Background: an optimization exercise with open tools, aiming at small area. Do not read the settings as production practice. RTL that was checked went through simulation tests only; none was proved equivalent to the original. The series may have gaps, and a smaller design here may also do less where the tests do not look. Function not checked in runs 5 to 7: the RTL went through the layout flow alone.

Figure 1. The routed nets (run 1).
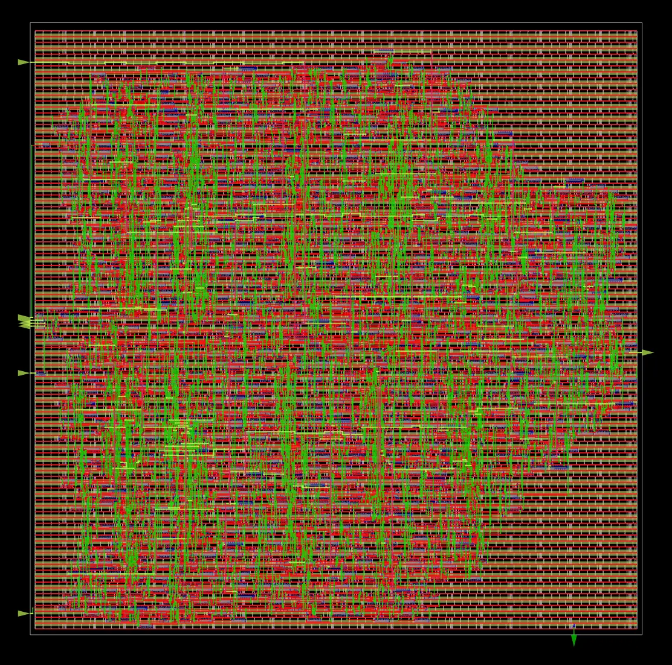
Figure 2. Port wiring (run 1).
Drawn at 1.5 px/um.
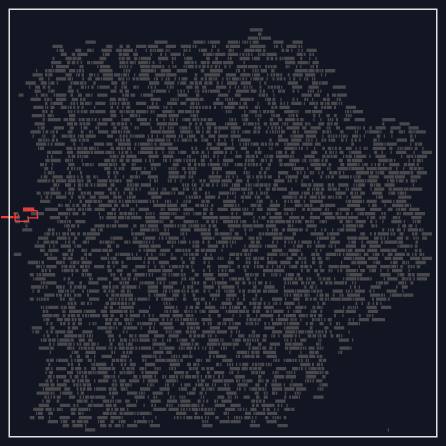
Figure 3. Metal layers overlaid (run 1).
Drawn at 1.5 px/um.
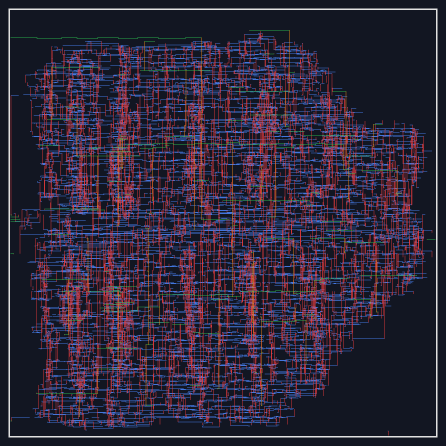
==> design.v <==
`timescale 1ns/1ns
`default_nettype none
module top (input wire clk,
	    input wire rst,
	    input wire mic_data_1,
	    input wire mic_data_2,
            output wire serial_tx,
	    output wire mic_clk_1,
	    output wire mic_clk_2,
	    output wire sel_2,
            output wire serial_split);
assign sel_2 = 1;
wire [31:0] CIC_to_serial_1;
wire [31:0] CIC_to_serial_2;
wire load_data_1;
wire clk_3MHz;
wire pdm_ce;
assign mic_clk_1 = clk_3MHz;
assign mic_clk_2 = clk_3MHz;
wire serial_conn;
assign serial_tx = serial_conn;
assign serial_split = clk_3MHz;
divider #(4) PDM1 ( .clk_in(clk), .rst(rst), .clk_out(clk_3MHz), .rise(pdm_ce));
centralCIC #(24) CIC ( .clk(clk), .ce(pdm_ce), .rst(rst), .d_in_1(mic_data_1),  .d_in_2(mic_data_2), .d_out_1(CIC_to_serial_1), .d_out_2(CIC_to_serial_2), .load(load_data_1));
serialtransmission SERIAL1 (.clk(clk), .rst(rst), .d_clk(load_data_1), .d_in_1(CIC_to_serial_1), .d_in_2(CIC_to_serial_2), .tx(serial_conn));
endmodule
module divider #(parameter M = 4)
                (input wire clk_in, input wire rst, output wire clk_out, output wire rise);
localparam N = $clog2(M);
reg [N-1:0] divcounter;
always @(posedge clk_in)
  if (rst)
    divcounter <= 0;
  else
    divcounter <= (divcounter == M - 1) ? 0 : divcounter + 1;
assign clk_out = divcounter[N-1];
assign rise = (divcounter == (1 << (N-1)) - 1);
endmodule
module centralCIC #(parameter width = 64)
		       (input wire        clk,
			input wire        ce,
			input wire        rst,
			input wire        d_in_1,
			input wire        d_in_2,
			output reg [31:0] d_out_1,
			output reg [31:0] d_out_2,
		        output reg        load);
parameter decimation_ratio = 256;  
reg [9:0] counter;
reg [width-1:0] d_tmp_1, d_d_tmp_1, d_tmp_2, d_d_tmp_2;
reg [width-1:0] d1_1;
reg [width-1:0] d2_1;
reg [width-1:0] d3_1;
reg [width-1:0] d1_2;
reg [width-1:0] d2_2;
reg [width-1:0] d3_2;
reg [width-1:0] d6_1, d_d6_1;
reg [width-1:0] d7_1, d_d7_1;
reg [width-1:0] d8_1;
reg [width-1:0] d6_2, d_d6_2;
reg [width-1:0] d7_2, d_d7_2;
reg [width-1:0] d8_2;
reg [7:0] count;
reg v_comb;   
always @(posedge clk)
begin
  if (rst)
  begin
    d1_1 <= 0;
    d2_1 <= 0;
    d3_1 <= 0;
    d1_2 <= 0;
    d2_2 <= 0;
    d3_2 <= 0;
    d_tmp_1 <= 0;
    d_tmp_2 <= 0;
    count <= 8'b0;
    load <= 1'b1;
    v_comb <= 1'b0;
  end else if (ce)
  begin
  d1_1 <= d1_1 + d_in_1;
  d2_1 <= d1_1 + d2_1;
  d3_1 <= d2_1 + d3_1;
  d1_2 <= d1_2 + d_in_2;
  d2_2 <= d1_2 + d2_2;
  d3_2 <= d2_2 + d3_2;
  if (count == decimation_ratio - 1)
  begin
    count <= 8'b0;
    d_tmp_1 <= d3_1;
    d_tmp_2 <= d3_2;
    load <= 1'b0;  
    v_comb <= 1'b1;
  end else
  begin
    load <= 1'b1;
    count <= count + 1;
    v_comb <= 1'b0;
  end
  end
end
always @(posedge clk)   
begin
  if (rst)
  begin
    counter <= 0;
    d6_1 <= 0;
    d7_1 <= 0;
    d8_1 <= 0;
    d_d_tmp_1 <= 0;
    d_d6_1 <= 0;
    d_d7_1 <= 0;
    d_out_1 <= {32{1'b1}};
    d6_2 <= 0;
    d7_2 <= 0;
    d8_2 <= 0;
    d_d_tmp_2 <= 0;
    d_d6_2 <= 0;
    d_d7_2 <= 0;
    d_out_2 <= {32{1'b1}};
  end else if (ce && v_comb)
  begin
    d_d_tmp_1 <= d_tmp_1;
    d_d_tmp_2 <= d_tmp_2;
    d6_1 <= d_tmp_1 - d_d_tmp_1;
    d6_2 <= d_tmp_2 - d_d_tmp_2;
    d_d6_1 <= d6_1;
    d_d6_2 <= d6_2;
    d7_1 <= d6_1 - d_d6_1;
    d7_2 <= d6_2 - d_d6_2;
    d_d7_1 <= d7_1;
    d_d7_2 <= d7_2;
    d8_1 <= d7_1 - d_d7_1;
    d8_2 <= d7_2 - d_d7_2;
    d_out_2 <= {{(32-width){1'b0}}, d8_2};
    if (counter == 511)
    begin
      d_out_1 <= {32{1'b1}};
      counter <= 10'b0;
    end else begin
      counter <= counter + 1;
      d_out_1 <= {{(32-width){1'b0}}, d8_1};
    end
  end
end
endmodule
module serialtransmission(input wire        clk,     
                          input wire        rst,
                          input wire        d_clk,   
	                  input wire [31:0] d_in_1,  
	                  input wire [31:0] d_in_2,  
                          output wire       tx       
              );
parameter BAUD = 15;
reg [9:0] counter;
reg [39:0] data;
reg load;
reg start;
reg transmitting;
wire baud_ce;
wire clk_baud;
wire start_next = (load == 0 && transmitting == 0) ? 1'b1 :
                  (transmitting == 1) ? 1'b0 : start;
always @(posedge clk)
begin
  if (rst)
  begin
    load <= 1'b1;
    start <= 1'b0;
    data <= 40'b1000000000100000000010000000001000000000;
  end else
  begin
  load <= d_clk;
  if (transmitting == 1) start <= 0;
  if (load == 0)
  begin
    data <= {1'b1, d_in_1[23:16], 1'b0, 1'b1, d_in_1[15:8], 1'b0, 1'b1, d_in_2[23:16], 1'b0, 1'b1, d_in_2[15:8], 1'b0};   
    if (transmitting == 0) start <= 1;
  end
  end
end
always @(posedge clk)
begin
  if (rst)
  begin
    counter <= 0;
    transmitting <= 1'b0;
  end else if (baud_ce)
  begin
  if (start_next == 1)
  begin
    counter <= 0;      
    transmitting <= 1;
  end
  if (transmitting)
  begin
    if (counter < 40) counter <= counter + 1;  
    else
    begin
      transmitting <= 0;
      counter <= 0;
    end
  end
  end
end
assign tx = (transmitting && counter < 40) ? data[counter] : 1;
divider #(BAUD) BAUD0 ( .clk_in(clk), .rst(rst), .clk_out(clk_baud), .rise(baud_ce));
endmodule
==> run.sh <==
#!/bin/bash
# synth_recipe.tcl (not shown) runs the flow's synth.tcl, then flattens the netlist and writes it again
# the make line also repeats each setting of config.mk as NAME=value (left out here)
make -C /OpenROAD-flow-scripts/flow DESIGN_CONFIG=/design/flow/config.mk WORK_HOME=/design/flow/orfs CLKGATE_MAP_FILE= SYNTH_SCRIPT=/design/flow/synth_recipe.tcl finish
==> config.mk <==
export PLATFORM = sky130hd
export DESIGN_NAME = top
export DESIGN_NICKNAME = top
export VERILOG_FILES = /design/flow/design.v
export SDC_FILE = /design/flow/constraint.sdc
export NUM_CORES = 4
export LEC_CHECK = 0
export CAP_MARGIN = 20
export CORE_MARGIN = 2
export CORE_UTILIZATION = 40
export SLEW_MARGIN = 20
==> constraint.sdc <==
create_clock -name core_clock -period 10.0 [get_ports {clk}]
set_input_delay 2.0000 -clock core_clock [delete_from_list [all_inputs] [get_ports {clk}]]
set_output_delay 2.0000 -clock core_clock [all_outputs]
set_load 0.01 [all_outputs]
==> metrics.yaml, run 1 <==
critical_path:
  crit_family: "multiplexers"
  crit_path_start: "SERIAL1.counter[0]$_SDFFE_PP0P_"
  critical_path.reg2reg.startpoint: "PDM1.divcounter[1]$_SDFF_PP0_"
  crit_arrival_ns: 3.20
  worst-r2r-cell-count: 10
  max_stage_delay_ns: 0.74
  cp.depth: 7
  crit_chain: "mux4_2, mux4_2, nand2_1, o21ai_1, o21ai_1, nand2_1, clkdlybuf4s50_1"
  end_kind: "output port"
  worst-path-buf-inv: 1
  critical_path_peak_fanout: 17
  slowest_stage: "dfxtp_1"
  startpoint_type: "flop"
synthesis:
  syn-mean-instance-area_um2: 7.86
  synth_edf_count: 0
  synth_top_area_share_pct: 36.2
  synth_commonest_cells: "nand2_1, dfxtp_1, a21oi_1"
  async_flop_share_pct: 0
  ys_seq_area_share_pct: 36.2
  synth.most_common_cell: "nand2_1"
  synthTopCellsByArea: "dfxtp_1, ha_1, nand2_1, a21oi_1, nor2_1"
  syn-num-nets: 4238
  synth_cells: 3987
  yosysTopAreaCell: "dfxtp_1"
floorplanning:
  num_tap_cells: 1040
  io_pins: 9
  die_w_um: 284
  start_util_pct: 40.5
  rows: 102
  core_area_um2: 77500
  die-area_um2: 80600
  die_h_um: 284
timing:
  grt_setup_unrepaired: "no"
  maxSlewHeadroom_pct: 32.3
  worst_slew_pin_slew_ns: 1.02
  slew_violations: 0
  setup-tns-final_ns: 0
  skew_ns: 0.0219
  post-route-min-period_ns: 5.20
  finalHoldViolations: 0
  timing.fmax_ghz: 0.192
  setup_ws_ns: 4.80
finish:
  multi_input_area_um2: 18500
  fin_util_pct: 44.5
  final_area_um2: 34500
  largest_reg_flops: 32
  n_all_inverters: 208
  buffers: 24
  diodes: 0
  n_sequential_cell: 567
  clk_share_pct: 6.58
  seq_area_share_pct: 32.9
  layout.nets: 4144
  syn_to_final_growth_pct: 9.97
  multi_input_cells: 3024
  regArea_um2: 11400
  buf_share_pct: 0.661
  dominant_cells: "multi-input gates"
  regMostFlops: "SERIAL1.data"
  final_cells: 4979
  drive_above_1_share_pct: 3.88
  multi_input_area_share_pct: 53.8
cts:
  clk_pin_slew_worst_paths_ns: 0.06
  ctsHoldBuffers: 0
  cts_tree: "done"
  post-cts-setup-buffers: 0
  clk_latency_ns: 0.61
  htree_levels: 3
  cts_buffers: 68
  postCtsResizedCells: 0
  cts_root_buffer: "clkbuf_16"
  numClockSinks: 567
run:
  drv_cap: 0
routing:
  met3WireLength_um: 1760
  top_layer_used: "met4"
  vias_per_cell: 5.05
  drt_iter0_markers: 1355
  wl_met1_um: 32700
  drtAntennaViolNets: 0
  first_pass_iters: 5
  wl_met2_um: 28700
grt:
  grt_max_degree: 203
  met1_usage_pct: 21.3
  grt_util_met2_pct: 25.9
  grt_first_pass_wirelength_um: 111000
  grt.busiest_layer: "met2"
  grt-ovfl-total: 0
placement:
  io_buffers: 7
  dp_cells: 4863
  place_area_um2: 32200
  pre_cts_ws_ns: 5.38
  dpl.hpwl_um: 44000
min_path:
  hold_class: "flop to flop"
  hold_path.startpoint: "CIC.d8_1[20]$_SDFFE_PP0P_"
status:
  run_status: "no timing/DRC/antenna violations"
Notes on Figure 1 above:
wire length per cell: 13.0 um
routed via count: 25163
final WL: 64600 um

Notes on Figure 2 above:
Key: mic_clk_2 = red [bits 1, direction output, end cells 1, buffers 1, wire 37.5 um]

Notes on Figure 3 above:
Key: metal 1 = blue [wire length 32.7 mm]; metal 2 = red [wire length 28.7 mm]; metal 4 = orange [wire length 1460 um]; metal 3 = green [wire length 1760 um]
overall routing resource usage: 15.7%

-- run 1: cells in the final DEF (no fill, tap or decap), types with 31 or more instances in the layout --
cell       count
inv_1        207
clkbuf_16     71
a21o_1        93
nor2_1       293
and3_1        33
a211oi_1      53
nand3b_1      31
o21ai_1      157
nand4_1       42
dfxtp_1      566
xnor2_1      103
nor2b_1       39
mux2i_1       78
nand3_1       82
ha_1         238
o21a_1        31
a21oi_1      444
nor3_1        42
nand2_1      753
a31oi_1       42
o21ai_0       68
xor2_1       113
-- run 1: worst paths after layout --
kind | to | slack [ns]
setup / recovery | serial_tx | 4.80
hold / removal | CIC.d8_1[20]$_SDFFE_PP0P_ | 0.44
setup reg to reg | CIC.d1_2[23]$_SDFFE_PP0N_ | 6.72
hold reg to reg | CIC.d8_1[20]$_SDFFE_PP0P_ | 0.44
-- run 1: kinds of logic after synthesis --
family	after synthesis	share of synthesized area [%]
multiplexers	86	2.96
other	1	0.0120
adder cells (fa/ha/maj)	247	10.1
AND/OR/NAND/NOR	1417	19.7
flip-flops	567	36.2
AO/OA/AOI/OAI	1057	20.3
XOR/XNOR	216	6.04
buffers and inverters	396	4.78
--- run 2 (changed files replaced; the others as in run 1) ---
==> design.v <==
`timescale 1ns/1ns
`default_nettype none
module top (input wire clk,
            input wire rst,
            input wire mic_data_1,
            input wire mic_data_2,
            output wire serial_tx,
            output wire mic_clk_1,
            output wire mic_clk_2,
            output wire sel_2,
            output wire serial_split);
assign sel_2 = 1'b1;
reg [18:0] tc;
always @(posedge clk)
  if (rst) tc <= 19'd3;
  else     tc <= tc + 19'd1;
wire [1:0] j  = tc[1:0];
wire [7:0] p  = tc[9:2];
wire       j0 = (j == 2'd0);
wire       p0 = (p == 8'd0);
wire       p255 = (p == 8'hff);
wire pdm_clk = tc[1] ^ tc[0];
assign mic_clk_1 = pdm_clk;
assign mic_clk_2 = pdm_clk;
assign serial_split = pdm_clk;
reg fresh;
always @(posedge clk)
  if (rst) fresh <= 1'b1;
  else if (tc[2:0] == 3'd7) fresh <= 1'b0;
reg init;
always @(posedge clk)
  if (rst) init <= 1'b1;
  else if (tc[12]) init <= 1'b0;
reg u1h, u2h;
always @(posedge clk)
  if (j0) begin
    u1h <= mic_data_1;
    u2h <= mic_data_2;
  end
wire u1 = j0 ? mic_data_1 : u1h;
wire u2 = j0 ? mic_data_2 : u2h;
wire [8:0] q = {1'b0, p} - 9'd127;
reg  [3:0] dH_d, E_d, Hc_d;
always @* begin
  case (j)
    2'd0: begin dH_d = q[3:0];    E_d = 4'h0;             Hc_d = fresh ? 4'h1 : 4'h0; end
    2'd1: begin dH_d = q[7:4];    E_d = {q[0], 3'b100};   Hc_d = fresh ? 4'h4 : 4'hc; end
    2'd2: begin dH_d = {4{q[8]}}; E_d = q[4:1];           Hc_d = 4'hf; end
    default: begin dH_d = {4{q[8]}}; E_d = q[8:5];        Hc_d = 4'h3; end
  endcase
end
reg [15:0] hr;           
reg hcy, fcy, lcy, mcy;  
wire [3:0] hbase = (fresh | p0) ? Hc_d : hr[3:0];
wire [4:0] hsum  = hbase + dH_d + (j0 ? 1'b0 : hcy);
wire [3:0] Hn    = hsum[3:0];
wire [4:0] wfs   = Hn + E_d + (j0 ? 1'b0 : fcy);
wire [3:0] nE    = ~E_d;
wire [4:0] wls   = Hn + nE + (j0 ? 1'b1 : lcy);
wire [3:0] h2    = {Hn[2:0], j0 ? 1'b0 : hr[15]};
wire [3:0] nh2   = ~h2;
wire [4:0] wms   = nh2 + (j0 ? 1'b1 : mcy);
wire [3:0] Wf = wfs[3:0];
wire [3:0] Wl = wls[3:0];
wire [3:0] Wm = wms[3:0];
always @(posedge clk) begin
  hr  <= {Hn, hr[15:4]};
  hcy <= hsum[4];
  fcy <= wfs[4];
  lcy <= wls[4];
  mcy <= wms[4];
end
wire [15:0] c1_hi, c1_lo, c2_hi, c2_lo;
cicwin W1 (.clk(clk), .fresh(fresh), .j0(j0), .p0(p0), .u(u1),
           .Wf(Wf), .Wm(Wm), .Wl(Wl), .c_lo(c1_lo), .c_hi(c1_hi));
cicwin W2 (.clk(clk), .fresh(fresh), .j0(j0), .p0(p0), .u(u2),
           .Wf(Wf), .Wm(Wm), .Wl(Wl), .c_lo(c2_lo), .c_hi(c2_hi));
reg [47:0] sh;    
reg [47:0] sl;    
wire wr_h = p255;
wire wr_l = p255 & j[1];
wire [3:0] sh_in = {c2_hi[1:0], c1_hi[1:0]};
wire [7:0] sl_in = {c2_lo[3:0], c1_lo[3:0]};
always @(posedge clk) begin
  sh <= {wr_h ? sh_in : sh[3:0], sh[47:4]};
  sl <= {wr_l ? sl_in : sl[7:0], sl[47:8]};
end
reg [3:0] th0, th1, th2, th3;
reg [7:0] tl0, tl1;
always @(posedge clk) begin
  if (wr_h && j == 2'd0) th0 <= sh[3:0];
  if (wr_h && j == 2'd1) th1 <= sh[3:0];
  if (wr_h && j == 2'd2) th2 <= sh[3:0];
  if (wr_h && j == 2'd3) th3 <= sh[3:0];
  if (wr_l && j == 2'd2) tl0 <= sl[7:0];
  if (wr_l && j == 2'd3) tl1 <= sl[7:0];
end
wire [7:0] m1_lo = {tl1[3:0], tl0[3:0]};
wire [7:0] m2_lo = {tl1[7:4], tl0[7:4]};
wire [7:0] m1_hi = {th3[1:0], th2[1:0], th1[1:0], th0[1:0]};
wire [7:0] m2_hi = {th3[3:2], th2[3:2], th1[3:2], th0[3:2]};
reg [3:0] baud;
always @(posedge clk)
  if (rst) baud <= 4'd0;
  else     baud <= (baud == 4'd14) ? 4'd0 : baud + 4'd1;
wire baud_ce = (baud == 4'd7);
wire sload_n = ~fresh & ((tc[9:3] == 7'd0) ? (tc[2:1] != 2'd0) : (tc[9:1] == 9'd2));
reg start, transmitting;
reg [5:0] counter;
wire start_next = transmitting ? 1'b0 : (sload_n ? 1'b1 : start);
always @(posedge clk)
  if (rst) start <= 1'b0;
  else     start <= start_next;
always @(posedge clk)
  if (rst) begin
    counter <= 6'd0;
    transmitting <= 1'b0;
  end else if (baud_ce) begin
    if (start_next) begin
      counter <= 6'd0;
      transmitting <= 1'b1;
    end
    if (transmitting) begin
      if (counter < 6'd40) counter <= counter + 6'd1;
      else begin
        transmitting <= 1'b0;
        counter <= 6'd0;
      end
    end
  end
wire mk   = (tc[18:10] == 9'd0);    
wire [7:0] d1_lo = init ? 8'h00 : (mk ? 8'hff : m1_lo);
wire [7:0] d1_hi = init ? 8'h00 : (mk ? 8'hff : m1_hi);
wire [7:0] d2_lo = init ? 8'h00 : m2_lo;
wire [7:0] d2_hi = init ? 8'h00 : m2_hi;
wire [39:0] data = {1'b1, d1_hi, 1'b0, 1'b1, d1_lo, 1'b0, 1'b1, d2_hi, 1'b0, 1'b1, d2_lo, 1'b0};
assign serial_tx = (transmitting && counter < 6'd40) ? data[counter] : 1'b1;
endmodule
module cicwin (input wire clk,
               input wire fresh,
               input wire j0,
               input wire p0,
               input wire u,
               input wire [3:0] Wf,
               input wire [3:0] Wm,
               input wire [3:0] Wl,
               output wire [15:0] c_lo,
               output wire [15:0] c_hi);
reg [15:0] al, bl, cl;        
reg [7:0]  ah, bh, ch;        
reg alc, blc, clc, ahc, bhc, chc;
wire keep = ~fresh & ~p0;
wire move = ~fresh & p0;
wire [3:0] a_b  = keep ? al[3:0] : 4'h0;
wire [3:0] b_b  = keep ? bl[3:0] : (move ? al[3:0] : 4'h0);
wire [3:0] c_b  = keep ? cl[3:0] : (move ? bl[3:0] : 4'h0);
wire [1:0] a_hb = keep ? ah[1:0] : 2'h0;
wire [1:0] b_hb = keep ? bh[1:0] : (move ? ah[1:0] : 2'h0);
wire [1:0] c_hb = keep ? ch[1:0] : (move ? bh[1:0] : 2'h0);
wire a_hci = j0 ? (keep & alc) : ahc;
wire b_hci = j0 ? ((keep & blc) | (move & alc)) : bhc;
wire c_hci = j0 ? ((keep & clc) | (move & blc)) : chc;
wire [4:0] a_s = a_b + (u ? Wf : 4'h0) + (j0 ? 1'b0 : alc);
wire [4:0] b_s = b_b + (u ? Wm : 4'h0) + (j0 ? 1'b0 : blc);
wire [4:0] c_s = c_b + (u ? Wl : 4'h0) + (j0 ? 1'b0 : clc);
wire [2:0] a_hs = a_hb + a_hci;
wire [2:0] b_hs = b_hb + b_hci;
wire [2:0] c_hs = c_hb + c_hci;
always @(posedge clk) begin
  al <= {a_s[3:0], al[15:4]};
  bl <= {b_s[3:0], bl[15:4]};
  cl <= {c_s[3:0], cl[15:4]};
  ah <= {a_hs[1:0], ah[7:2]};
  bh <= {b_hs[1:0], bh[7:2]};
  ch <= {c_hs[1:0], ch[7:2]};
  alc <= a_s[4]; blc <= b_s[4]; clc <= c_s[4];
  ahc <= a_hs[2]; bhc <= b_hs[2]; chc <= c_hs[2];
end
assign c_lo = cl;
assign c_hi = {8'h00, ch};
endmodule
==> config.mk <==
export PLATFORM = sky130hd
export DESIGN_NAME = top
export DESIGN_NICKNAME = top
export VERILOG_FILES = /design/flow/design.v
export SDC_FILE = /design/flow/constraint.sdc
export NUM_CORES = 4
export LEC_CHECK = 0
export CAP_MARGIN = 20
export CORE_MARGIN = 2
export CORE_UTILIZATION = 40
export CTS_BUF_LIST = sky130_fd_sc_hd__clkbuf_2
export SLEW_MARGIN = 20
Figure 4. Placement density heat map (run 2).
Drawn at 2 px/um. The die is cut into 17 by 17 equal tiles; dark purple is low, yellow is high, 0 to 100% covered.
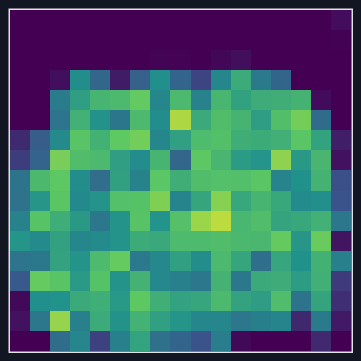
23% of the tiles are nearly empty. The densest ninth of the die: middle. 5.2% of the tiles are over 75% full.
initial core utilization: 40.4%
core area: 27600 um^2
fin util: 44.4%

Figure 5. Port wiring (run 2).
Drawn at 3 px/um.
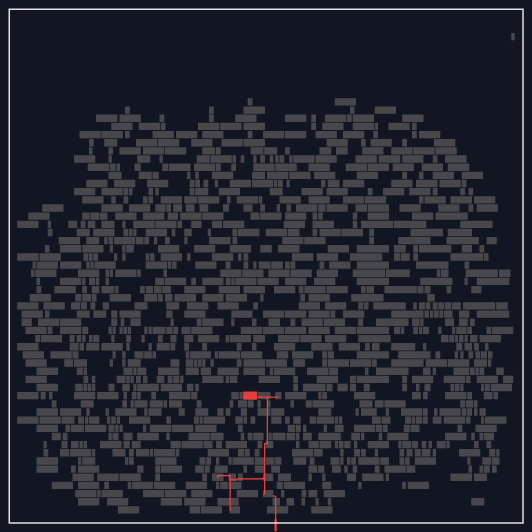
Key: mic_clk_2 = red [bits 1, direction output, end cells 1, buffers 1, wire 83.3 um]

Figure 6. The routed nets (run 2).
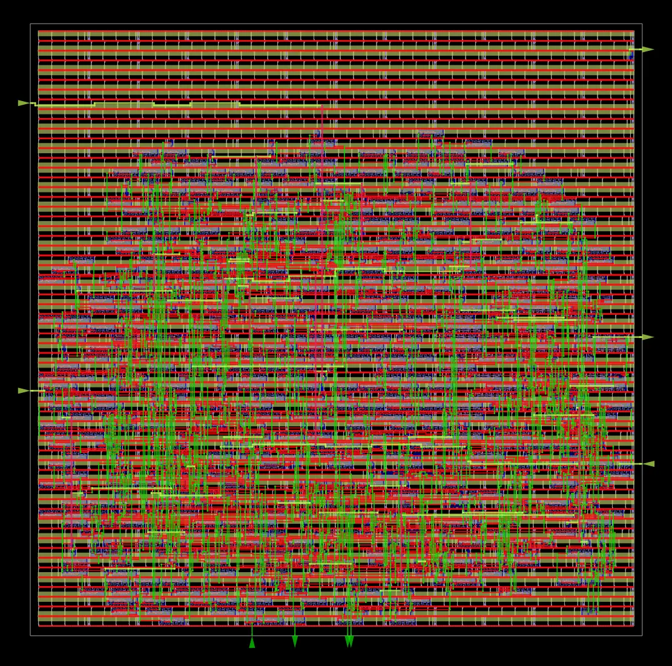
routed wl met3: 835 um
overall routing resource usage: 13.9%

==> run 2 against run 1 <==
  * Highest routed layer unchanged
  * Critical path depth decreased by 2
  * Area after synthesis decreased by 65%
  * Worst hold slack got worse by 0.15 ns
  * Sequential share of layout area increased by 25 points
  * Largest cell class is now registers
  * Clock skew increased by 0.026 ns
  * Die area decreased by 64%
==> metrics.yaml, run 2 <==
timing:
  timing.fmax_ghz: 0.188  # -2.0%
  worst_slew_pin_slew_ns: 0.869  # -0.147 ns
  grt_setup_unrepaired: "no"
  setup-tns-final_ns: 0  # unchanged
  slew_violations: 0  # unchanged
  maxSlewHeadroom_pct: 42.1  # +9.8 points
  skew_ns: 0.0482  # +0.0263 ns
routing:
  post_drt_wl_per_cell_um: 13.3  # +2.1%
  wl_met1_um: 8990  # -73%
  first_pass_iters: 4  # -1
  drt_iter0_markers: 328  # -76%
  wl_met2_um: 8630  # -70%
  top_layer_used: "met4"
  drt_wl_total_um: 18800  # -71%
  vias_per_cell: 4.46  # -12%
synthesis:
  yosysTopAreaCell: "dfxtp_1"
  ys_seq_area_share_pct: 63.9  # +28 points
  synthTopCellsByArea: "dfxtp_1, edfxtp_1, ha_1, fa_1, nand2_1"
  synth_commonest_cells: "dfxtp_1, nand2_1, inv_1"
  synth_xor_area_share_pct: 3.23  # -2.8 points
  synth_cells: 918  # -77%
  synthSimpleGateAreaFrac_pct: 10.2  # -9.4 points
  synth_compound_area_share_pct: 6.95  # -13 points
  synth_top_family_by_area: "simple AND/OR/NAND/NOR gates"
  synth.most_common_cell: "dfxtp_1"
min_path:
  hold_class: "flop to flop"
critical_path:
  startpoint_type: "flop"
  crit_chain: "mux2_2, a311o_1, o311ai_0, o311ai_1, clkdlybuf4s50_1"
  crit_family: "compound AO/OA/AOI/OAI gates"
  crit_arrival_ns: 3.31  # +0.11 ns
  worst-path-buf-inv: 1  # unchanged
  end_kind: "output port"
  max_stage_delay_ns: 0.77  # +0.03 ns
cts:
  htree_levels: 3  # unchanged
  cts_root_buffer: "clkbuf_2"
  cts_buffers: 80  # +18%
  numClockSinks: 339  # -40%
  clk_pin_slew_worst_paths_ns: 0.10  # +0.04 ns
  postCtsResizedCells: 0  # unchanged
  ctsHoldBuffers: 0  # unchanged
grt:
  grt-ovfl-total: 0  # unchanged
  met1_usage_pct: 18.0  # -3.3 points
finish:
  layout_common_cells: "dfxtp_1, clkbuf_2, nand2_1"
  final_area_um2: 12200  # -64%
  final_common_cell: "dfxtp_1"
status:
  run_status: "no timing/DRC/antenna violations"
placement:
  io_buffers: 7  # unchanged
  dpl.hpwl_um: 12500  # -72%
  place_area_um2: 11500  # -64%
run:
  drv_cap: 0  # unchanged
[run 2: changes by cell type in the layout (fill, tap and decap cells not counted), moves of 71 or more]
cell and delta:
a21o_1 -76, a21oi_1 -399, clkbuf_16 -71, clkbuf_2 +116
dfxtp_1 -259, ha_1 -186, inv_1 -154, nand2_1 -672
nor2_1 -241, o21ai_1 -157, xnor2_1 -82, xor2_1 -93
[run 2: worst paths after layout]
| kind | from | endpoint | slack [ns] | depth (start not counted) |
|---|---|---|---|---|
| worst max-delay path | counter[1]$_SDFFE_PP0P_ | serial_tx | 4.69 | 5 |
| worst min-delay path | sh[36]$_DFF_P_ | sh[32]$_DFF_P_ | 0.29 | 0 |
| worst max register to register | tc[1]$_SDFF_PP1_ | W2.al[15]$_DFF_P_ | 4.81 | 16 |
| worst min register to register | sh[36]$_DFF_P_ | sh[32]$_DFF_P_ | 0.29 | 0 |
[run 2: cell type report]
| class | count | area (um^2) |
|---|---|---|
| fillers | 2615 | 15300 |
| flip-flops and latches | 339 | 7110 |
| multi-input cells | 492 | 3650 |
| clock buffers | 116 | 581 |
| well taps | 378 | 473 |
| inverters | 53 | 199 |
| clock inverters | 24 | 123 |
| repair buffers | 12 | 108 |
| diodes | 1 | 2.50 |
## Run 3: what changed since run 2
--- a/config.mk
+++ b/config.mk
@@ -8,5 +8,4 @@
 export CAP_MARGIN = 20
 export CORE_MARGIN = 2
 export CORE_UTILIZATION = 40
-export CTS_BUF_LIST = sky130_fd_sc_hd__clkbuf_2
 export SLEW_MARGIN = 20
Figure 7. Placement density heat map (run 3).
Drawn at 2 px/um. The die is cut into 17 by 17 equal tiles; dark purple is low, yellow is high, 0 to 100% covered.
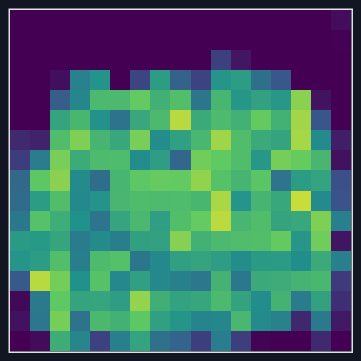
The emptiest ninth of the die: top left. 23% of the tiles are nearly empty. 11% of the tiles are over 75% full. The mean over all tiles is 42%. The fullest tile reaches 92%.
fin util: 45.8%

Figure 8. Port wiring (run 3).
Drawn at 3 px/um.
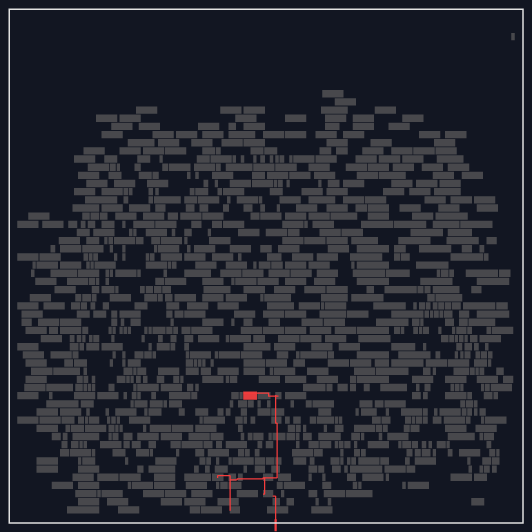
Key: mic_clk_2 = red [bits 1, direction output, end cells 1, buffers 1, wire 88.7 um]
input/output buffers: 7
I/O pin count: 9

==> run 3 against run 2 <==
  * Final cell count shrank 6.0%
  * Clock-buffer cell count shrank 75
  * Wire length shrank 1.7%
  * Synthesized cell count unchanged
  * Maximum frequency is 3.7% higher
  * Sequential share of layout area is 1.7 points lower
==> metrics.yaml, run 3 <==
status:
  run_status: "no timing/DRC/antenna violations"
critical_path:
  rrSetupSlack_ns: 4.88  # +0.07 ns
  critical_path.reg2reg.startpoint: "tc[1]$_SDFF_PP1_"
  startpoint_type: "flop"
  end_kind: "flop"
  crit_chain: "inv_1, ha_1, inv_1, o21ai_0, fa_1, inv_1, fa_1, xnor2_1, ha_1, inv_1, nor2_1, nor2_1, xor2_1, nor2_1, ha_1, xnor2_1"
  max_stage_delay_ns: 0.76  # about the same
  worst-path-buf-inv: 4  # +3
  crit_arrival_ns: 5.58  # +2.27 ns
  worst-r2r-cell-count: 16  # unchanged
synthesis:
  synthSimpleGateAreaFrac_pct: 10.2  # unchanged
  ys_seq_area_share_pct: 63.9  # unchanged
  synthTopCellsByArea: "dfxtp_1, edfxtp_1, ha_1, fa_1, nand2_1"
  synth_compound_area_share_pct: 6.95  # unchanged
  synth_cells: 918  # unchanged
  synth_top_family_by_area: "simple AND/OR/NAND/NOR gates"
  synth_xor_area_share_pct: 3.23  # unchanged
  synth.most_common_cell: "dfxtp_1"
cts:
  htree_levels: 1  # -2
  cts_buffers: 31  # -61%
  ctsHoldBuffers: 0  # unchanged
  cts_root_buffer: "clkbuf_16"
  clk_pin_slew_worst_paths_ns: 0.06  # -0.04 ns
  numClockSinks: 339  # unchanged
grt:
  grt_use_total_pct: 13.4  # -0.47 points
min_path:
  hold_class: "flop to flop"
  hold_path.startpoint: "W1.ch[4]$_DFF_P_"
  hold-path-cell-count: 0  # unchanged
finish:
  final_area_um2: 12600  # +3.1%
  diodes: 0  # -1
  final_common_cell: "dfxtp_1"
  layout_common_cells: "dfxtp_1, nand2_1, inv_1"
timing:
  maxSlewHeadroom_pct: 43.0  # +0.96 points
  skew_ns: 0.00857  # -0.0397 ns
  timing.fmax_ghz: 0.195  # +3.7%
floorplanning:
  start_util_pct: 40.4  # unchanged
  core_area_um2: 27600  # unchanged
routing:
  first_pass_iters: 4  # unchanged
  vias_per_cell: 4.50  # +0.71%
  drt_wl_total_um: 18400  # -1.7%
  top_layer_used: "met4"
run:
  drv_cap: 0  # unchanged
placement:
  place_area_um2: 11500  # unchanged
  dpl.hpwl_um: 12500  # unchanged
Figure 9. The routed nets (run 3).
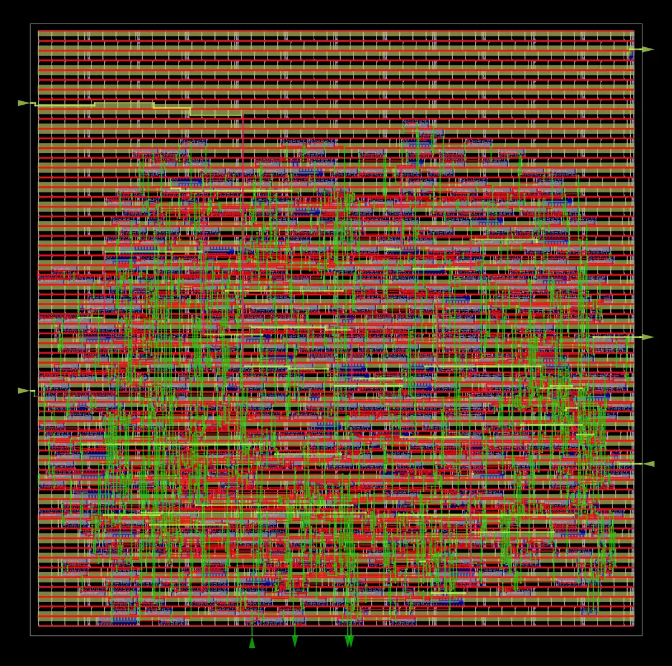
met2 WL post-DR: 8320 um
routed wl met3: 720 um
WL met1: 9150 um
wire length per cell: 13.9 um

==> run 3: worst max-delay path by stage <==
stage                     cells after the start        startpoint                 to  slack, ns
final                                        16  tc[1]$_SDFF_PP1_  W2.al[15]$_DFF_P_       4.88
after floorplan                              17  tc[9]$_SDFF_PP0_     W2.clc$_DFF_P_       5.86
after global routing                         16  tc[1]$_SDFF_PP1_  W2.al[15]$_DFF_P_       4.31
after detailed placement                     17  tc[1]$_SDFF_PP1_     W1.alc$_DFF_P_       4.82
after global placement                       16  tc[1]$_SDFF_PP1_  W1.al[15]$_DFF_P_       4.92
after CTS                                    17  tc[1]$_SDFF_PP1_     W1.alc$_DFF_P_       4.83
==> run 3: final cells by class <==
class	instances	area, um^2	area share, %
flip-flops and latches	339	7110	56.3
multi-input cells	492	3650	28.9
clock buffers	41	886	7.02
well taps	378	473	3.75
inverters	53	199	1.58
clock inverters	15	196	1.56
repair buffers	12	108	0.853
==> run 3: metal layers <==
layer  vias to the layer above  global-route usage (%)
met4                         0                    3.20
met3                        19                    2.50
met1                      2821                    18.7
met5                         -                       0
li1                       3077                       -
met2                        62                    21.7
## Run 4: what changed since run 3
--- a/config.mk
+++ b/config.mk
@@ -8,4 +8,5 @@
 export CAP_MARGIN = 20
 export CORE_MARGIN = 2
 export CORE_UTILIZATION = 40
+export CTS_BUF_LIST = sky130_fd_sc_hd__clkbuf_4
 export SLEW_MARGIN = 20
Figure 10. Clock network drawn from the DEF (run 4).
Drawn at 3 px/um.
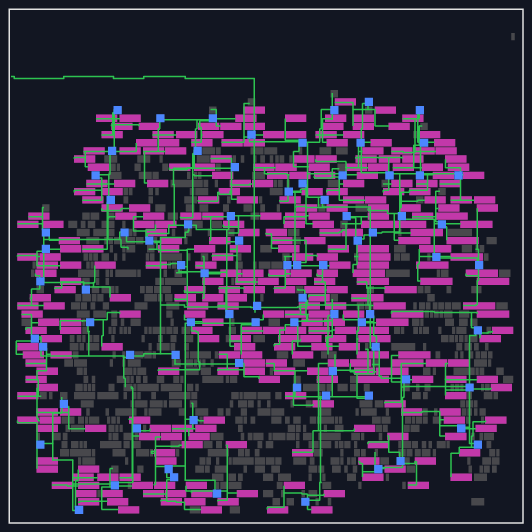
Key: clock wires = green [length 3940 um]; flip-flops = magenta [count 339]; clock drivers = blue [count 80]
Position of the flops: spread over the die.
clock latency (worst-skew pair): 0.68 ns
worst clock skew: 0.0405 ns

Figure 11. Port wiring (run 4).
Drawn at 3 px/um.
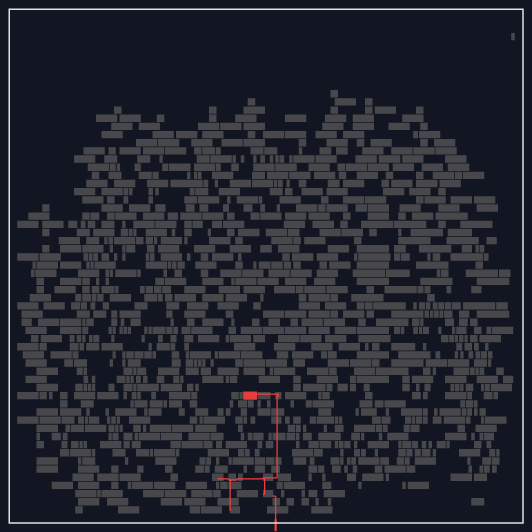
Key: mic_clk_2 = red [bits 1, direction output, end cells 1, buffers 1, wire 86.5 um]

Figure 12. The routed nets (run 4).
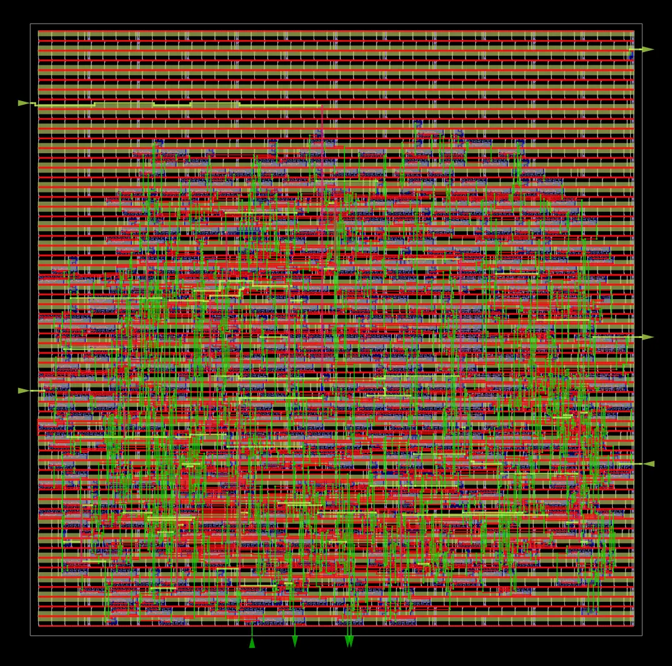
overall routing resource usage: 13.9%
final WL: 18700 um

==> run 4 against run 3 <==
  * Still clean on timing, DRC and antenna
  * Maximum frequency decreased by 0.97%
  * Via count grew 5.5%
  * Worst setup slack got worse by 0.050 ns
  * Clock-buffer cell count grew 73
  * Area after synthesis stayed put
==> metrics.yaml, run 4 <==
critical_path:
  end_kind: "flop"
  max_stage_delay_ns: 0.77  # about the same
  startpoint_type: "flop"
  worst-path-buf-inv: 4  # unchanged
  critPathCapture: "W2.al[15]$_DFF_P_"
  crit_arrival_ns: 5.73  # +0.15 ns
  cp.depth: 16  # unchanged
  worst-r2r-cell-count: 16  # unchanged
  crit_path_start: "tc[1]$_SDFF_PP1_"
  critical_path.reg2reg.startpoint: "tc[1]$_SDFF_PP1_"
  crit_chain: "inv_1, ha_1, inv_1, o21ai_0, fa_1, inv_1, fa_1, xnor2_1, ha_1, inv_1, nor2_1, nor2_1, xor2_1, nor2_1, ha_1, xnor2_1"
status:
  run_status: "no timing/DRC/antenna violations"
finish:
  final_area_um2: 12500  # -0.68%
  regArea_um2: 7110  # unchanged
  fin_util_pct: 45.5  # -0.31 points
  final_common_cell: "dfxtp_1"
  layout_common_cells: "dfxtp_1, clkbuf_4, nand2_1"
  multi_input_area_um2: 3650  # unchanged
synthesis:
  synth.most_common_cell: "dfxtp_1"
  synth_cell_type_count: 61
  ys_seq_area_share_pct: 63.9  # unchanged
  synth_cells: 918  # unchanged
  synthTopCellsByArea: "dfxtp_1, edfxtp_1, ha_1, fa_1, nand2_1"
placement:
  io_buffers: 7  # unchanged
  place_area_um2: 11500  # unchanged
  dpl.hpwl_um: 12500  # unchanged
cts:
  cts_tree: "done"
  cts_root_buffer: "clkbuf_4"
  numClockSinks: 339  # unchanged
  ctsHoldBuffers: 0  # unchanged
  clk_pin_slew_worst_paths_ns: 0.07  # about the same
  cts_buffers: 80  # +160%
  htree_levels: 3  # +2
run:
  drv_cap: 0  # unchanged
routing:
  post_drt_wl_per_cell_um: 13.3  # -4.3%
  vias_per_cell: 4.47  # -0.54%
  first_pass_iters: 4  # unchanged
floorplanning:
  core_area_um2: 27600  # unchanged
  die_h_um: 171
  io_pins: 9  # unchanged
  start_util_pct: 40.4  # unchanged
min_path:
  hold_class: "flop to flop"
  hold_path.startpoint: "W2.ah[7]$_DFF_P_"
timing:
  maxSlewHeadroom_pct: 42.8  # -0.22 points
## run 4: cell counts after synthesis
No cell type changed its count.
## run 4: cell type report
class | instances | area share (%)
Sequential cell | 339 | 56.7
Timing Repair Buffer | 12 | 0.858
Clock inverter | 22 | 1.10
Antenna cell | 1 | 0.0200
Clock buffer | 114 | 6.83
Tap cell | 378 | 3.77
Multi-Input combinational cell | 492 | 29.1
Inverter | 53 | 1.59
## run 4: metal layers
metal | vias up | share of wire (%) | routed length (um) | global-route usage (%)
met2 | 104 | 45 | 8440 | 21.6
met3 | 38 | 3.9 | 729 | 3.75
met1 | 2937 | 49 | 9140 | 18.2
met5 | - | 0 | 0 | 0
met4 | 0 | 2.2 | 403 | 6.02
li1 | 3230 | - | - | -
## run 4: cells by family after synthesis
kind of cell	Yosys count	share of synthesized area, %
mux	31	3.31
fa+ha+maj	70	9.09
compound gates	119	6.95
xor+xnor	41	3.23
flops	339	63.9
buf+inv	87	3.23
other cells	1	0.0337
simple gates	230	10.2
Figure 13. Metal layers overlaid (run 4).
Drawn at 3 px/um.
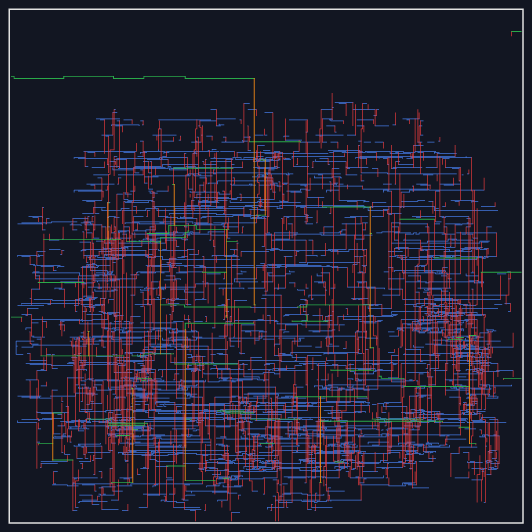

## Run 5: what changed since run 4
--- a/design.v
+++ b/design.v
@@ -85,56 +85,57 @@
   sh <= {wr_h ? sh_in : sh[3:0], sh[47:4]};
   sl <= {wr_l ? sl_in : sl[7:0], sl[47:8]};
 end
-reg [3:0] th0, th1, th2, th3;
-reg [7:0] tl0, tl1;
+reg [15:0] th;    
+reg [15:0] tl;    
 always @(posedge clk) begin
-  if (wr_h && j == 2'd0) th0 <= sh[3:0];
-  if (wr_h && j == 2'd1) th1 <= sh[3:0];
-  if (wr_h && j == 2'd2) th2 <= sh[3:0];
-  if (wr_h && j == 2'd3) th3 <= sh[3:0];
-  if (wr_l && j == 2'd2) tl0 <= sl[7:0];
-  if (wr_l && j == 2'd3) tl1 <= sl[7:0];
+  th <= {wr_h ? sh[3:0] : th[3:0], th[15:4]};
+  tl <= {wr_l ? sl[7:0] : tl[7:0], tl[15:8]};
 end
-wire [7:0] m1_lo = {tl1[3:0], tl0[3:0]};
-wire [7:0] m2_lo = {tl1[7:4], tl0[7:4]};
-wire [7:0] m1_hi = {th3[1:0], th2[1:0], th1[1:0], th0[1:0]};
-wire [7:0] m2_hi = {th3[3:2], th2[3:2], th1[3:2], th0[3:2]};
 reg [3:0] baud;
 always @(posedge clk)
   if (rst) baud <= 4'd0;
   else     baud <= (baud == 4'd14) ? 4'd0 : baud + 4'd1;
 wire baud_ce = (baud == 4'd7);
-wire sload_n = ~fresh & ((tc[9:3] == 7'd0) ? (tc[2:1] != 2'd0) : (tc[9:1] == 9'd2));
-reg start, transmitting;
-reg [5:0] counter;
-wire start_next = transmitting ? 1'b0 : (sload_n ? 1'b1 : start);
-always @(posedge clk)
-  if (rst) start <= 1'b0;
-  else     start <= start_next;
+wire start_now = (tc[9:5] == 5'd0) && (tc[4:0] >= 5'd2) && (tc[4:0] <= 5'd16) &&
+                 !(init && tc[18:10] == 9'd0);
+reg transmitting;
+reg [3:0] pos;
+reg [1:0] chr;
 always @(posedge clk)
   if (rst) begin
-    counter <= 6'd0;
     transmitting <= 1'b0;
+    pos <= 4'd0;
+    chr <= 2'd0;
   end else if (baud_ce) begin
-    if (start_next) begin
-      counter <= 6'd0;
+    if (start_now) begin
       transmitting <= 1'b1;
-    end
-    if (transmitting) begin
-      if (counter < 6'd40) counter <= counter + 6'd1;
-      else begin
+      pos <= 4'd0;
+      chr <= 2'd0;
+    end else if (transmitting) begin
+      if (pos == 4'd10) begin
         transmitting <= 1'b0;
-        counter <= 6'd0;
-      end
+        pos <= 4'd0;
+        chr <= 2'd0;
+      end else if (pos == 4'd9 && chr != 2'd3) begin
+        pos <= 4'd0;
+        chr <= chr + 2'd1;
+      end else
+        pos <= pos + 4'd1;
     end
   end
+wire [2:0] b = pos[2:0];
+wire [3:0] tl_lane = chr[1] ? tl[3:0] : tl[7:4];
+wire [1:0] th_lane = chr[1] ? th[1:0] : th[3:2];
+wire fetch = chr[0] ? (j == b[2:1]) : (j[0] == b[2]);
+wire fbit  = chr[0] ? th_lane[b[0]] : tl_lane[b[1:0]];
+reg nb, txb;
+always @(posedge clk) begin
+  if (fetch)   nb  <= fbit;
+  if (baud_ce) txb <= nb;
+end
 wire mk   = (tc[18:10] == 9'd0);    
-wire [7:0] d1_lo = init ? 8'h00 : (mk ? 8'hff : m1_lo);
-wire [7:0] d1_hi = init ? 8'h00 : (mk ? 8'hff : m1_hi);
-wire [7:0] d2_lo = init ? 8'h00 : m2_lo;
-wire [7:0] d2_hi = init ? 8'h00 : m2_hi;
-wire [39:0] data = {1'b1, d1_hi, 1'b0, 1'b1, d1_lo, 1'b0, 1'b1, d2_hi, 1'b0, 1'b1, d2_lo, 1'b0};
-assign serial_tx = (transmitting && counter < 6'd40) ? data[counter] : 1'b1;
+wire dbit = init ? 1'b0 : ((mk & chr[1]) | txb);
+assign serial_tx = !transmitting || (pos >= 4'd9) || ((pos != 4'd0) && dbit);
 endmodule
 module cicwin (input wire clk,
                input wire fresh,
--- a/config.mk
+++ b/config.mk
@@ -8,5 +8,4 @@
 export CAP_MARGIN = 20
 export CORE_MARGIN = 2
 export CORE_UTILIZATION = 40
-export CTS_BUF_LIST = sky130_fd_sc_hd__clkbuf_4
 export SLEW_MARGIN = 20
Figure 14. Metal layers overlaid (run 5).
Drawn at 3 px/um.
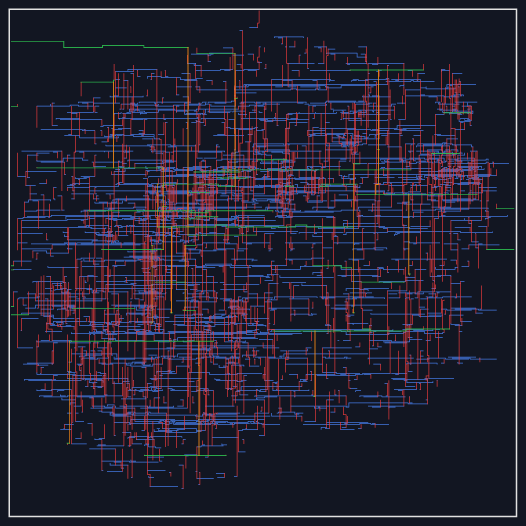
Key: metal 1 = blue [wire length 9190 um]; metal 3 = green [wire length 782 um]; metal 4 = orange [wire length 465 um]; metal 2 = red [wire length 7710 um]

Figure 15. Port wiring (run 5).
Drawn at 3 px/um.
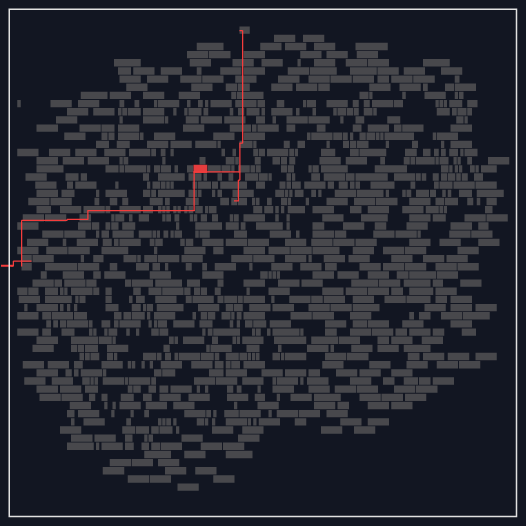
Key: mic_clk_2 = red [bits 1, direction output, end cells 1, buffers 1, wire 173 um]

Figure 16. The routed nets (run 5).
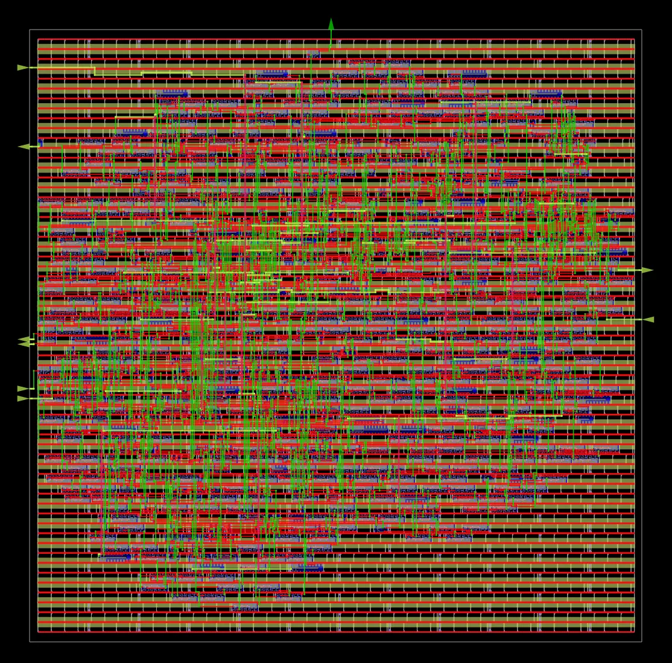
wire length per cell: 14.0 um
overall routing resource usage: 13.1%
final WL: 18200 um
met2 WL post-DR: 7710 um
routed via count: 5892

==> run 5 against run 4 <==
  * Sequential share of layout area shrank 1.8 points
  * Die area fell by 2.5%
  * Clock-buffer cell count fell by 64
  * Area after synthesis fell by 2.6%
  * Sequential cell count increased by 1
  * Global-route usage decreased by 0.75 points
  * Via count is 6.6% lower
  * Still clean
==> metrics.yaml, run 5 <==
finish:
  drive_above_1_share_pct: 10.3
  largestRegisters: "sh: 48 flops, sl: 48 flops, tc: 19 flops"
  layout.nets: 1005
  final_area_um2: 12400  # -0.81%
  final_cells: 1293
  syn_to_final_growth_pct: 14.8
  fin_util_pct: 46.4  # +0.90 points
  layout_common_cells: "dfxtp_1, nand2_1, ha_1"
  final_common_cell: "dfxtp_1"
  diodes: 0  # -1
critical_path:
  critical_path_peak_fanout: 30
  worst-r2r-cell-count: 17  # +1
  max_stage_delay_ns: 0.46  # -0.31 ns
  critical_path.reg2reg.startpoint: "tc[2]$_SDFF_PP0_"
  crit_type: "flop to flop"
  cp_common_cell: "ha_1"
  crit_family: "adder cells"
  crit_chain: "inv_1, ha_1, nor2b_1, and3_1, buf_4, nor2_1, buf_4, mux2_2, ha_1, xor2_1, ha_1, xnor2_1, nor2_1, ha_1, nor2b_1, o21ai_0, nand2b_1"
  end_kind: "flop"
  worst-path-buf-inv: 3  # -1
  rrSetupSlack_ns: 5.36
  crit_required_ns: 10.41
  slowest_stage: "xor2_1"
  startpoint_type: "flop"
  crit_path_start: "tc[2]$_SDFF_PP0_"
  r2r_end: "W2.clc$_DFF_P_"
  crit_arrival_ns: 5.05  # -0.68 ns
  critPathCapture: "W2.clc$_DFF_P_"
  cp.depth: 17  # +1
timing:
  setup_violations: 0
  grt_setup_unrepaired: "no"
  finalHoldViolations: 0
  setup-tns-final_ns: 0
  worst_slew_pin_slew_ns: 0.752
  skew_ns: 0.0202  # -0.0203 ns
  timing.fmax_ghz: 0.216
  slew_violations: 0
  maxSlewHeadroom_pct: 48.4  # +5.6 points
  holdWs_ns: 0.322
  period_share_pct: 46.4
routing:
  drt_iter0_markers: 295
  vias_per_cell: 4.56  # +1.9%
  first_pass_iters: 4  # unchanged
cts:
  clk_latency_ns: 0.51  # -0.17 ns
  htree_levels: 2  # -1
  cts.path.max_buffers: 3
  numClockSinks: 340  # +0.29%
  cts_root_buffer: "clkbuf_16"
  postCtsResizedCells: 0
  cts_tree: "done"
  cts_buffers: 34  # -57%
  clk_pin_slew_worst_paths_ns: 0.06  # about the same
  ctsHoldBuffers: 0  # unchanged
  post-cts-setup-buffers: 0
floorplanning:
  die-area_um2: 28400
  start_util_pct: 40.4  # +0.063 points
  die_w_um: 169
  die_h_um: 169  # -1.3%
  core_area_um2: 26800  # -2.7%
  io_pins: 9  # unchanged
min_path:
  min_to: "W2.bl[11]$_DFF_P_"
  hold-path-cell-count: 0
  hold_path.startpoint: "W2.bl[15]$_DFF_P_"
  hold_class: "flop to flop"
synthesis:
  synth_top_area_share_pct: 62.5
  synthTopCellsByArea: "dfxtp_1, ha_1, fa_1, nand2_1, mux2_2"
  ys_seq_area_share_pct: 63.0  # -0.90 points
  syn-mean-instance-area_um2: 11.9
  yosysWarnings: 2
  synth.most_common_cell: "dfxtp_1"
  async_flop_share_pct: 0
  synth_cells: 908  # -1.1%
  synth-seq-cells: 340
  syn-num-nets: 987
  yosysTopAreaCell: "dfxtp_1"
  synth_commonest_cells: "dfxtp_1, nand2_1, ha_1"
  syn_area_um2: 10800
  synth_cell_type_count: 56  # -8.2%
placement:
  dp_cells: 1231
  io_buffers: 7  # unchanged
  place_area_um2: 11200  # -2.6%
  pre_cts_ws_ns: 5.27
  gp_congestion: 0.824
  dpl.hpwl_um: 12200  # -1.7%
grt:
  grt_pass1_vias: 5683
  antenna_found_initial: 0
  grt_first_pass_wirelength_um: 29600
run:
  drv_cap: 0  # unchanged
status:
  run_status: "no timing/DRC/antenna violations"
-- run 5: per-layer routing --
layer / vias to the layer above / wire length, um / track usage [%]
met2: 88 / 7710 / 19.8
met3: 33 / 781 / 2.81
met5: - / 0 / 0
met4: 0 / 465 / 4.91
li1: 3024 / - / -
met1: 2747 / 9190 / 18.6
-- run 5: area by class of cell --
type / instances / area [um^2]
repair buffers: 14 / 123
fillers: 2430 / 14400
well taps: 341 / 427
multi-input cells: 489 / 3690
clock buffers: 50 / 1040
flip-flops and latches: 340 / 6830
clock inverters: 12 / 144
inverters: 47 / 176
-- run 5: cells by family after synthesis --
group / synth area share (%)
flops: 63.0
xor+xnor: 3.48
fa+ha+maj: 9.91
other cells: 0.0346
simple gates: 10.1
compound gates: 6.34
buf+inv: 2.95
mux: 4.15
-- run 5: worst register-to-register path, delay by kind of cell (launching register included) --
family / cells / cell delay (ns)
adders and majority gates: 4 / 1.34
and+or+nand+nor: 6 / 0.86
xor gates and xnor gates: 2 / 0.74
buffers and inverters: 3 / 0.65
DFF: 1 / 0.45
muxes: 1 / 0.36
AOI/OAI and AO/OA: 1 / 0.15
## Run 6: what changed since run 5
--- a/config.mk
+++ b/config.mk
@@ -8,4 +8,7 @@
 export CAP_MARGIN = 20
 export CORE_MARGIN = 2
 export CORE_UTILIZATION = 40
+export CTS_BUF_LIST = sky130_fd_sc_hd__clkbuf_8
+export CTS_CLUSTER_DIAMETER = 60
+export CTS_CLUSTER_SIZE = 20
 export SLEW_MARGIN = 20
Figure 17. Port wiring (run 6).
Drawn at 3 px/um.
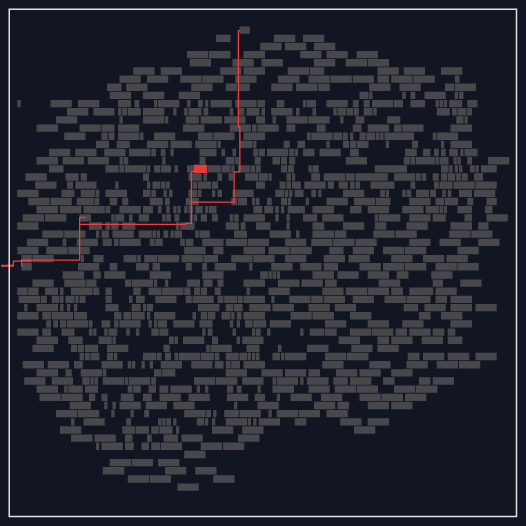
Key: mic_clk_2 = red [bits 1, direction output, end cells 1, buffers 1, wire 176 um]

Figure 18. The routed nets (run 6).
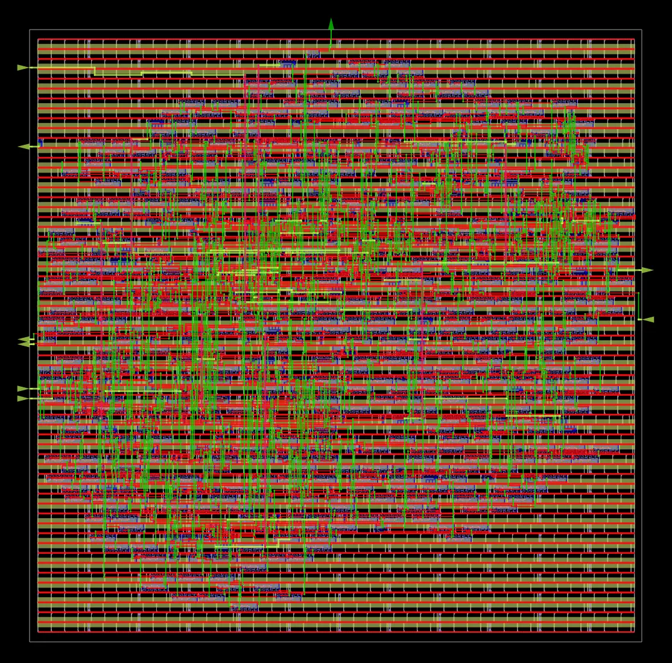
overall routing resource usage: 12.5%
top sig layer: met4
met2 WL post-DR: 7550 um
final WL: 17600 um

==> run 6 against run 5 <==
  * Critical path depth decreased by 12
  * Global-route usage down 0.61 points
  * Worst hold slack gained 0.0064 ns
  * Area after synthesis unchanged
  * Still clean on timing, DRC and antenna
  * First-iteration DRC count up 5.8%
  * Die area unchanged
  * Non-clock buffer count unchanged
  * Wire length decreased by 3.2%
  * Final cell count is 2.2% lower
  * Critical endpoint is now serial_tx
==> metrics.yaml, run 6 <==
placement:
  gp_congestion: 0.824  # unchanged
  place_area_um2: 11200  # unchanged
  dp_cells: 1231  # unchanged
  io_buffers: 7  # unchanged
finish:
  largestRegisters: "sh: 48 flops, sl: 48 flops, tc: 19 flops"
  layout.nets: 994  # -1.1%
  drive_above_1_share_pct: 7.91  # -2.4 points
  syn_to_final_growth_pct: 7.55
  fillers: 2528  # +4.0%
  final_area_um2: 11600  # -6.3%
  layout_common_cells: "dfxtp_1, nand2_1, ha_1"
  fin_util_pct: 43.5  # -2.9 points
  final_cells: 1264  # -2.2%
critical_path:
  startpoint_type: "flop"
  slowest_stage: "clkdlybuf4s50_1"
  crit_family: "simple AND/OR/NAND/NOR gates"
  crit_type: "flop to output port"
  end_kind: "output port"
  rrSetupSlack_ns: 5.34  # -0.02 ns
  critical_path_peak_fanout: 7  # -77%
  crit_chain: "or4_4, nor2_1, a31oi_1, o311ai_1, clkdlybuf4s50_1"
  worst-path-buf-inv: 1  # -2
  crit_arrival_ns: 2.67  # -2.38 ns
  crit_required_ns: 8.00  # -2.41 ns
timing:
  holdWs_ns: 0.329  # +0.00645 ns
  period_share_pct: 46.7  # +0.26 points
  setup-tns-final_ns: 0  # unchanged
  maxSlewHeadroom_pct: 46.7  # -1.7 points
  setup_violations: 0  # unchanged
  timing.fmax_ghz: 0.214  # -0.56%
  worst_slew_pin_slew_ns: 0.777  # +0.0252 ns
  grt_setup_unrepaired: "no"
cts:
  clk_latency_ns: 0.56  # +0.05 ns
  numClockSinks: 340  # unchanged
  cts.path.max_buffers: 3  # unchanged
  cts_tree: "done"
  clk_pin_slew_worst_paths_ns: 0.12  # +0.06 ns
  htree_levels: 1  # -1
  postCtsResizedCells: 0  # unchanged
  cts_root_buffer: "clkbuf_8"
  cts_buffers: 23  # -32%
grt:
  antenna_found_initial: 0  # unchanged
  grt_first_pass_wirelength_um: 28700  # -3.1%
  met1_usage_pct: 18.6  # about the same
  grt.busiest_layer: "met2"
  grt_pass1_vias: 5481  # -3.6%
  use_met3_pct: 1.96  # -0.84 points
  grt_util_met2_pct: 19.0  # -0.82 points
synthesis:
  synth_top_area_share_pct: 62.5  # unchanged
  ys_seq_area_share_pct: 63.0  # unchanged
  yosysWarnings: 2  # unchanged
  synth_cells: 908  # unchanged
  synth.most_common_cell: "dfxtp_1"
  syn_area_um2: 10800  # unchanged
  synth-seq-cells: 340  # unchanged
  async_flop_share_pct: 0  # unchanged
  syn-mean-instance-area_um2: 11.9  # unchanged
  synthTopCellsByArea: "dfxtp_1, ha_1, fa_1, nand2_1, mux2_2"
routing:
  vias: 5841  # -0.87%
  vias_per_cell: 4.62  # +1.4%
  met3WireLength_um: 536  # -31%
  post_drt_wl_per_cell_um: 13.9  # -0.96%
  drt_iter0_markers: 312  # +5.8%
  first_pass_iters: 5  # +1
min_path:
  hold_class: "flop to flop"
floorplanning:
  io_pins: 9  # unchanged
  start_util_pct: 40.4  # unchanged
  core_area_um2: 26800  # unchanged
  die-area_um2: 28400  # unchanged
  die_h_um: 169  # unchanged
status:
  run_status: "no timing/DRC/antenna violations"
Figure 19. Placement density heat map (run 6).
Drawn at 2 px/um. The die is cut into 17 by 17 equal tiles; dark purple is low, yellow is high, 0 to 100% covered.
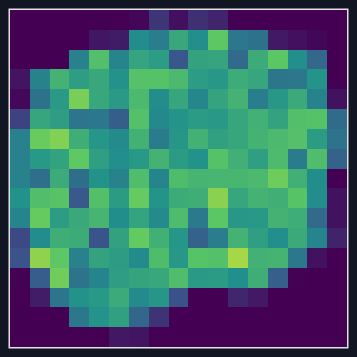
The fullest tile reaches 86%. The emptiest ninth of the die: bottom right. The densest ninth of the die: middle. 22% of the tiles are nearly empty. The mean over all tiles is 40%.

run 6: area by class of cell:
cell class	count	area, um^2	area share (%)
flip-flops and latches	340	6830	58.6
multi-input cells	489	3690	31.7
well taps	341	427	3.66
clock buffers	23	317	2.72
inverters	47	176	1.51
repair buffers	14	123	1.05
clock inverters	10	88.8	0.763
run 6: kinds of logic (layout without fill, tap and decap cells):
group | Yosys count | count (layout) | share of synthesized area [%]
AND/OR/NAND/NOR | 224 | 224 | 10.1
XOR/XNOR | 43 | 43 | 3.48
multiplexers | 38 | 38 | 4.15
other | 1 | 1 | 0.0346
buffers and inverters | 79 | 94 | 2.95
AO/OA/AOI/OAI | 108 | 108 | 6.34
adder cells (fa/ha/maj) | 75 | 75 | 9.91
flip-flops | 340 | 340 | 63.0
run 6: path summary, 6_finish.rpt:
| kind | from | end | depth (start not counted) |
|---|---|---|---|
| hold reg to reg | sh[27]$_DFF_P_ | sh[23]$_DFF_P_ | 0 |
| setup reg to reg | tc[2]$_SDFF_PP0_ | W2.clc$_DFF_P_ | 17 |
| setup / recovery | tc[10]$_SDFF_PP0_ | serial_tx | 5 |
| hold / removal | sh[27]$_DFF_P_ | sh[23]$_DFF_P_ | 0 |
## Run 7: what changed since run 6
--- a/config.mk
+++ b/config.mk
@@ -7,8 +7,8 @@
 export LEC_CHECK = 0
 export CAP_MARGIN = 20
 export CORE_MARGIN = 2
-export CORE_UTILIZATION = 40
+export CORE_UTILIZATION = 65
 export CTS_BUF_LIST = sky130_fd_sc_hd__clkbuf_8
-export CTS_CLUSTER_DIAMETER = 60
-export CTS_CLUSTER_SIZE = 20
+export CTS_CLUSTER_DIAMETER = 40
+export CTS_CLUSTER_SIZE = 16
 export SLEW_MARGIN = 20
==> run 7 against run 6 <==
  * Register-to-register slack improved by 0.05 ns
  * First-iteration DRC count fell by 0.96%
  * Die area decreased by 38%
  * Clock skew fell by 0.0023 ns
  * Sequential cell count unchanged
  * Global-route usage is 8.3 points higher
  * Core utilization is 28 points higher
  * Design area up 1.0%
  * Critical path type is now flop to flop
==> metrics.yaml, run 7 <==
status:
  run_status: "no timing/DRC/antenna violations"
routing:
  post_drt_wl_per_cell_um: 15.0  # +8.1%
  wl_met2_um: 8240  # +9.1%
  drt_iter0_markers: 309  # -0.96%
  drt_wl_total_um: 17500  # -0.36%
  vias: 6057  # +3.7%
  top_layer_used: "met4"
cts:
  cts_root_buffer: "clkbuf_8"
  cts_tree: "done"
  numClockSinks: 340  # unchanged
  htree_levels: 2  # +1
  cts_buffers: 35  # +52%
  postCtsResizedCells: 0  # unchanged
  cts.path.max_buffers: 3  # unchanged
finish:
  clk_share_pct: 5.93  # +2.5 points
  n_sequential_cell: 340  # unchanged
  seq_area_share_pct: 58.0  # -0.60 points
  final_area_um2: 11800  # +1.0%
  dominant_cells: "registers"
  layout_common_cells: "dfxtp_1, nand2_1, ha_1"
  buffers: 12  # -2
  n_all_inverters: 47  # unchanged
  buf_share_pct: 0.872  # -0.18 points
  multi_input_area_um2: 3690  # unchanged
  syn_to_final_growth_pct: 8.68
  multi_input_area_share_pct: 31.4  # -0.33 points
  fillers: 1134  # -55%
  layout.nets: 1004  # +1.0%
  drive_above_1_share_pct: 10.3  # +2.4 points
synthesis:
  syn_area_um2: 10800  # unchanged
  synth-seq-cells: 340  # unchanged
  synth_cells: 908  # unchanged
  syn-mean-instance-area_um2: 11.9  # unchanged
  async_flop_share_pct: 0  # unchanged
  synth.most_common_cell: "dfxtp_1"
  yosysWarnings: 2  # unchanged
  ys_seq_area_share_pct: 63.0  # unchanged
floorplanning:
  die-area_um2: 17700  # -38%
  die_h_um: 133  # -21%
  num_tap_cells: 220  # -35%
  io_pins: 9  # unchanged
  core_area_um2: 16400  # -39%
critical_path:
  worst-r2r-cell-count: 18  # +1
  end_kind: "flop"
  r2r_end: "W2.clc$_DFF_P_"
  startpoint_type: "flop"
  crit_required_ns: 10.41  # +2.41 ns
  crit_arrival_ns: 5.02  # +2.35 ns
  crit_chain: "inv_1, ha_1, nor2b_1, and3_1, buf_4, nor2_1, mux2i_1, fa_1, inv_1, fa_1, inv_1, fa_1, xnor2_1, nor2_1, ha_1, nor2b_1, o21ai_0, nand2b_1"
  crit_family: "adder cells"
  critical_path.reg2reg.startpoint: "tc[2]$_SDFF_PP0_"
  critical_path_peak_fanout: 30  # +23
grt:
  met1_usage_pct: 27.8  # +9.2 points
  grt_use_total_pct: 20.8  # +8.3 points
  antenna_found_initial: 0  # unchanged
  grt.busiest_layer: "met2"
  grt_first_pass_wirelength_um: 29600  # +3.2%
  grt_util_met2_pct: 34.0  # +15 points
  grt_pass1_vias: 6173  # +13%
  use_met3_pct: 4.19  # +2.2 points
min_path:
  hold_class: "flop to flop"
  hold-path-cell-count: 0  # unchanged
  min_to: "W1.cl[0]$_DFF_P_"
  hold_path.startpoint: "W1.cl[4]$_DFF_P_"
placement:
  io_buffers: 7  # unchanged
  dp_cells: 1108  # -10%
  gp_congestion: 0.886  # +7.6%
  place_area_um2: 11100  # -1.5%
timing:
  timing.fmax_ghz: 0.217  # +1.2%
  maxSlewHeadroom_pct: 36.6  # -10 points
  grt_setup_unrepaired: "no"
  holdWs_ns: 0.309  # -0.0196 ns
  setup-tns-final_ns: 0  # unchanged
  setup_violations: 0  # unchanged
run 7: cell families (layout without fill, tap and decap cells):
family / Yosys count / after routing / share of synthesized area (%)
buffers and inverters: 79 / 116 / 2.95
other: 1 / 1 / 0.0346
and+or+nand+nor: 224 / 224 / 10.1
xor gates and xnor gates: 43 / 43 / 3.48
DFF: 340 / 340 / 63.0
muxes: 38 / 38 / 4.15
adders and majority gates: 75 / 75 / 9.91
AOI/OAI and AO/OA: 108 / 108 / 6.34
run 7: how the worst max path moves through the flow:
stage                      from        endpoint  slack [ns]  cells past startpoint
5_1_grt        tc[2]$_SDFF_PP0_  W1.alc$_DFF_P_        5.06                     18
2_1_floorplan  tc[2]$_SDFF_PP0_  W1.alc$_DFF_P_        5.89                     14
3_3_place_gp         mic_data_1  W1.blc$_DFF_P_        5.37                      7
3_5_place_dp         mic_data_1  W1.blc$_DFF_P_        5.34                      7
6_report       tc[2]$_SDFF_PP0_  W2.clc$_DFF_P_        5.39                     18
4_1_cts        tc[2]$_SDFF_PP0_  W2.clc$_DFF_P_        5.43                     18
Figure 20. Clock network drawn from the DEF (run 7).
Drawn at 4 px/um.
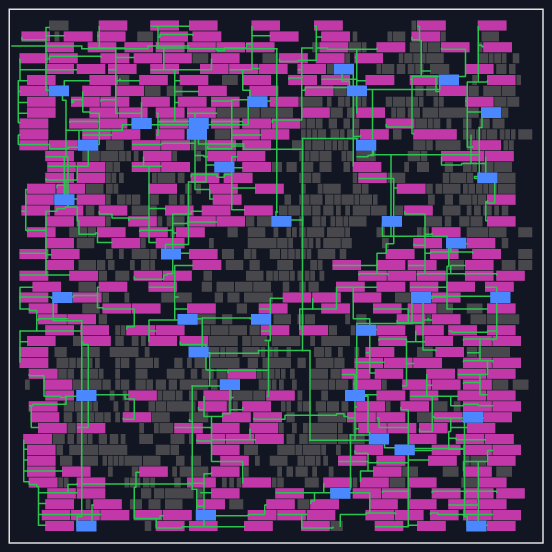
Key: flip-flops = magenta [count 340]; clock drivers = blue [count 35]; clock wires = green [length 3260 um]
Position of the flops: spread over the die.
clock latency (worst-skew pair): 0.54 ns

Figure 21. Port wiring (run 7).
Drawn at 4 px/um.
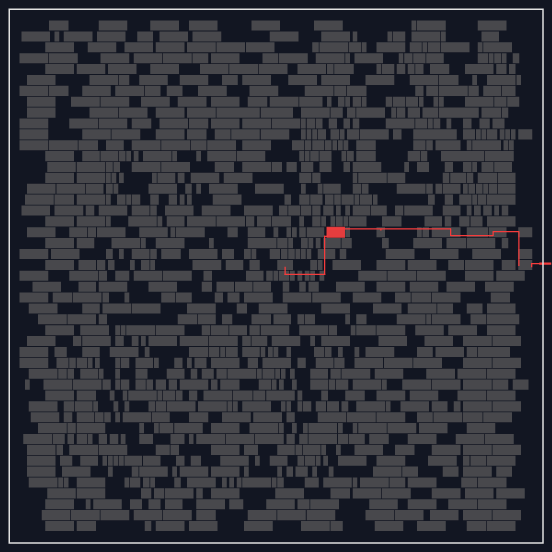
Key: mic_clk_2 = red [bits 1, direction output, end cells 1, buffers 1, wire 84.9 um]

Figure 22. Placement density heat map (run 7).
Drawn at 3 px/um. The die is cut into 13 by 13 equal tiles; dark purple is low, yellow is high, 0 to 100% covered.
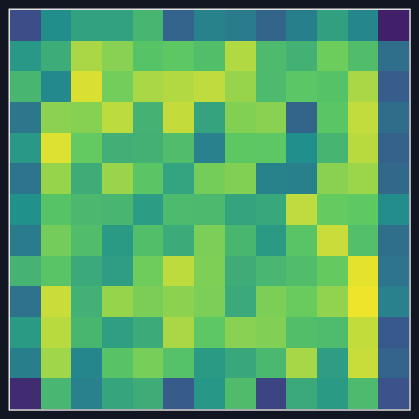
The mean over all tiles is 65%. 33% of the tiles are over 75% full. The fullest tile reaches 98%.
initial core utilization: 66.0%
fin util: 71.7%

## Run 8: files that changed since run 7, shown whole
==> design.v <==
`timescale 1ns/1ns
`default_nettype none
module top (input wire clk,
            input wire rst,
            input wire mic_data_1,
            input wire mic_data_2,
            output wire serial_tx,
            output wire mic_clk_1,
            output wire mic_clk_2,
            output wire sel_2,
            output wire serial_split);
assign sel_2 = 1'b1;
reg [18:0] tc;
always @(posedge clk)
  if (rst) tc <= 19'd7;
  else     tc <= tc + 19'd1;
wire [1:0] j  = tc[1:0];
wire       j0 = (j == 2'd0);
wire       p0 = (tc[9:2] == 8'd1);
wire       p255 = (tc[9:2] == 8'd0);
wire pdm_clk = tc[1] ^ tc[0];
assign mic_clk_1 = pdm_clk;
assign mic_clk_2 = pdm_clk;
assign serial_split = pdm_clk;
reg fresh;
always @(posedge clk)
  if (rst) fresh <= 1'b1;
  else if (tc[2:0] == 3'd3) fresh <= 1'b0;
reg init;
always @(posedge clk)
  if (rst) init <= 1'b1;
  else if (tc[12]) init <= 1'b0;
reg u1h, u2h;
always @(posedge clk)
  if (j0) begin
    u1h <= mic_data_1;
    u2h <= mic_data_2;
  end
wire u1 = j0 ? mic_data_1 : u1h;
wire u2 = j0 ? mic_data_2 : u2h;
wire [8:0] q = {~tc[9] & (tc[8:2] != 7'd0), ~tc[9], tc[8:2]};
reg  [3:0] dH_d, E_d, Hc_d;
always @* begin
  case (j)
    2'd0: begin dH_d = q[3:0];    E_d = 4'h0;             Hc_d = fresh ? 4'h1 : 4'h0; end
    2'd1: begin dH_d = q[7:4];    E_d = {q[0], 3'b100};   Hc_d = fresh ? 4'h4 : 4'hc; end
    2'd2: begin dH_d = {4{q[8]}}; E_d = q[4:1];           Hc_d = 4'hf; end
    default: begin dH_d = {4{q[8]}}; E_d = q[8:5];        Hc_d = 4'h3; end
  endcase
end
reg [15:0] hr;           
reg hcy, fcy, lcy;       
wire [3:0] hbase = (fresh | p0) ? Hc_d : hr[3:0];
wire [3:0] Hn, Wf, Wl;
wire hco, fco, lco;
add4 HU (.a(hbase), .b(dH_d), .ci(~j0 & hcy), .s(Hn), .co(hco));
add4 FU (.a(Hn), .b(E_d), .ci(~j0 & fcy), .s(Wf), .co(fco));
add4 LU (.a(Hn), .b(~E_d), .ci(j0 | lcy), .s(Wl), .co(lco));
wire [3:0] Wm = ~{Hn[2:0], ~j0 & hr[15]};
always @(posedge clk) begin
  hr  <= {Hn, hr[15:4]};
  hcy <= hco;
  fcy <= fco;
  lcy <= lco;
end
wire [15:0] c1_hi, c1_lo, c2_hi, c2_lo;
cicwin W1 (.clk(clk), .fresh(fresh), .j0(j0), .p0(p0), .u(u1),
           .Wf(Wf), .Wm(Wm), .Wl(Wl), .c_lo(c1_lo), .c_hi(c1_hi));
cicwin W2 (.clk(clk), .fresh(fresh), .j0(j0), .p0(p0), .u(u2),
           .Wf(Wf), .Wm(Wm), .Wl(Wl), .c_lo(c2_lo), .c_hi(c2_hi));
reg [47:0] sh;    
reg [47:0] sl;    
wire wr_h = p255;
wire wr_l = p255 & j[1];
wire [3:0] sh_in = {c2_hi[1:0], c1_hi[1:0]};
wire [7:0] sl_in = {c2_lo[3:0], c1_lo[3:0]};
always @(posedge clk) begin
  sh <= {wr_h ? sh_in : sh[3:0], sh[47:4]};
  sl <= {wr_l ? sl_in : sl[7:0], sl[47:8]};
end
reg [15:0] th;    
reg [15:0] tl;    
always @(posedge clk) begin
  th <= {wr_h ? sh[3:0] : th[3:0], th[15:4]};
  tl <= {wr_l ? sl[7:0] : tl[7:0], tl[15:8]};
end
reg [3:0] baud;
always @(posedge clk)
  if (rst) baud <= 4'd0;
  else     baud <= (baud == 4'd14) ? 4'd0 : baud + 4'd1;
wire baud_ce = (baud == 4'd7);
wire start_now = (tc[9:5] == 5'd0) && (tc[4:0] >= 5'd6) && (tc[4:0] <= 5'd20) &&
                 !(init && tc[18:10] == 9'd0);
reg transmitting;
reg [3:0] pos;
reg [1:0] chr;
always @(posedge clk)
  if (rst)
    transmitting <= 1'b0;
  else if (baud_ce) begin
    if (start_now) begin
      transmitting <= 1'b1;
      pos <= 4'd0;
      chr <= 2'd0;
    end else if (transmitting) begin
      if (pos == 4'd10) begin
        transmitting <= 1'b0;
        pos <= 4'd0;
        chr <= 2'd0;
      end else if (pos == 4'd9 && chr != 2'd3) begin
        pos <= 4'd0;
        chr <= chr + 2'd1;
      end else
        pos <= pos + 4'd1;
    end
  end
wire [2:0] b = pos[2:0];
wire [3:0] tl_lane = chr[1] ? tl[3:0] : tl[7:4];
wire [1:0] th_lane = chr[1] ? th[1:0] : th[3:2];
wire fetch = chr[0] ? (j == b[2:1]) : (j[0] == b[2]);
wire fbit  = chr[0] ? th_lane[b[0]] : tl_lane[b[1:0]];
reg nb, txb;
always @(posedge clk) begin
  if (fetch)   nb  <= fbit;
  if (baud_ce) txb <= nb;
end
wire mk   = (tc[18:10] == 9'd0);    
wire dbit = init ? 1'b0 : ((mk & chr[1]) | txb);
assign serial_tx = !transmitting || (pos >= 4'd9) || ((pos != 4'd0) && dbit);
endmodule
module add4 (input wire [3:0] a, input wire [3:0] b, input wire ci, output wire [3:0] s, output wire co);
wire [4:0] c;
assign c[0] = ci;
genvar i;
generate for (i = 0; i < 4; i = i + 1) begin : g
  assign s[i] = a[i] ^ b[i] ^ c[i];
  assign c[i+1] = (a[i] & b[i]) | (c[i] & (a[i] ^ b[i]));
end endgenerate
assign co = c[4];
endmodule
module cicwin (input wire clk,
               input wire fresh,
               input wire j0,
               input wire p0,
               input wire u,
               input wire [3:0] Wf,
               input wire [3:0] Wm,
               input wire [3:0] Wl,
               output wire [15:0] c_lo,
               output wire [15:0] c_hi);
reg [15:0] al, bl, cl;
reg [7:0]  ah, bh, ch;
reg alc, blc, clc, ahc, bhc, chc;
wire keep = ~fresh & ~p0;
wire move = ~fresh & p0;
wire [3:0] a_b  = keep ? al[3:0] : 4'h0;
wire [3:0] b_b  = keep ? bl[3:0] : (move ? al[3:0] : 4'h0);
wire [3:0] c_b  = keep ? cl[3:0] : (move ? bl[3:0] : 4'h0);
wire [1:0] a_hb = keep ? ah[1:0] : 2'h0;
wire [1:0] b_hb = keep ? bh[1:0] : (move ? ah[1:0] : 2'h0);
wire [1:0] c_hb = keep ? ch[1:0] : (move ? bh[1:0] : 2'h0);
wire a_hci = j0 ? (keep & alc) : ahc;
wire b_hci = j0 ? ((keep & blc) | (move & alc)) : bhc;
wire c_hci = j0 ? ((keep & clc) | (move & blc)) : chc;
wire [3:0] a_s, b_s, c_s;
wire a_co, b_co, c_co;
add4 A (.a(a_b), .b(Wf & {4{u}}), .ci(~j0 & alc), .s(a_s), .co(a_co));
add4 B (.a(b_b), .b(Wm & {4{u}}), .ci(j0 ? u : blc), .s(b_s), .co(b_co));
add4 C (.a(c_b), .b(Wl & {4{u}}), .ci(~j0 & clc), .s(c_s), .co(c_co));
wire [1:0] a_hs = {a_hb[1] ^ (a_hb[0] & a_hci), a_hb[0] ^ a_hci};
wire [1:0] b_hs = {b_hb[1] ^ (b_hb[0] & b_hci), b_hb[0] ^ b_hci};
wire [1:0] c_hs = {c_hb[1] ^ (c_hb[0] & c_hci), c_hb[0] ^ c_hci};
always @(posedge clk) begin
  al <= {a_s, al[15:4]};
  bl <= {b_s, bl[15:4]};
  cl <= {c_s, cl[15:4]};
  ah <= {a_hs, ah[7:2]};
  bh <= {b_hs, bh[7:2]};
  ch <= {c_hs, ch[7:2]};
  alc <= a_co; blc <= b_co; clc <= c_co;
  ahc <= a_hb[1] & a_hb[0] & a_hci;
  bhc <= b_hb[1] & b_hb[0] & b_hci;
  chc <= c_hb[1] & c_hb[0] & c_hci;
end
assign c_lo = cl;
assign c_hi = {8'h00, ch};
endmodule
==> config.mk <==
export PLATFORM = sky130hd
export DESIGN_NAME = top
export DESIGN_NICKNAME = top
export VERILOG_FILES = /design/flow/design.v
export SDC_FILE = /design/flow/constraint.sdc
export NUM_CORES = 4
export LEC_CHECK = 0
export CAP_MARGIN = 20
export CORE_MARGIN = 2
export CORE_UTILIZATION = 40
export CTS_BUF_LIST = sky130_fd_sc_hd__clkbuf_8
export CTS_CLUSTER_DIAMETER = 50
export CTS_CLUSTER_SIZE = 16
export SLEW_MARGIN = 20
Figure 23. Metal layers overlaid (run 8).
Drawn at 3 px/um.
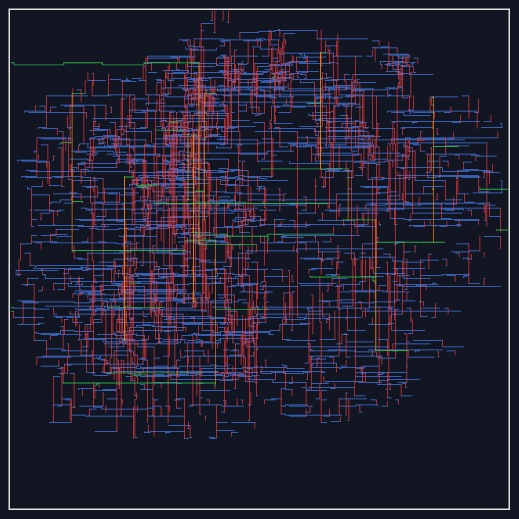
Key: metal 2 = red [wire length 7140 um]; metal 1 = blue [wire length 8680 um]; metal 4 = orange [wire length 482 um]; metal 3 = green [wire length 539 um]
final WL: 16800 um
overall routing resource usage: 12.5%
routed via count: 5363

Figure 24. Clock network drawn from the DEF (run 8).
Drawn at 3 px/um.
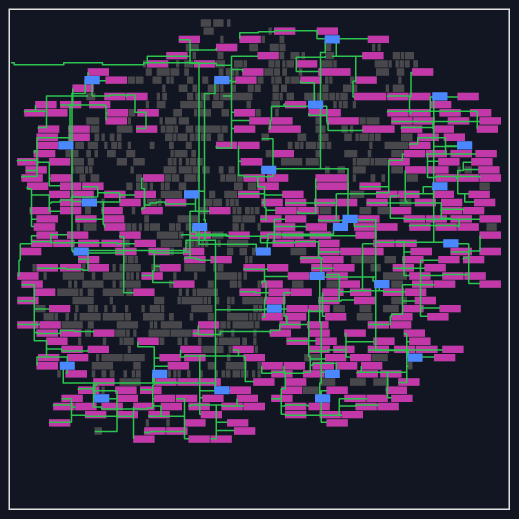
Key: clock wires = green [length 3400 um]; clock drivers = blue [count 27]; flip-flops = magenta [count 339]
There are 28 routed clock nets.

==> run 8 against run 7 <==
  * Final cell count up 1.5%
  * Wire length down 3.8%
  * Synthesized cell count down 8.3%
  * Die area up 56%
==> metrics.yaml, run 8 <==
finish:
  layout_common_cells: "dfxtp_1, nand2_1, inv_1"
  multi_input_area_um2: 3250  # -12%
  syn_to_final_growth_pct: 7.46
grt:
  grt_first_pass_wirelength_um: 28200  # -4.5%
  grt_pass1_vias: 5432  # -12%
  met1_usage_pct: 18.5  # -9.3 points
  grt.busiest_layer: "met2"
  grt_util_met2_pct: 18.9  # -15 points
  antenna_found_initial: 0  # unchanged
placement:
  place_area_um2: 10800  # -2.2%
floorplanning:
  start_util_pct: 40.6  # -25 points
  die_h_um: 166  # +25%
  io_pins: 9  # unchanged
timing:
  maxSlewHeadroom_pct: 41.3  # +4.7 points
  setup-tns-final_ns: 0  # unchanged
  holdWs_ns: 0.324  # +0.0148 ns
routing:
  top_layer_used: "met4"
  drt_iter0_markers: 271  # -12%
critical_path:
  worst-r2r-cell-count: 16  # -2
  crit_required_ns: 10.47  # +0.06 ns
  critical_path.reg2reg.startpoint: "tc[1]$_SDFF_PP1_"
  end_kind: "flop"
  critical_path_peak_fanout: 27  # -10%
  r2r_end: "W1.cl[15]$_DFF_P_"
  crit_path_start: "tc[1]$_SDFF_PP1_"
cts:
  numClockSinks: 339  # -0.29%
  clk_latency_ns: 0.56  # +0.02 ns
  postCtsResizedCells: 0  # unchanged
synthesis:
  synth_compound_area_share_pct: 4.19  # -2.2 points
  syn-mean-instance-area_um2: 12.6  # +5.9%
  synth.most_common_cell: "dfxtp_1"
  muxShareOfSynthArea_pct: 5.34  # +1.2 points
  ys_seq_area_share_pct: 65.3  # +2.2 points
  async_flop_share_pct: 0  # unchanged
  synthAdderAreaFrac_pct: 9.11  # -0.80 points
  synth_xor_area_share_pct: 1.75  # -1.7 points
  synth_cells: 833  # -8.3%
status:
  run_status: "no timing/DRC/antenna violations"
Figure 25. The routed nets (run 8).
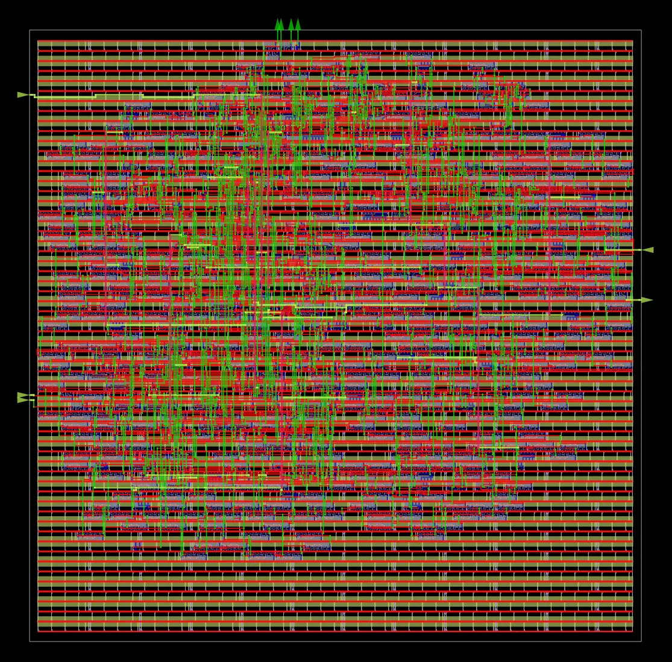
WL met1: 8680 um
routed wl met3: 538 um
wire length per cell: 14.2 um
met2 WL post-DR: 7140 um

run 8: worst max-delay path, delay by kind of cell, from the launching register on:
family	cells	cell delay, ns
compound gates	1	0.14
fa+ha+maj	7	2.93
buf+inv	5	0.60
flops	1	0.67
simple gates	3	0.87
run 8: how the worst min path moves through the flow:
stage                      from                to  slack (ns)  cells after the start
2_1_floorplan  W1.ah[2]$_DFF_P_  W1.ah[0]$_DFF_P_        0.31                      0
3_3_place_gp     sl[33]$_DFF_P_    sl[25]$_DFF_P_        0.31                      0
3_5_place_dp   W1.ch[3]$_DFF_P_  W1.ch[1]$_DFF_P_        0.31                      0
4_1_cts        W1.al[4]$_DFF_P_  W1.al[0]$_DFF_P_        0.33                      0
5_1_grt        W1.al[9]$_DFF_P_  W1.al[5]$_DFF_P_        0.32                      0
6_report       W1.al[4]$_DFF_P_  W1.al[0]$_DFF_P_        0.32                      0
run 8: layout make-up:
type | count | area share (%)
clock buffer | 28 | 3.41
tap | 335 | 3.71
timing repair buffer | 11 | 0.885
clock inverter | 10 | 0.841
inverter | 51 | 1.69
sequential | 339 | 60.7
multi-input combinational | 409 | 28.7
## Run 9: what changed since run 8
--- a/config.mk
+++ b/config.mk
@@ -9,6 +9,6 @@
 export CORE_MARGIN = 2
 export CORE_UTILIZATION = 40
 export CTS_BUF_LIST = sky130_fd_sc_hd__clkbuf_8
-export CTS_CLUSTER_DIAMETER = 50
-export CTS_CLUSTER_SIZE = 16
+export CTS_CLUSTER_DIAMETER = 60
+export CTS_CLUSTER_SIZE = 20
 export SLEW_MARGIN = 20
Figure 26. The routed nets (run 9).
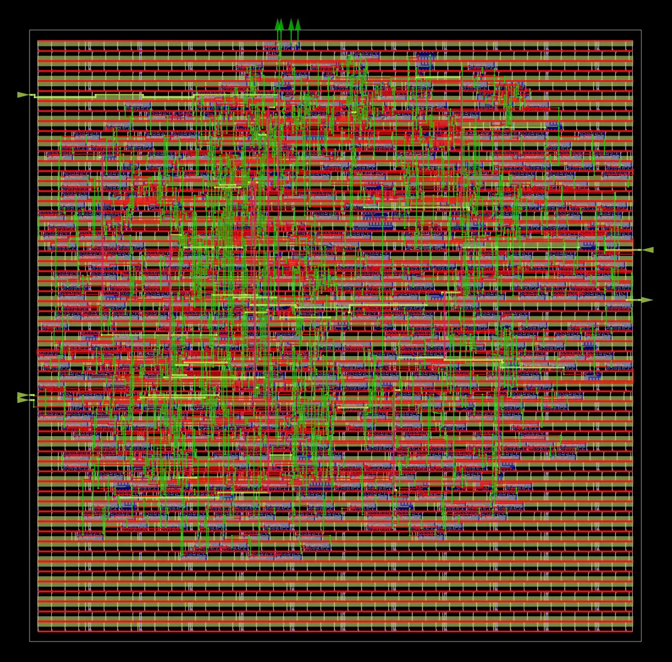
WL met1: 8490 um
met2 WL post-DR: 7200 um
wire length per cell: 14.2 um
routed via count: 5348

Figure 27. Metal layers overlaid (run 9).
Drawn at 3 px/um.
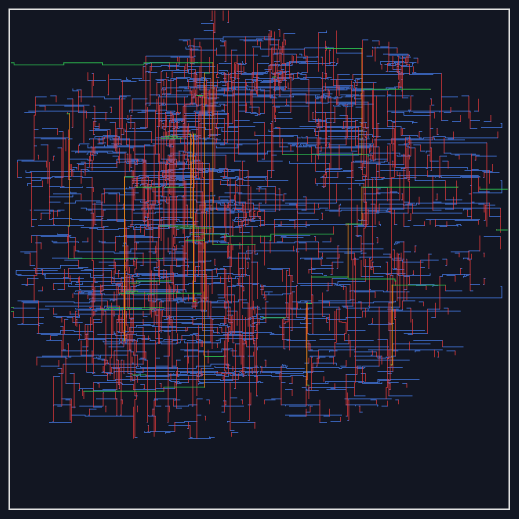
Key: metal 3 = green [wire length 538 um]; metal 2 = red [wire length 7200 um]; metal 1 = blue [wire length 8490 um]; metal 4 = orange [wire length 460 um]
overall routing resource usage: 12.6%
final WL: 16700 um

Figure 28. Placement density heat map (run 9).
Drawn at 2 px/um. The die is cut into 17 by 17 equal tiles; dark purple is low, yellow is high, 0 to 100% covered.
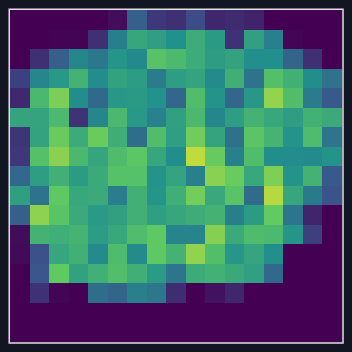
The emptiest ninth of the die: bottom right. 6.2% of the tiles are over 75% full. The mean over all tiles is 39%.

==> run 9 against run 8 <==
  * Critical path depth unchanged
  * Area after synthesis unchanged
  * Worst hold slack worse by 0.00064 ns
  * Clock-buffer cell count down 4
==> metrics.yaml, run 9 <==
grt:
  grt_first_pass_wirelength_um: 28200  # about the same
  grt.busiest_layer: "met2"
  antenna_found_initial: 0  # unchanged
  grt_pass1_vias: 5423  # -0.17%
  met1_usage_pct: 18.3  # -0.15 points
  grt_util_met2_pct: 19.2  # +0.29 points
  use_met3_pct: 2.17
synthesis:
  ys_seq_area_share_pct: 65.3  # unchanged
  synth_ff_type: "dfxtp_1"
  synth_cell_type_count: 60
  synth.most_common_cell: "dfxtp_1"
  synth-seq-cells: 339
  synth_xor_area_share_pct: 1.75  # unchanged
  synth_commonest_cells: "dfxtp_1, nand2_1, inv_1"
  synth_compound_area_share_pct: 4.19  # unchanged
  muxShareOfSynthArea_pct: 5.34  # unchanged
  syn-mean-instance-area_um2: 12.6  # unchanged
  synth_edf_count: 8
  synth_cells: 833  # unchanged
  synthSimpleGateAreaFrac_pct: 10.4
  synth_top_family_by_area: "simple AND/OR/NAND/NOR gates"
  synthAdderAreaFrac_pct: 9.11  # unchanged
  syn_area_um2: 10500
  yosysTopAreaCell: "dfxtp_1"
  async_flop_share_pct: 0  # unchanged
critical_path:
  r2r_end: "W1.cl[15]$_DFF_P_"
  worst-r2r-cell-count: 16  # unchanged
  crit_type: "flop to flop"
  critical_path.reg2reg.startpoint: "tc[1]$_SDFF_PP1_"
  critPathCapture: "W1.cl[15]$_DFF_P_"
  crit_required_ns: 10.45  # -0.02 ns
  end_kind: "flop"
  critical_path_peak_fanout: 27  # unchanged
  crit_path_start: "tc[1]$_SDFF_PP1_"
routing:
  met3WireLength_um: 538  # unchanged
  drc_errors: 0
  vias_per_cell: 4.54
  drtAntennaViolNets: 0
  drt_iter0_markers: 258  # -4.8%
  top_layer_used: "met4"
placement:
  gp_congestion: 0.816
  place_area_um2: 10800  # unchanged
  dpl.hpwl_um: 11600
finish:
  layout.nets: 893
  largestRegisters: "sh: 48 flops, sl: 48 flops, tc: 19 flops"
  regArea_um2: 6870
  diodes: 0
  syn_to_final_growth_pct: 7.35  # about the same
  fillers: 2407
  final_common_cell: "dfxtp_1"
  layout_common_cells: "dfxtp_1, nand2_1, inv_1"
  final_area_um2: 11300
  multi_input_area_um2: 3250  # unchanged
timing:
  timing.fmax_ghz: 0.189
  grt_setup_unrepaired: "no"
  finalHoldViolations: 0
  setup_violations: 0
  slew_violations: 0
  period_share_pct: 53.0
  maxSlewHeadroom_pct: 44.2  # +2.9 points
  post-route-min-period_ns: 5.30
  setup-tns-final_ns: 0  # unchanged
cts:
  numClockSinks: 339  # unchanged
  post-cts-setup-buffers: 0
  clk_latency_ns: 0.56  # about the same
  htree_levels: 1
  cts.path.max_buffers: 3
  ctsHoldBuffers: 0
  postCtsResizedCells: 0  # unchanged
  cts_buffers: 22
floorplanning:
  die_h_um: 166  # unchanged
  die_w_um: 166
  rows: 59
  io_pins: 9  # unchanged
  start_util_pct: 40.6  # unchanged
min_path:
  hold-path-cell-count: 0  # unchanged
  min_to: "W2.cl[11]$_DFF_P_"
  hold_path.startpoint: "W2.cl[15]$_DFF_P_"
status:
  run_status: "no timing/DRC/antenna violations"
[run 9: critical path, cell delays in order, from the launching register on]
cell and delay (ns):
dfxtp_1 0.67, inv_1 0.18, ha_1 0.21, buf_4 0.23
and3_1 0.21, or4_1 0.48, o21ai_0 0.14, fa_1 0.22
inv_1 0.05, fa_1 0.39, fa_1 0.70, inv_1 0.11
fa_1 0.44, fa_1 0.45, nand2b_1 0.18, fa_1 0.51
inv_1 0.03
[run 9: final cells by class]
class,instances,share of cell area [%]
Multi-Input combinational cell,409,28.8
Inverter,51,1.70
Clock buffer,24,2.92
Sequential cell,339,60.8
Tap cell,335,3.71
Clock inverter,9,1.23
Timing Repair Buffer,11,0.886
[run 9: through the flow]
step                      instances  util, %  hold WS (ns)
after detailed placement       1145     41.8         0.312
after global routing           1178     43.6         0.330
after global placement         1145     41.8         0.310
after CTS                      1178     43.6         0.334
after floorplan                 833        -         0.310
final                          1178     43.6         0.323
Figure 29. Clock network drawn from the DEF (run 9).
Drawn at 3 px/um.
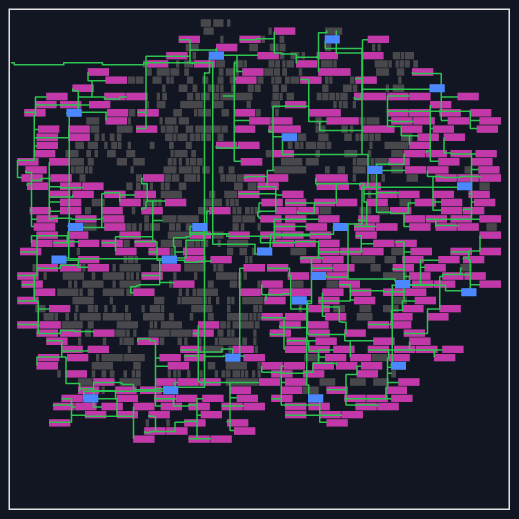

## Run 10: what changed since run 9
--- a/design.v
+++ b/design.v
@@ -133,8 +133,7 @@
 assign c[0] = ci;
 genvar i;
 generate for (i = 0; i < 4; i = i + 1) begin : g
-  assign s[i] = a[i] ^ b[i] ^ c[i];
-  assign c[i+1] = (a[i] & b[i]) | (c[i] & (a[i] ^ b[i]));
+  assign {c[i+1], s[i]} = a[i] + b[i] + c[i];
 end endgenerate
 assign co = c[4];
 endmodule
--- a/config.mk
+++ b/config.mk
@@ -9,6 +9,6 @@
 export CORE_MARGIN = 2
 export CORE_UTILIZATION = 40
 export CTS_BUF_LIST = sky130_fd_sc_hd__clkbuf_8
-export CTS_CLUSTER_DIAMETER = 60
-export CTS_CLUSTER_SIZE = 20
+export CTS_CLUSTER_DIAMETER = 50
+export CTS_CLUSTER_SIZE = 16
 export SLEW_MARGIN = 20
Figure 30. Clock network drawn from the DEF (run 10).
Drawn at 3 px/um.
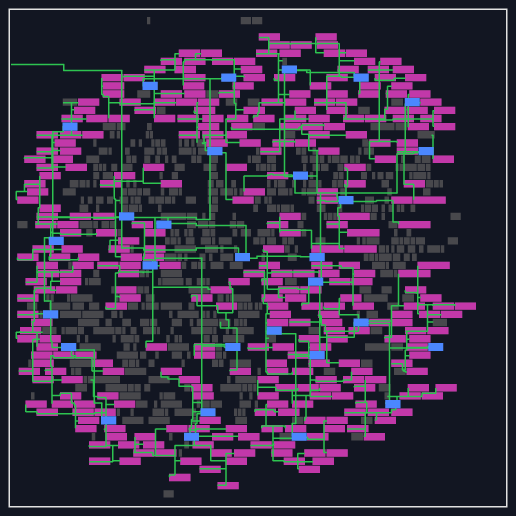
Key: flip-flops = magenta [count 339]; clock wires = green [length 3320 um]; clock drivers = blue [count 29]
Position of the flops: spread over the die.

Figure 31. Placement density heat map (run 10).
Drawn at 2 px/um. The die is cut into 17 by 17 equal tiles; dark purple is low, yellow is high, 0 to 100% covered.
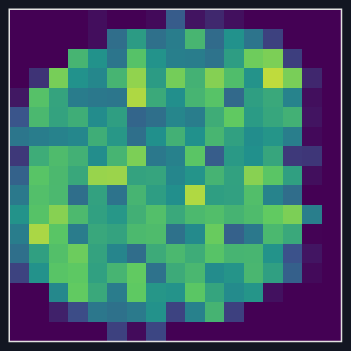
The mean over all tiles is 40%. The emptiest ninth of the die: bottom right. The fullest tile reaches 90%. 22% of the tiles are nearly empty. 8.0% of the tiles are over 75% full.
fin util: 43.8%
core area: 25800 um^2
initial core utilization: 40.3%

Figure 32. Metal layers overlaid (run 10).
Drawn at 3 px/um.
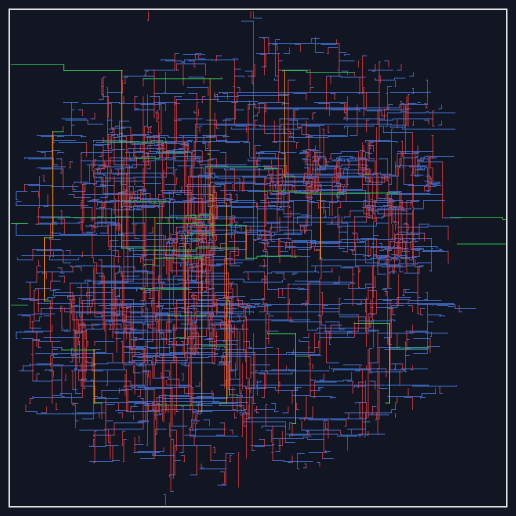
Key: metal 3 = green [wire length 580 um]; metal 2 = red [wire length 7270 um]; metal 1 = blue [wire length 8330 um]; metal 4 = orange [wire length 517 um]
overall routing resource usage: 12.8%
routed via count: 5440
final WL: 16700 um
wire length per cell: 14.1 um

==> run 10 against run 9 <==
  * Clock-buffer cell count up 8
  * Design area up 0.31%
  * First-iteration DRC count up 9.7%
  * Die area down 0.98%
  * Register-to-register slack worse by 0.33 ns
  * Critical path depth unchanged
  * Synthesized cell count down 0.84%
  * Maximum frequency down 5.8%
  * Worst hold slack worse by 0.0026 ns
  * Core utilization up 0.26 points
  * Largest cell class unchanged
==> metrics.yaml, run 10 <==
finish:
  layout_common_cells: "dfxtp_1, nand2_1, inv_1"
  syn_to_final_growth_pct: 8.77
  final_area_um2: 11300  # +0.31%
  final_common_cell: "dfxtp_1"
  regArea_um2: 6870  # unchanged
  final_cells: 1183  # +0.42%
  fillers: 2398  # -0.37%
  layout.nets: 894  # +0.11%
  multi_input_area_um2: 3210  # -1.2%
  diodes: 0  # unchanged
  largestRegisters: "sh: 48 flops, sl: 48 flops, tc: 19 flops"
synthesis:
  synth_edf_count: 8  # unchanged
  syn_area_um2: 10400  # -1.0%
  synthTopCellsByArea: "dfxtp_1, fa_1, nand2_1, ha_1, edfxtp_1"
  synth_commonest_cells: "dfxtp_1, nand2_1, inv_1"
  async_flop_share_pct: 0  # unchanged
  yosysWarnings: 2
  yosysTopAreaCell: "dfxtp_1"
  synth.most_common_cell: "dfxtp_1"
  synth_cell_type_count: 58  # -3.3%
  synth_ff_type: "dfxtp_1"
  synth_top_area_share_pct: 63.6
  synth-seq-cells: 339  # unchanged
  ys_seq_area_share_pct: 65.9  # +0.66 points
  synth_cells: 826  # -0.84%
  syn-mean-instance-area_um2: 12.6  # -0.16%
critical_path:
  critPathCapture: "W2.al[15]$_DFF_P_"
  cp_common_cell: "fa_1"
  crit_required_ns: 10.46  # about the same
  critical_path.reg2reg.startpoint: "tc[1]$_SDFF_PP1_"
  crit_type: "flop to flop"
  r2r_end: "W2.al[15]$_DFF_P_"
  crit_arrival_ns: 6.08
  cp.depth: 16  # unchanged
  max_stage_delay_ns: 0.71  # about the same
  end_kind: "flop"
  crit_family: "adder cells"
  worst-path-buf-inv: 2  # -3
  crit_chain: "inv_1, ha_1, nor4_1, a221oi_1, fa_1, fa_1, inv_1, xnor2_1, ha_1, o21bai_1, xor2_1, ha_1, a21oi_1, fa_1, nor2_1, fa_1"
  crit_path_start: "tc[1]$_SDFF_PP1_"
  startpoint_type: "flop"
  worst-r2r-cell-count: 16  # unchanged
  slowest_stage: "nor4_1"
  critical_path_peak_fanout: 27  # unchanged
timing:
  period_share_pct: 56.2  # +3.3 points
  post-route-min-period_ns: 5.62  # +0.327 ns
  holdWs_ns: 0.321  # -0.00262 ns
  grt_setup_unrepaired: "no"
  skew_ns: 0.0251
  setup-tns-final_ns: 0  # unchanged
  worst_slew_pin_slew_ns: 1.06
  finalHoldViolations: 0  # unchanged
  setup_violations: 0  # unchanged
  slew_violations: 0  # unchanged
  timing.fmax_ghz: 0.178  # -5.8%
  maxSlewHeadroom_pct: 29.6  # -15 points
cts:
  postCtsResizedCells: 0  # unchanged
  ctsHoldBuffers: 0  # unchanged
  cts_root_buffer: "clkbuf_8"
  numClockSinks: 339  # unchanged
  cts_tree: "done"
  cts.path.max_buffers: 3  # unchanged
  post-cts-setup-buffers: 0  # unchanged
  htree_levels: 1  # unchanged
  cts_buffers: 29  # +32%
  clk_latency_ns: 0.57  # about the same
routing:
  drt_iter0_markers: 283  # +9.7%
  first_pass_iters: 4
  drc_errors: 0  # unchanged
  drtAntennaViolNets: 0  # unchanged
  vias_per_cell: 4.60  # +1.3%
floorplanning:
  rows: 59  # unchanged
  die-area_um2: 27300
  die_h_um: 165  # -0.49%
  io_pins: 9  # unchanged
  die_w_um: 165  # -0.49%
min_path:
  hold-path-cell-count: 0  # unchanged
  min_to: "hr[4]$_DFF_P_"
  hold_path.startpoint: "hr[8]$_DFF_P_"
  hold_class: "flop to flop"
grt:
  grt_first_pass_wirelength_um: 27500  # -2.6%
  grt_pass1_vias: 5220  # -3.7%
  antenna_found_initial: 0  # unchanged
status:
  run_status: "no timing/DRC/antenna violations"
placement:
  dp_cells: 1138  # -0.61%
  gp_congestion: 0.808  # -1.0%
  place_area_um2: 10800  # -0.53%
  dpl.hpwl_um: 11400  # -1.1%
==> run 10: logic make-up (layout without fill, tap and decap cells) <==
group | Yosys count | after routing | synth area share (%)
XOR/XNOR | 20 | 20 | 1.68
AND/OR/NAND/NOR | 203 | 203 | 9.98
adder cells (fa/ha/maj) | 56 | 56 | 9.11
other | 1 | 1 | 0.0360
multiplexers | 48 | 48 | 5.39
flip-flops | 339 | 339 | 65.9
buffers and inverters | 81 | 103 | 3.27
AO/OA/AOI/OAI | 78 | 78 | 4.60
==> run 10: area by class of cell <==
class / count / share of cell area [%]
Clock inverter: 13 / 1.07
Multi-Input combinational cell: 406 / 28.3
Sequential cell: 339 / 60.6
Inverter: 48 / 1.59
Timing Repair Buffer: 10 / 0.817
Clock buffer: 32 / 3.89
Tap cell: 335 / 3.70
==> run 10: routing by layer <==
metal / GRT usage (%) / part of all wire (%) / wire (um)
met2: 19.0 / 44 / 7270
met1: 18.8 / 50 / 8330
met5: 0 / 0 / 0
met3: 2.25 / 3.5 / 579
met4: 4.39 / 3.1 / 516
## Run 11: what changed since run 10
==> flow/run.sh (new file) <==
#!/bin/bash
# Layout flow: the standard layout, except that synthesis maps the logic
# with an area-oriented ABC script (no buffering or upsizing in ABC).  The
# synthesis is otherwise ORFS's own with the standard flow's synthesis script, so the
# registers are the standard synthesis's.
set -euo pipefail
W=$PWD
rm -rf "$W/scripts_area"
cp -r "$FLOW_HOME/scripts" "$W/scripts_area"
printf 'strash\ndc2\ndch -f\namap\n' > "$W/scripts_area/abc_area.script"
make -C "$FLOW_HOME" DESIGN_CONFIG="$W/config.mk" WORK_HOME="$W/orfs" CLKGATE_MAP_FILE= \
  SYNTH_SCRIPT="$W/synth_recipe.tcl" SCRIPTS_DIR="$W/scripts_area" ABC_AREA=1 synth \
  > "$W/synth_area.log" 2>&1
bash standard.sh > "$W/layout.log" 2>&1
==> standard.sh (new file) <==
#!/bin/bash
# synth_recipe.tcl (not shown) runs the flow's synth.tcl, then flattens the netlist and writes it again
# the make line also repeats each setting of config.mk as NAME=value (left out here)
make -C /OpenROAD-flow-scripts/flow DESIGN_CONFIG=/design/flow/config.mk WORK_HOME=/design/flow/orfs CLKGATE_MAP_FILE= SYNTH_SCRIPT=/design/flow/synth_recipe.tcl "${@:-finish}"
removed: run.sh
Figure 33. The routed nets (run 11).
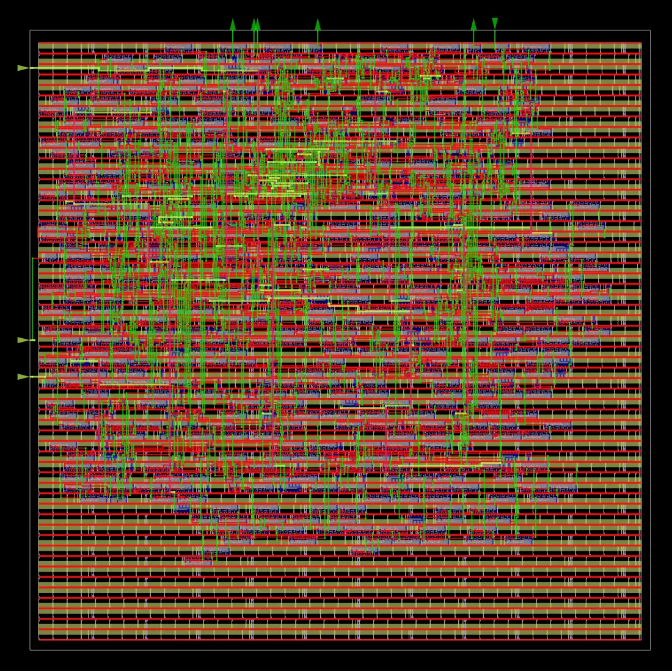
wire length per cell: 13.5 um
routed wl met3: 567 um
routed via count: 5474
met2 WL post-DR: 6910 um
final WL: 16200 um

Figure 34. Metal layers overlaid (run 11).
Drawn at 3 px/um.
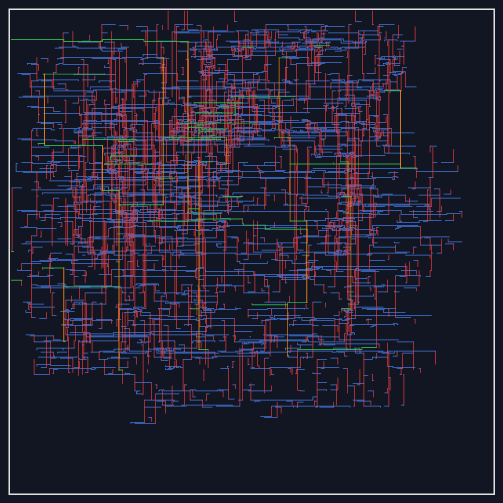
Key: metal 3 = green [wire length 567 um]; metal 1 = blue [wire length 8200 um]; metal 2 = red [wire length 6910 um]; metal 4 = orange [wire length 479 um]
overall routing resource usage: 12.7%

==> run 11 against run 10 <==
  * Design area fell by 4.1%
  * Wire length down 3.2%
  * Area after synthesis down 5.2%
  * Critical path type unchanged
  * Critical endpoint is now W1.al[15]$_DFF_P_
  * Highest routed layer unchanged
==> metrics.yaml, run 11 <==
timing:
  slew_violations: 0  # unchanged
  timing.fmax_ghz: 0.167  # -6.4%
  finalHoldViolations: 0  # unchanged
  post-route-min-period_ns: 6.00  # +0.382 ns
  worst_slew_pin_slew_ns: 0.993  # -0.0636 ns
  holdWs_ns: 0.304  # -0.0167 ns
  grt_setup_unrepaired: "no"
  period_share_pct: 60.0  # +3.8 points
  setup-tns-final_ns: 0  # unchanged
  maxSlewHeadroom_pct: 33.7  # +4.1 points
  skew_ns: 0.0341  # +0.00907 ns
  setup_violations: 0  # unchanged
cts:
  cts_buffers: 28  # -3.4%
  cts_root_buffer: "clkbuf_8"
  clk_pin_slew_worst_paths_ns: 0.09
  clk_latency_ns: 0.58  # about the same
  ctsHoldBuffers: 0  # unchanged
  post-cts-setup-buffers: 0  # unchanged
  cts.path.max_buffers: 3  # unchanged
  htree_levels: 1  # unchanged
  numClockSinks: 339  # unchanged
  cts_tree: "done"
  postCtsResizedCells: 0  # unchanged
synthesis:
  synthTopCellsByArea: "dfxtp_1, fa_1, clkinv_1, nor2_1, ha_1"
  async_flop_share_pct: 0  # unchanged
  synth_top_area_share_pct: 67.1  # +3.5 points
  syn-mean-instance-area_um2: 12.0  # -5.1%
  synth_cell_type_count: 33  # -43%
  yosysTopAreaCell: "dfxtp_1"
  synth_edf_count: 8  # unchanged
  yosysWarnings: 2  # unchanged
  ys_seq_area_share_pct: 69.5  # +3.6 points
  syn_area_um2: 9880  # -5.2%
  synth_cells: 825  # -0.12%
  synth.most_common_cell: "dfxtp_1"
  synth_ff_type: "dfxtp_1"
  synth_commonest_cells: "dfxtp_1, clkinv_1, nor2_1"
  synth-seq-cells: 339  # unchanged
routing:
  drt_iter0_markers: 288  # +1.8%
  drc_errors: 0  # unchanged
  first_pass_iters: 4  # unchanged
  drtAntennaViolNets: 0  # unchanged
  vias_per_cell: 4.57  # -0.63%
finish:
  largestRegisters: "sh: 48 flops, sl: 48 flops, tc: 19 flops"
  final_common_cell: "dfxtp_1"
  regArea_um2: 6870  # unchanged
  final_cells: 1198  # +1.3%
  final_area_um2: 10900  # -4.1%
  layout_common_cells: "dfxtp_1, clkinv_1, nor2_1"
  layout.nets: 922  # +3.1%
  diodes: 0  # unchanged
  fillers: 2305  # -3.9%
  syn_to_final_growth_pct: 10.0
  multi_input_area_um2: 2560  # -20%
critical_path:
  end_kind: "flop"
  crit_required_ns: 10.46  # about the same
  critical_path.reg2reg.startpoint: "tc[7]$_SDFF_PP0_"
  crit_path_start: "tc[7]$_SDFF_PP0_"
  crit_arrival_ns: 6.46  # +0.38 ns
  worst-r2r-cell-count: 24  # +8
  cp.depth: 24  # +8
  max_stage_delay_ns: 0.85  # +0.14 ns
  slowest_stage: "nor3b_1"
  cp_common_cell: "nor2_1"
  critical_path_peak_fanout: 33  # +22%
  critPathCapture: "W1.al[15]$_DFF_P_"
  crit_chain: "clkinv_1, nand3_1, nor3_1, nor3b_1, nor2_1, buf_4, clkinv_1, buf_4, o22ai_1, fa_1, nor2_1, a21oi_1, ha_1, nor2_1, a22oi_1, ha_1, a21oi_1, clkinv_1, a22oi_1, ha_1, a21oi_1, fa_1, nor2_1, fa_1"
  startpoint_type: "flop"
  crit_family: "adder cells"
  r2r_end: "W1.al[15]$_DFF_P_"
  worst-path-buf-inv: 5  # +3
  crit_type: "flop to flop"
floorplanning:
  die_w_um: 161  # -2.6%
  die_h_um: 161  # -2.6%
  rows: 57  # -3.4%
  io_pins: 9  # unchanged
  die-area_um2: 26000  # -5.1%
placement:
  gp_congestion: 0.889  # +10%
  place_area_um2: 10400  # -3.9%
  dpl.hpwl_um: 11000  # -3.6%
  dp_cells: 1156  # +1.6%
grt:
  grt_first_pass_wirelength_um: 26600  # -3.0%
  grt-ovfl-total: 0
  grt_max_degree: 34
  antenna_found_initial: 0  # unchanged
  grt_pass1_vias: 5205  # -0.29%
min_path:
  hold_class: "flop to flop"
  hold-path-cell-count: 0  # unchanged
  hold_path.startpoint: "W1.cl[14]$_DFF_P_"
  min_to: "W1.cl[10]$_DFF_P_"
status:
  run_status: "no timing/DRC/antenna violations"
Figure 35. Placement density heat map (run 11).
Drawn at 2 px/um. The die is cut into 16 by 16 equal tiles; dark purple is low, yellow is high, 0 to 100% covered.
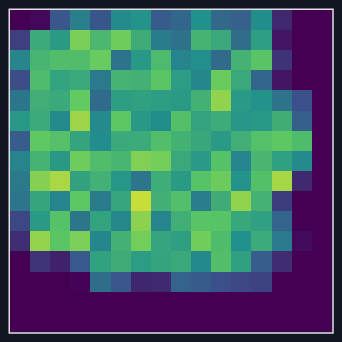
8.2% of the tiles are over 75% full. 24% of the tiles are nearly empty. The emptiest ninth of the die: bottom right. The mean over all tiles is 40%. The fullest tile reaches 92%.
initial core utilization: 40.7%
core area: 24200 um^2
fin util: 44.8%

[run 11: routing by layer]
metal | track usage, % | share of wire (%) | wire length (um) | up-vias
li1 | - | - | - | 2769
met1 | 18.5 | 51 | 8200 | 2579
met2 | 19.3 | 43 | 6910 | 87
met3 | 2.34 | 3.5 | 567 | 39
met4 | 4.02 | 3.0 | 478 | 0
met5 | 0 | 0 | 0 | -
[run 11: kinds of logic (layout without fill, tap and decap cells)]
logic type / Yosys count / in the layout / share of synthesized area [%]
AOI/OAI and AO/OA: 139 / 139 / 8.93
buffers and inverters: 117 / 166 / 4.56
and+or+nand+nor: 173 / 173 / 7.34
DFF: 339 / 339 / 69.5
other: 1 / 1 / 0.0380
adders and majority gates: 56 / 56 / 9.60
[run 11: layout make-up]
type,instances,area share [%]
flip-flops and latches,339,63.2
multi-input cells,369,23.5
inverters,114,3.94
clock buffers,31,3.93
well taps,324,3.73
repair buffers,10,0.852
clock inverters,11,0.806

## Gallery

Placement density heat map.
picture 1
Drawn at 2 px/um. The die is cut into 17 by 17 equal tiles; dark purple is low, yellow is high, 0 to 100% covered.
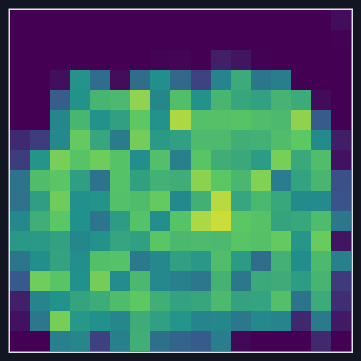
picture 2
Drawn at 2 px/um. The die is cut into 17 by 17 equal tiles; dark purple is low, yellow is high, 0 to 100% covered.
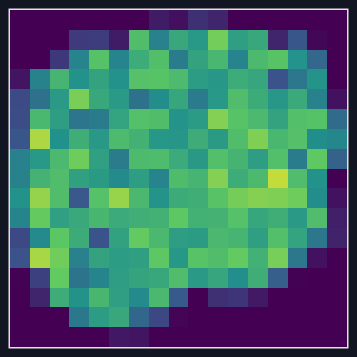
picture 3
Drawn at 1.5 px/um. The die is cut into 28 by 28 equal tiles; dark purple is low, yellow is high, 0 to 100% covered.
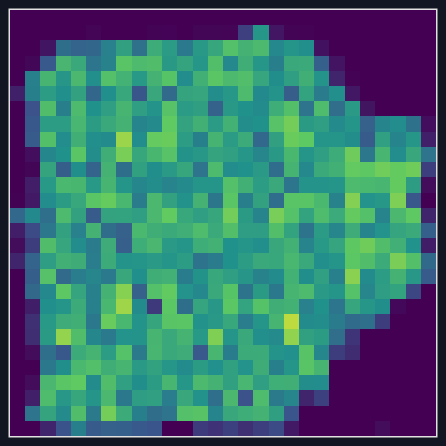
| from | picture |
|---|---|
| run 4 | picture 1 |
| run 5 | picture 2 |
| run 1 | picture 3 |


==> layout pictures side by side <==
Metal layers overlaid.
shot_01.png
Drawn at 3 px/um.
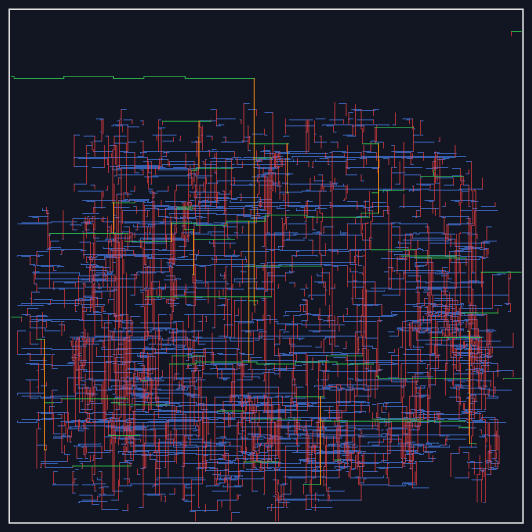
shot_02.png
Drawn at 3 px/um.
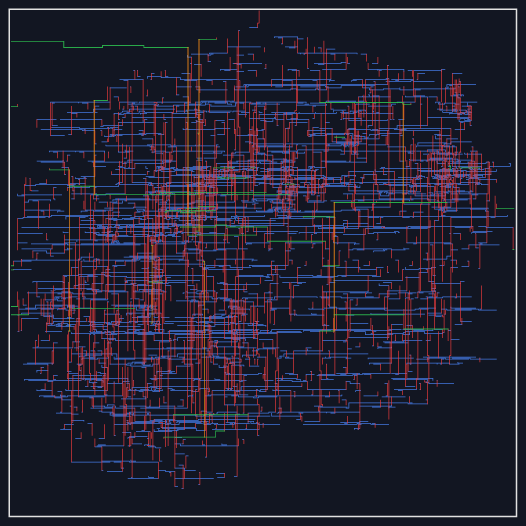
shot_03.png
Drawn at 4 px/um.
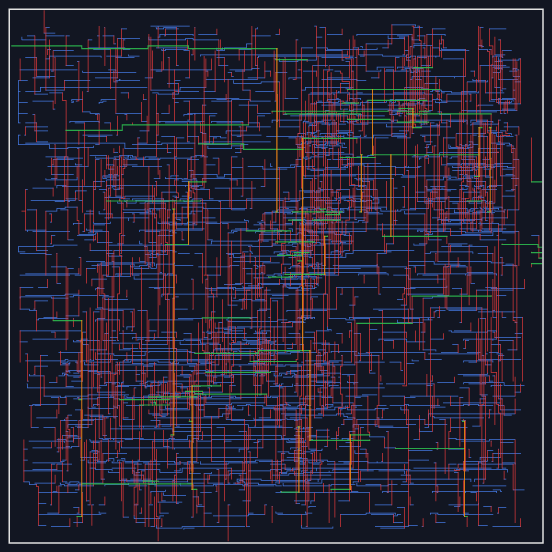
Of these, smallest die: shot_03.png
shot_03.png: run 7
shot_02.png: run 6
shot_01.png: run 2

Key to shot_02.png:
Key: metal 2 = red [wire length 7550 um]; metal 1 = blue [wire length 9110 um]; metal 4 = orange [wire length 371 um]; metal 3 = green [wire length 537 um]

[separate check: timing with driven ports]
Ports are ideal in the flow. The routed layouts listed here were re-timed in OpenROAD. Step 1, drivers: a clkbuf_16 drives clk and a buf_2 each remaining input, both assumed. Step 2 also shifts input and output timing later by t, the mid clock arrival at the registers, as if the neighbouring blocks saw the same clock. Three values: ideal ports, drivers, drivers and shift; two values: the first two.
| run | t (ns) | slack for setup (ns) | worst setup path at the end | worst slew at a driven data input, ns |
|---|---|---|---|---|
| run 1 | 0.660 | 4.796 / 4.732 / 5.392 | register to output | 0.06 |
| run 2 | 0.858 | 4.689 / 4.651 / 4.806 | register to register | 0.03 |
| run 3 | 0.587 | 4.880 / 4.880 / 4.880 | register to register | 0.03 |
| run 4 | 0.697 | 4.830 / 4.812 / 4.830 | register to register | 0.03 |
| run 5 | 0.548 | 5.360 / 5.341 / 5.310 | input to register | 0.03 |
| run 6 | 0.583 | 5.334 / 5.294 / 5.292 | input to register | 0.03 |
| run 7 | 0.557 | 5.390 / 5.390 / 5.338 | input to register | 0.04 |
| run 8 | 0.595 | 4.695 / 4.695 / 4.695 | register to register | 0.03 |
| run 9 | 0.591 | 4.704 / 4.704 / 4.704 | register to register | 0.03 |
| run 10 | 0.600 | 4.377 / 4.377 / 4.377 | register to register | 0.03 |
| run 11 | 0.603 | 3.996 / 3.996 / 3.996 | register to register | 0.03 |
After both steps every run listed still meets setup and hold. The setup slack of run 7, which loses most, moves by 0.000 ns with the drivers and by -0.052 ns with both steps.
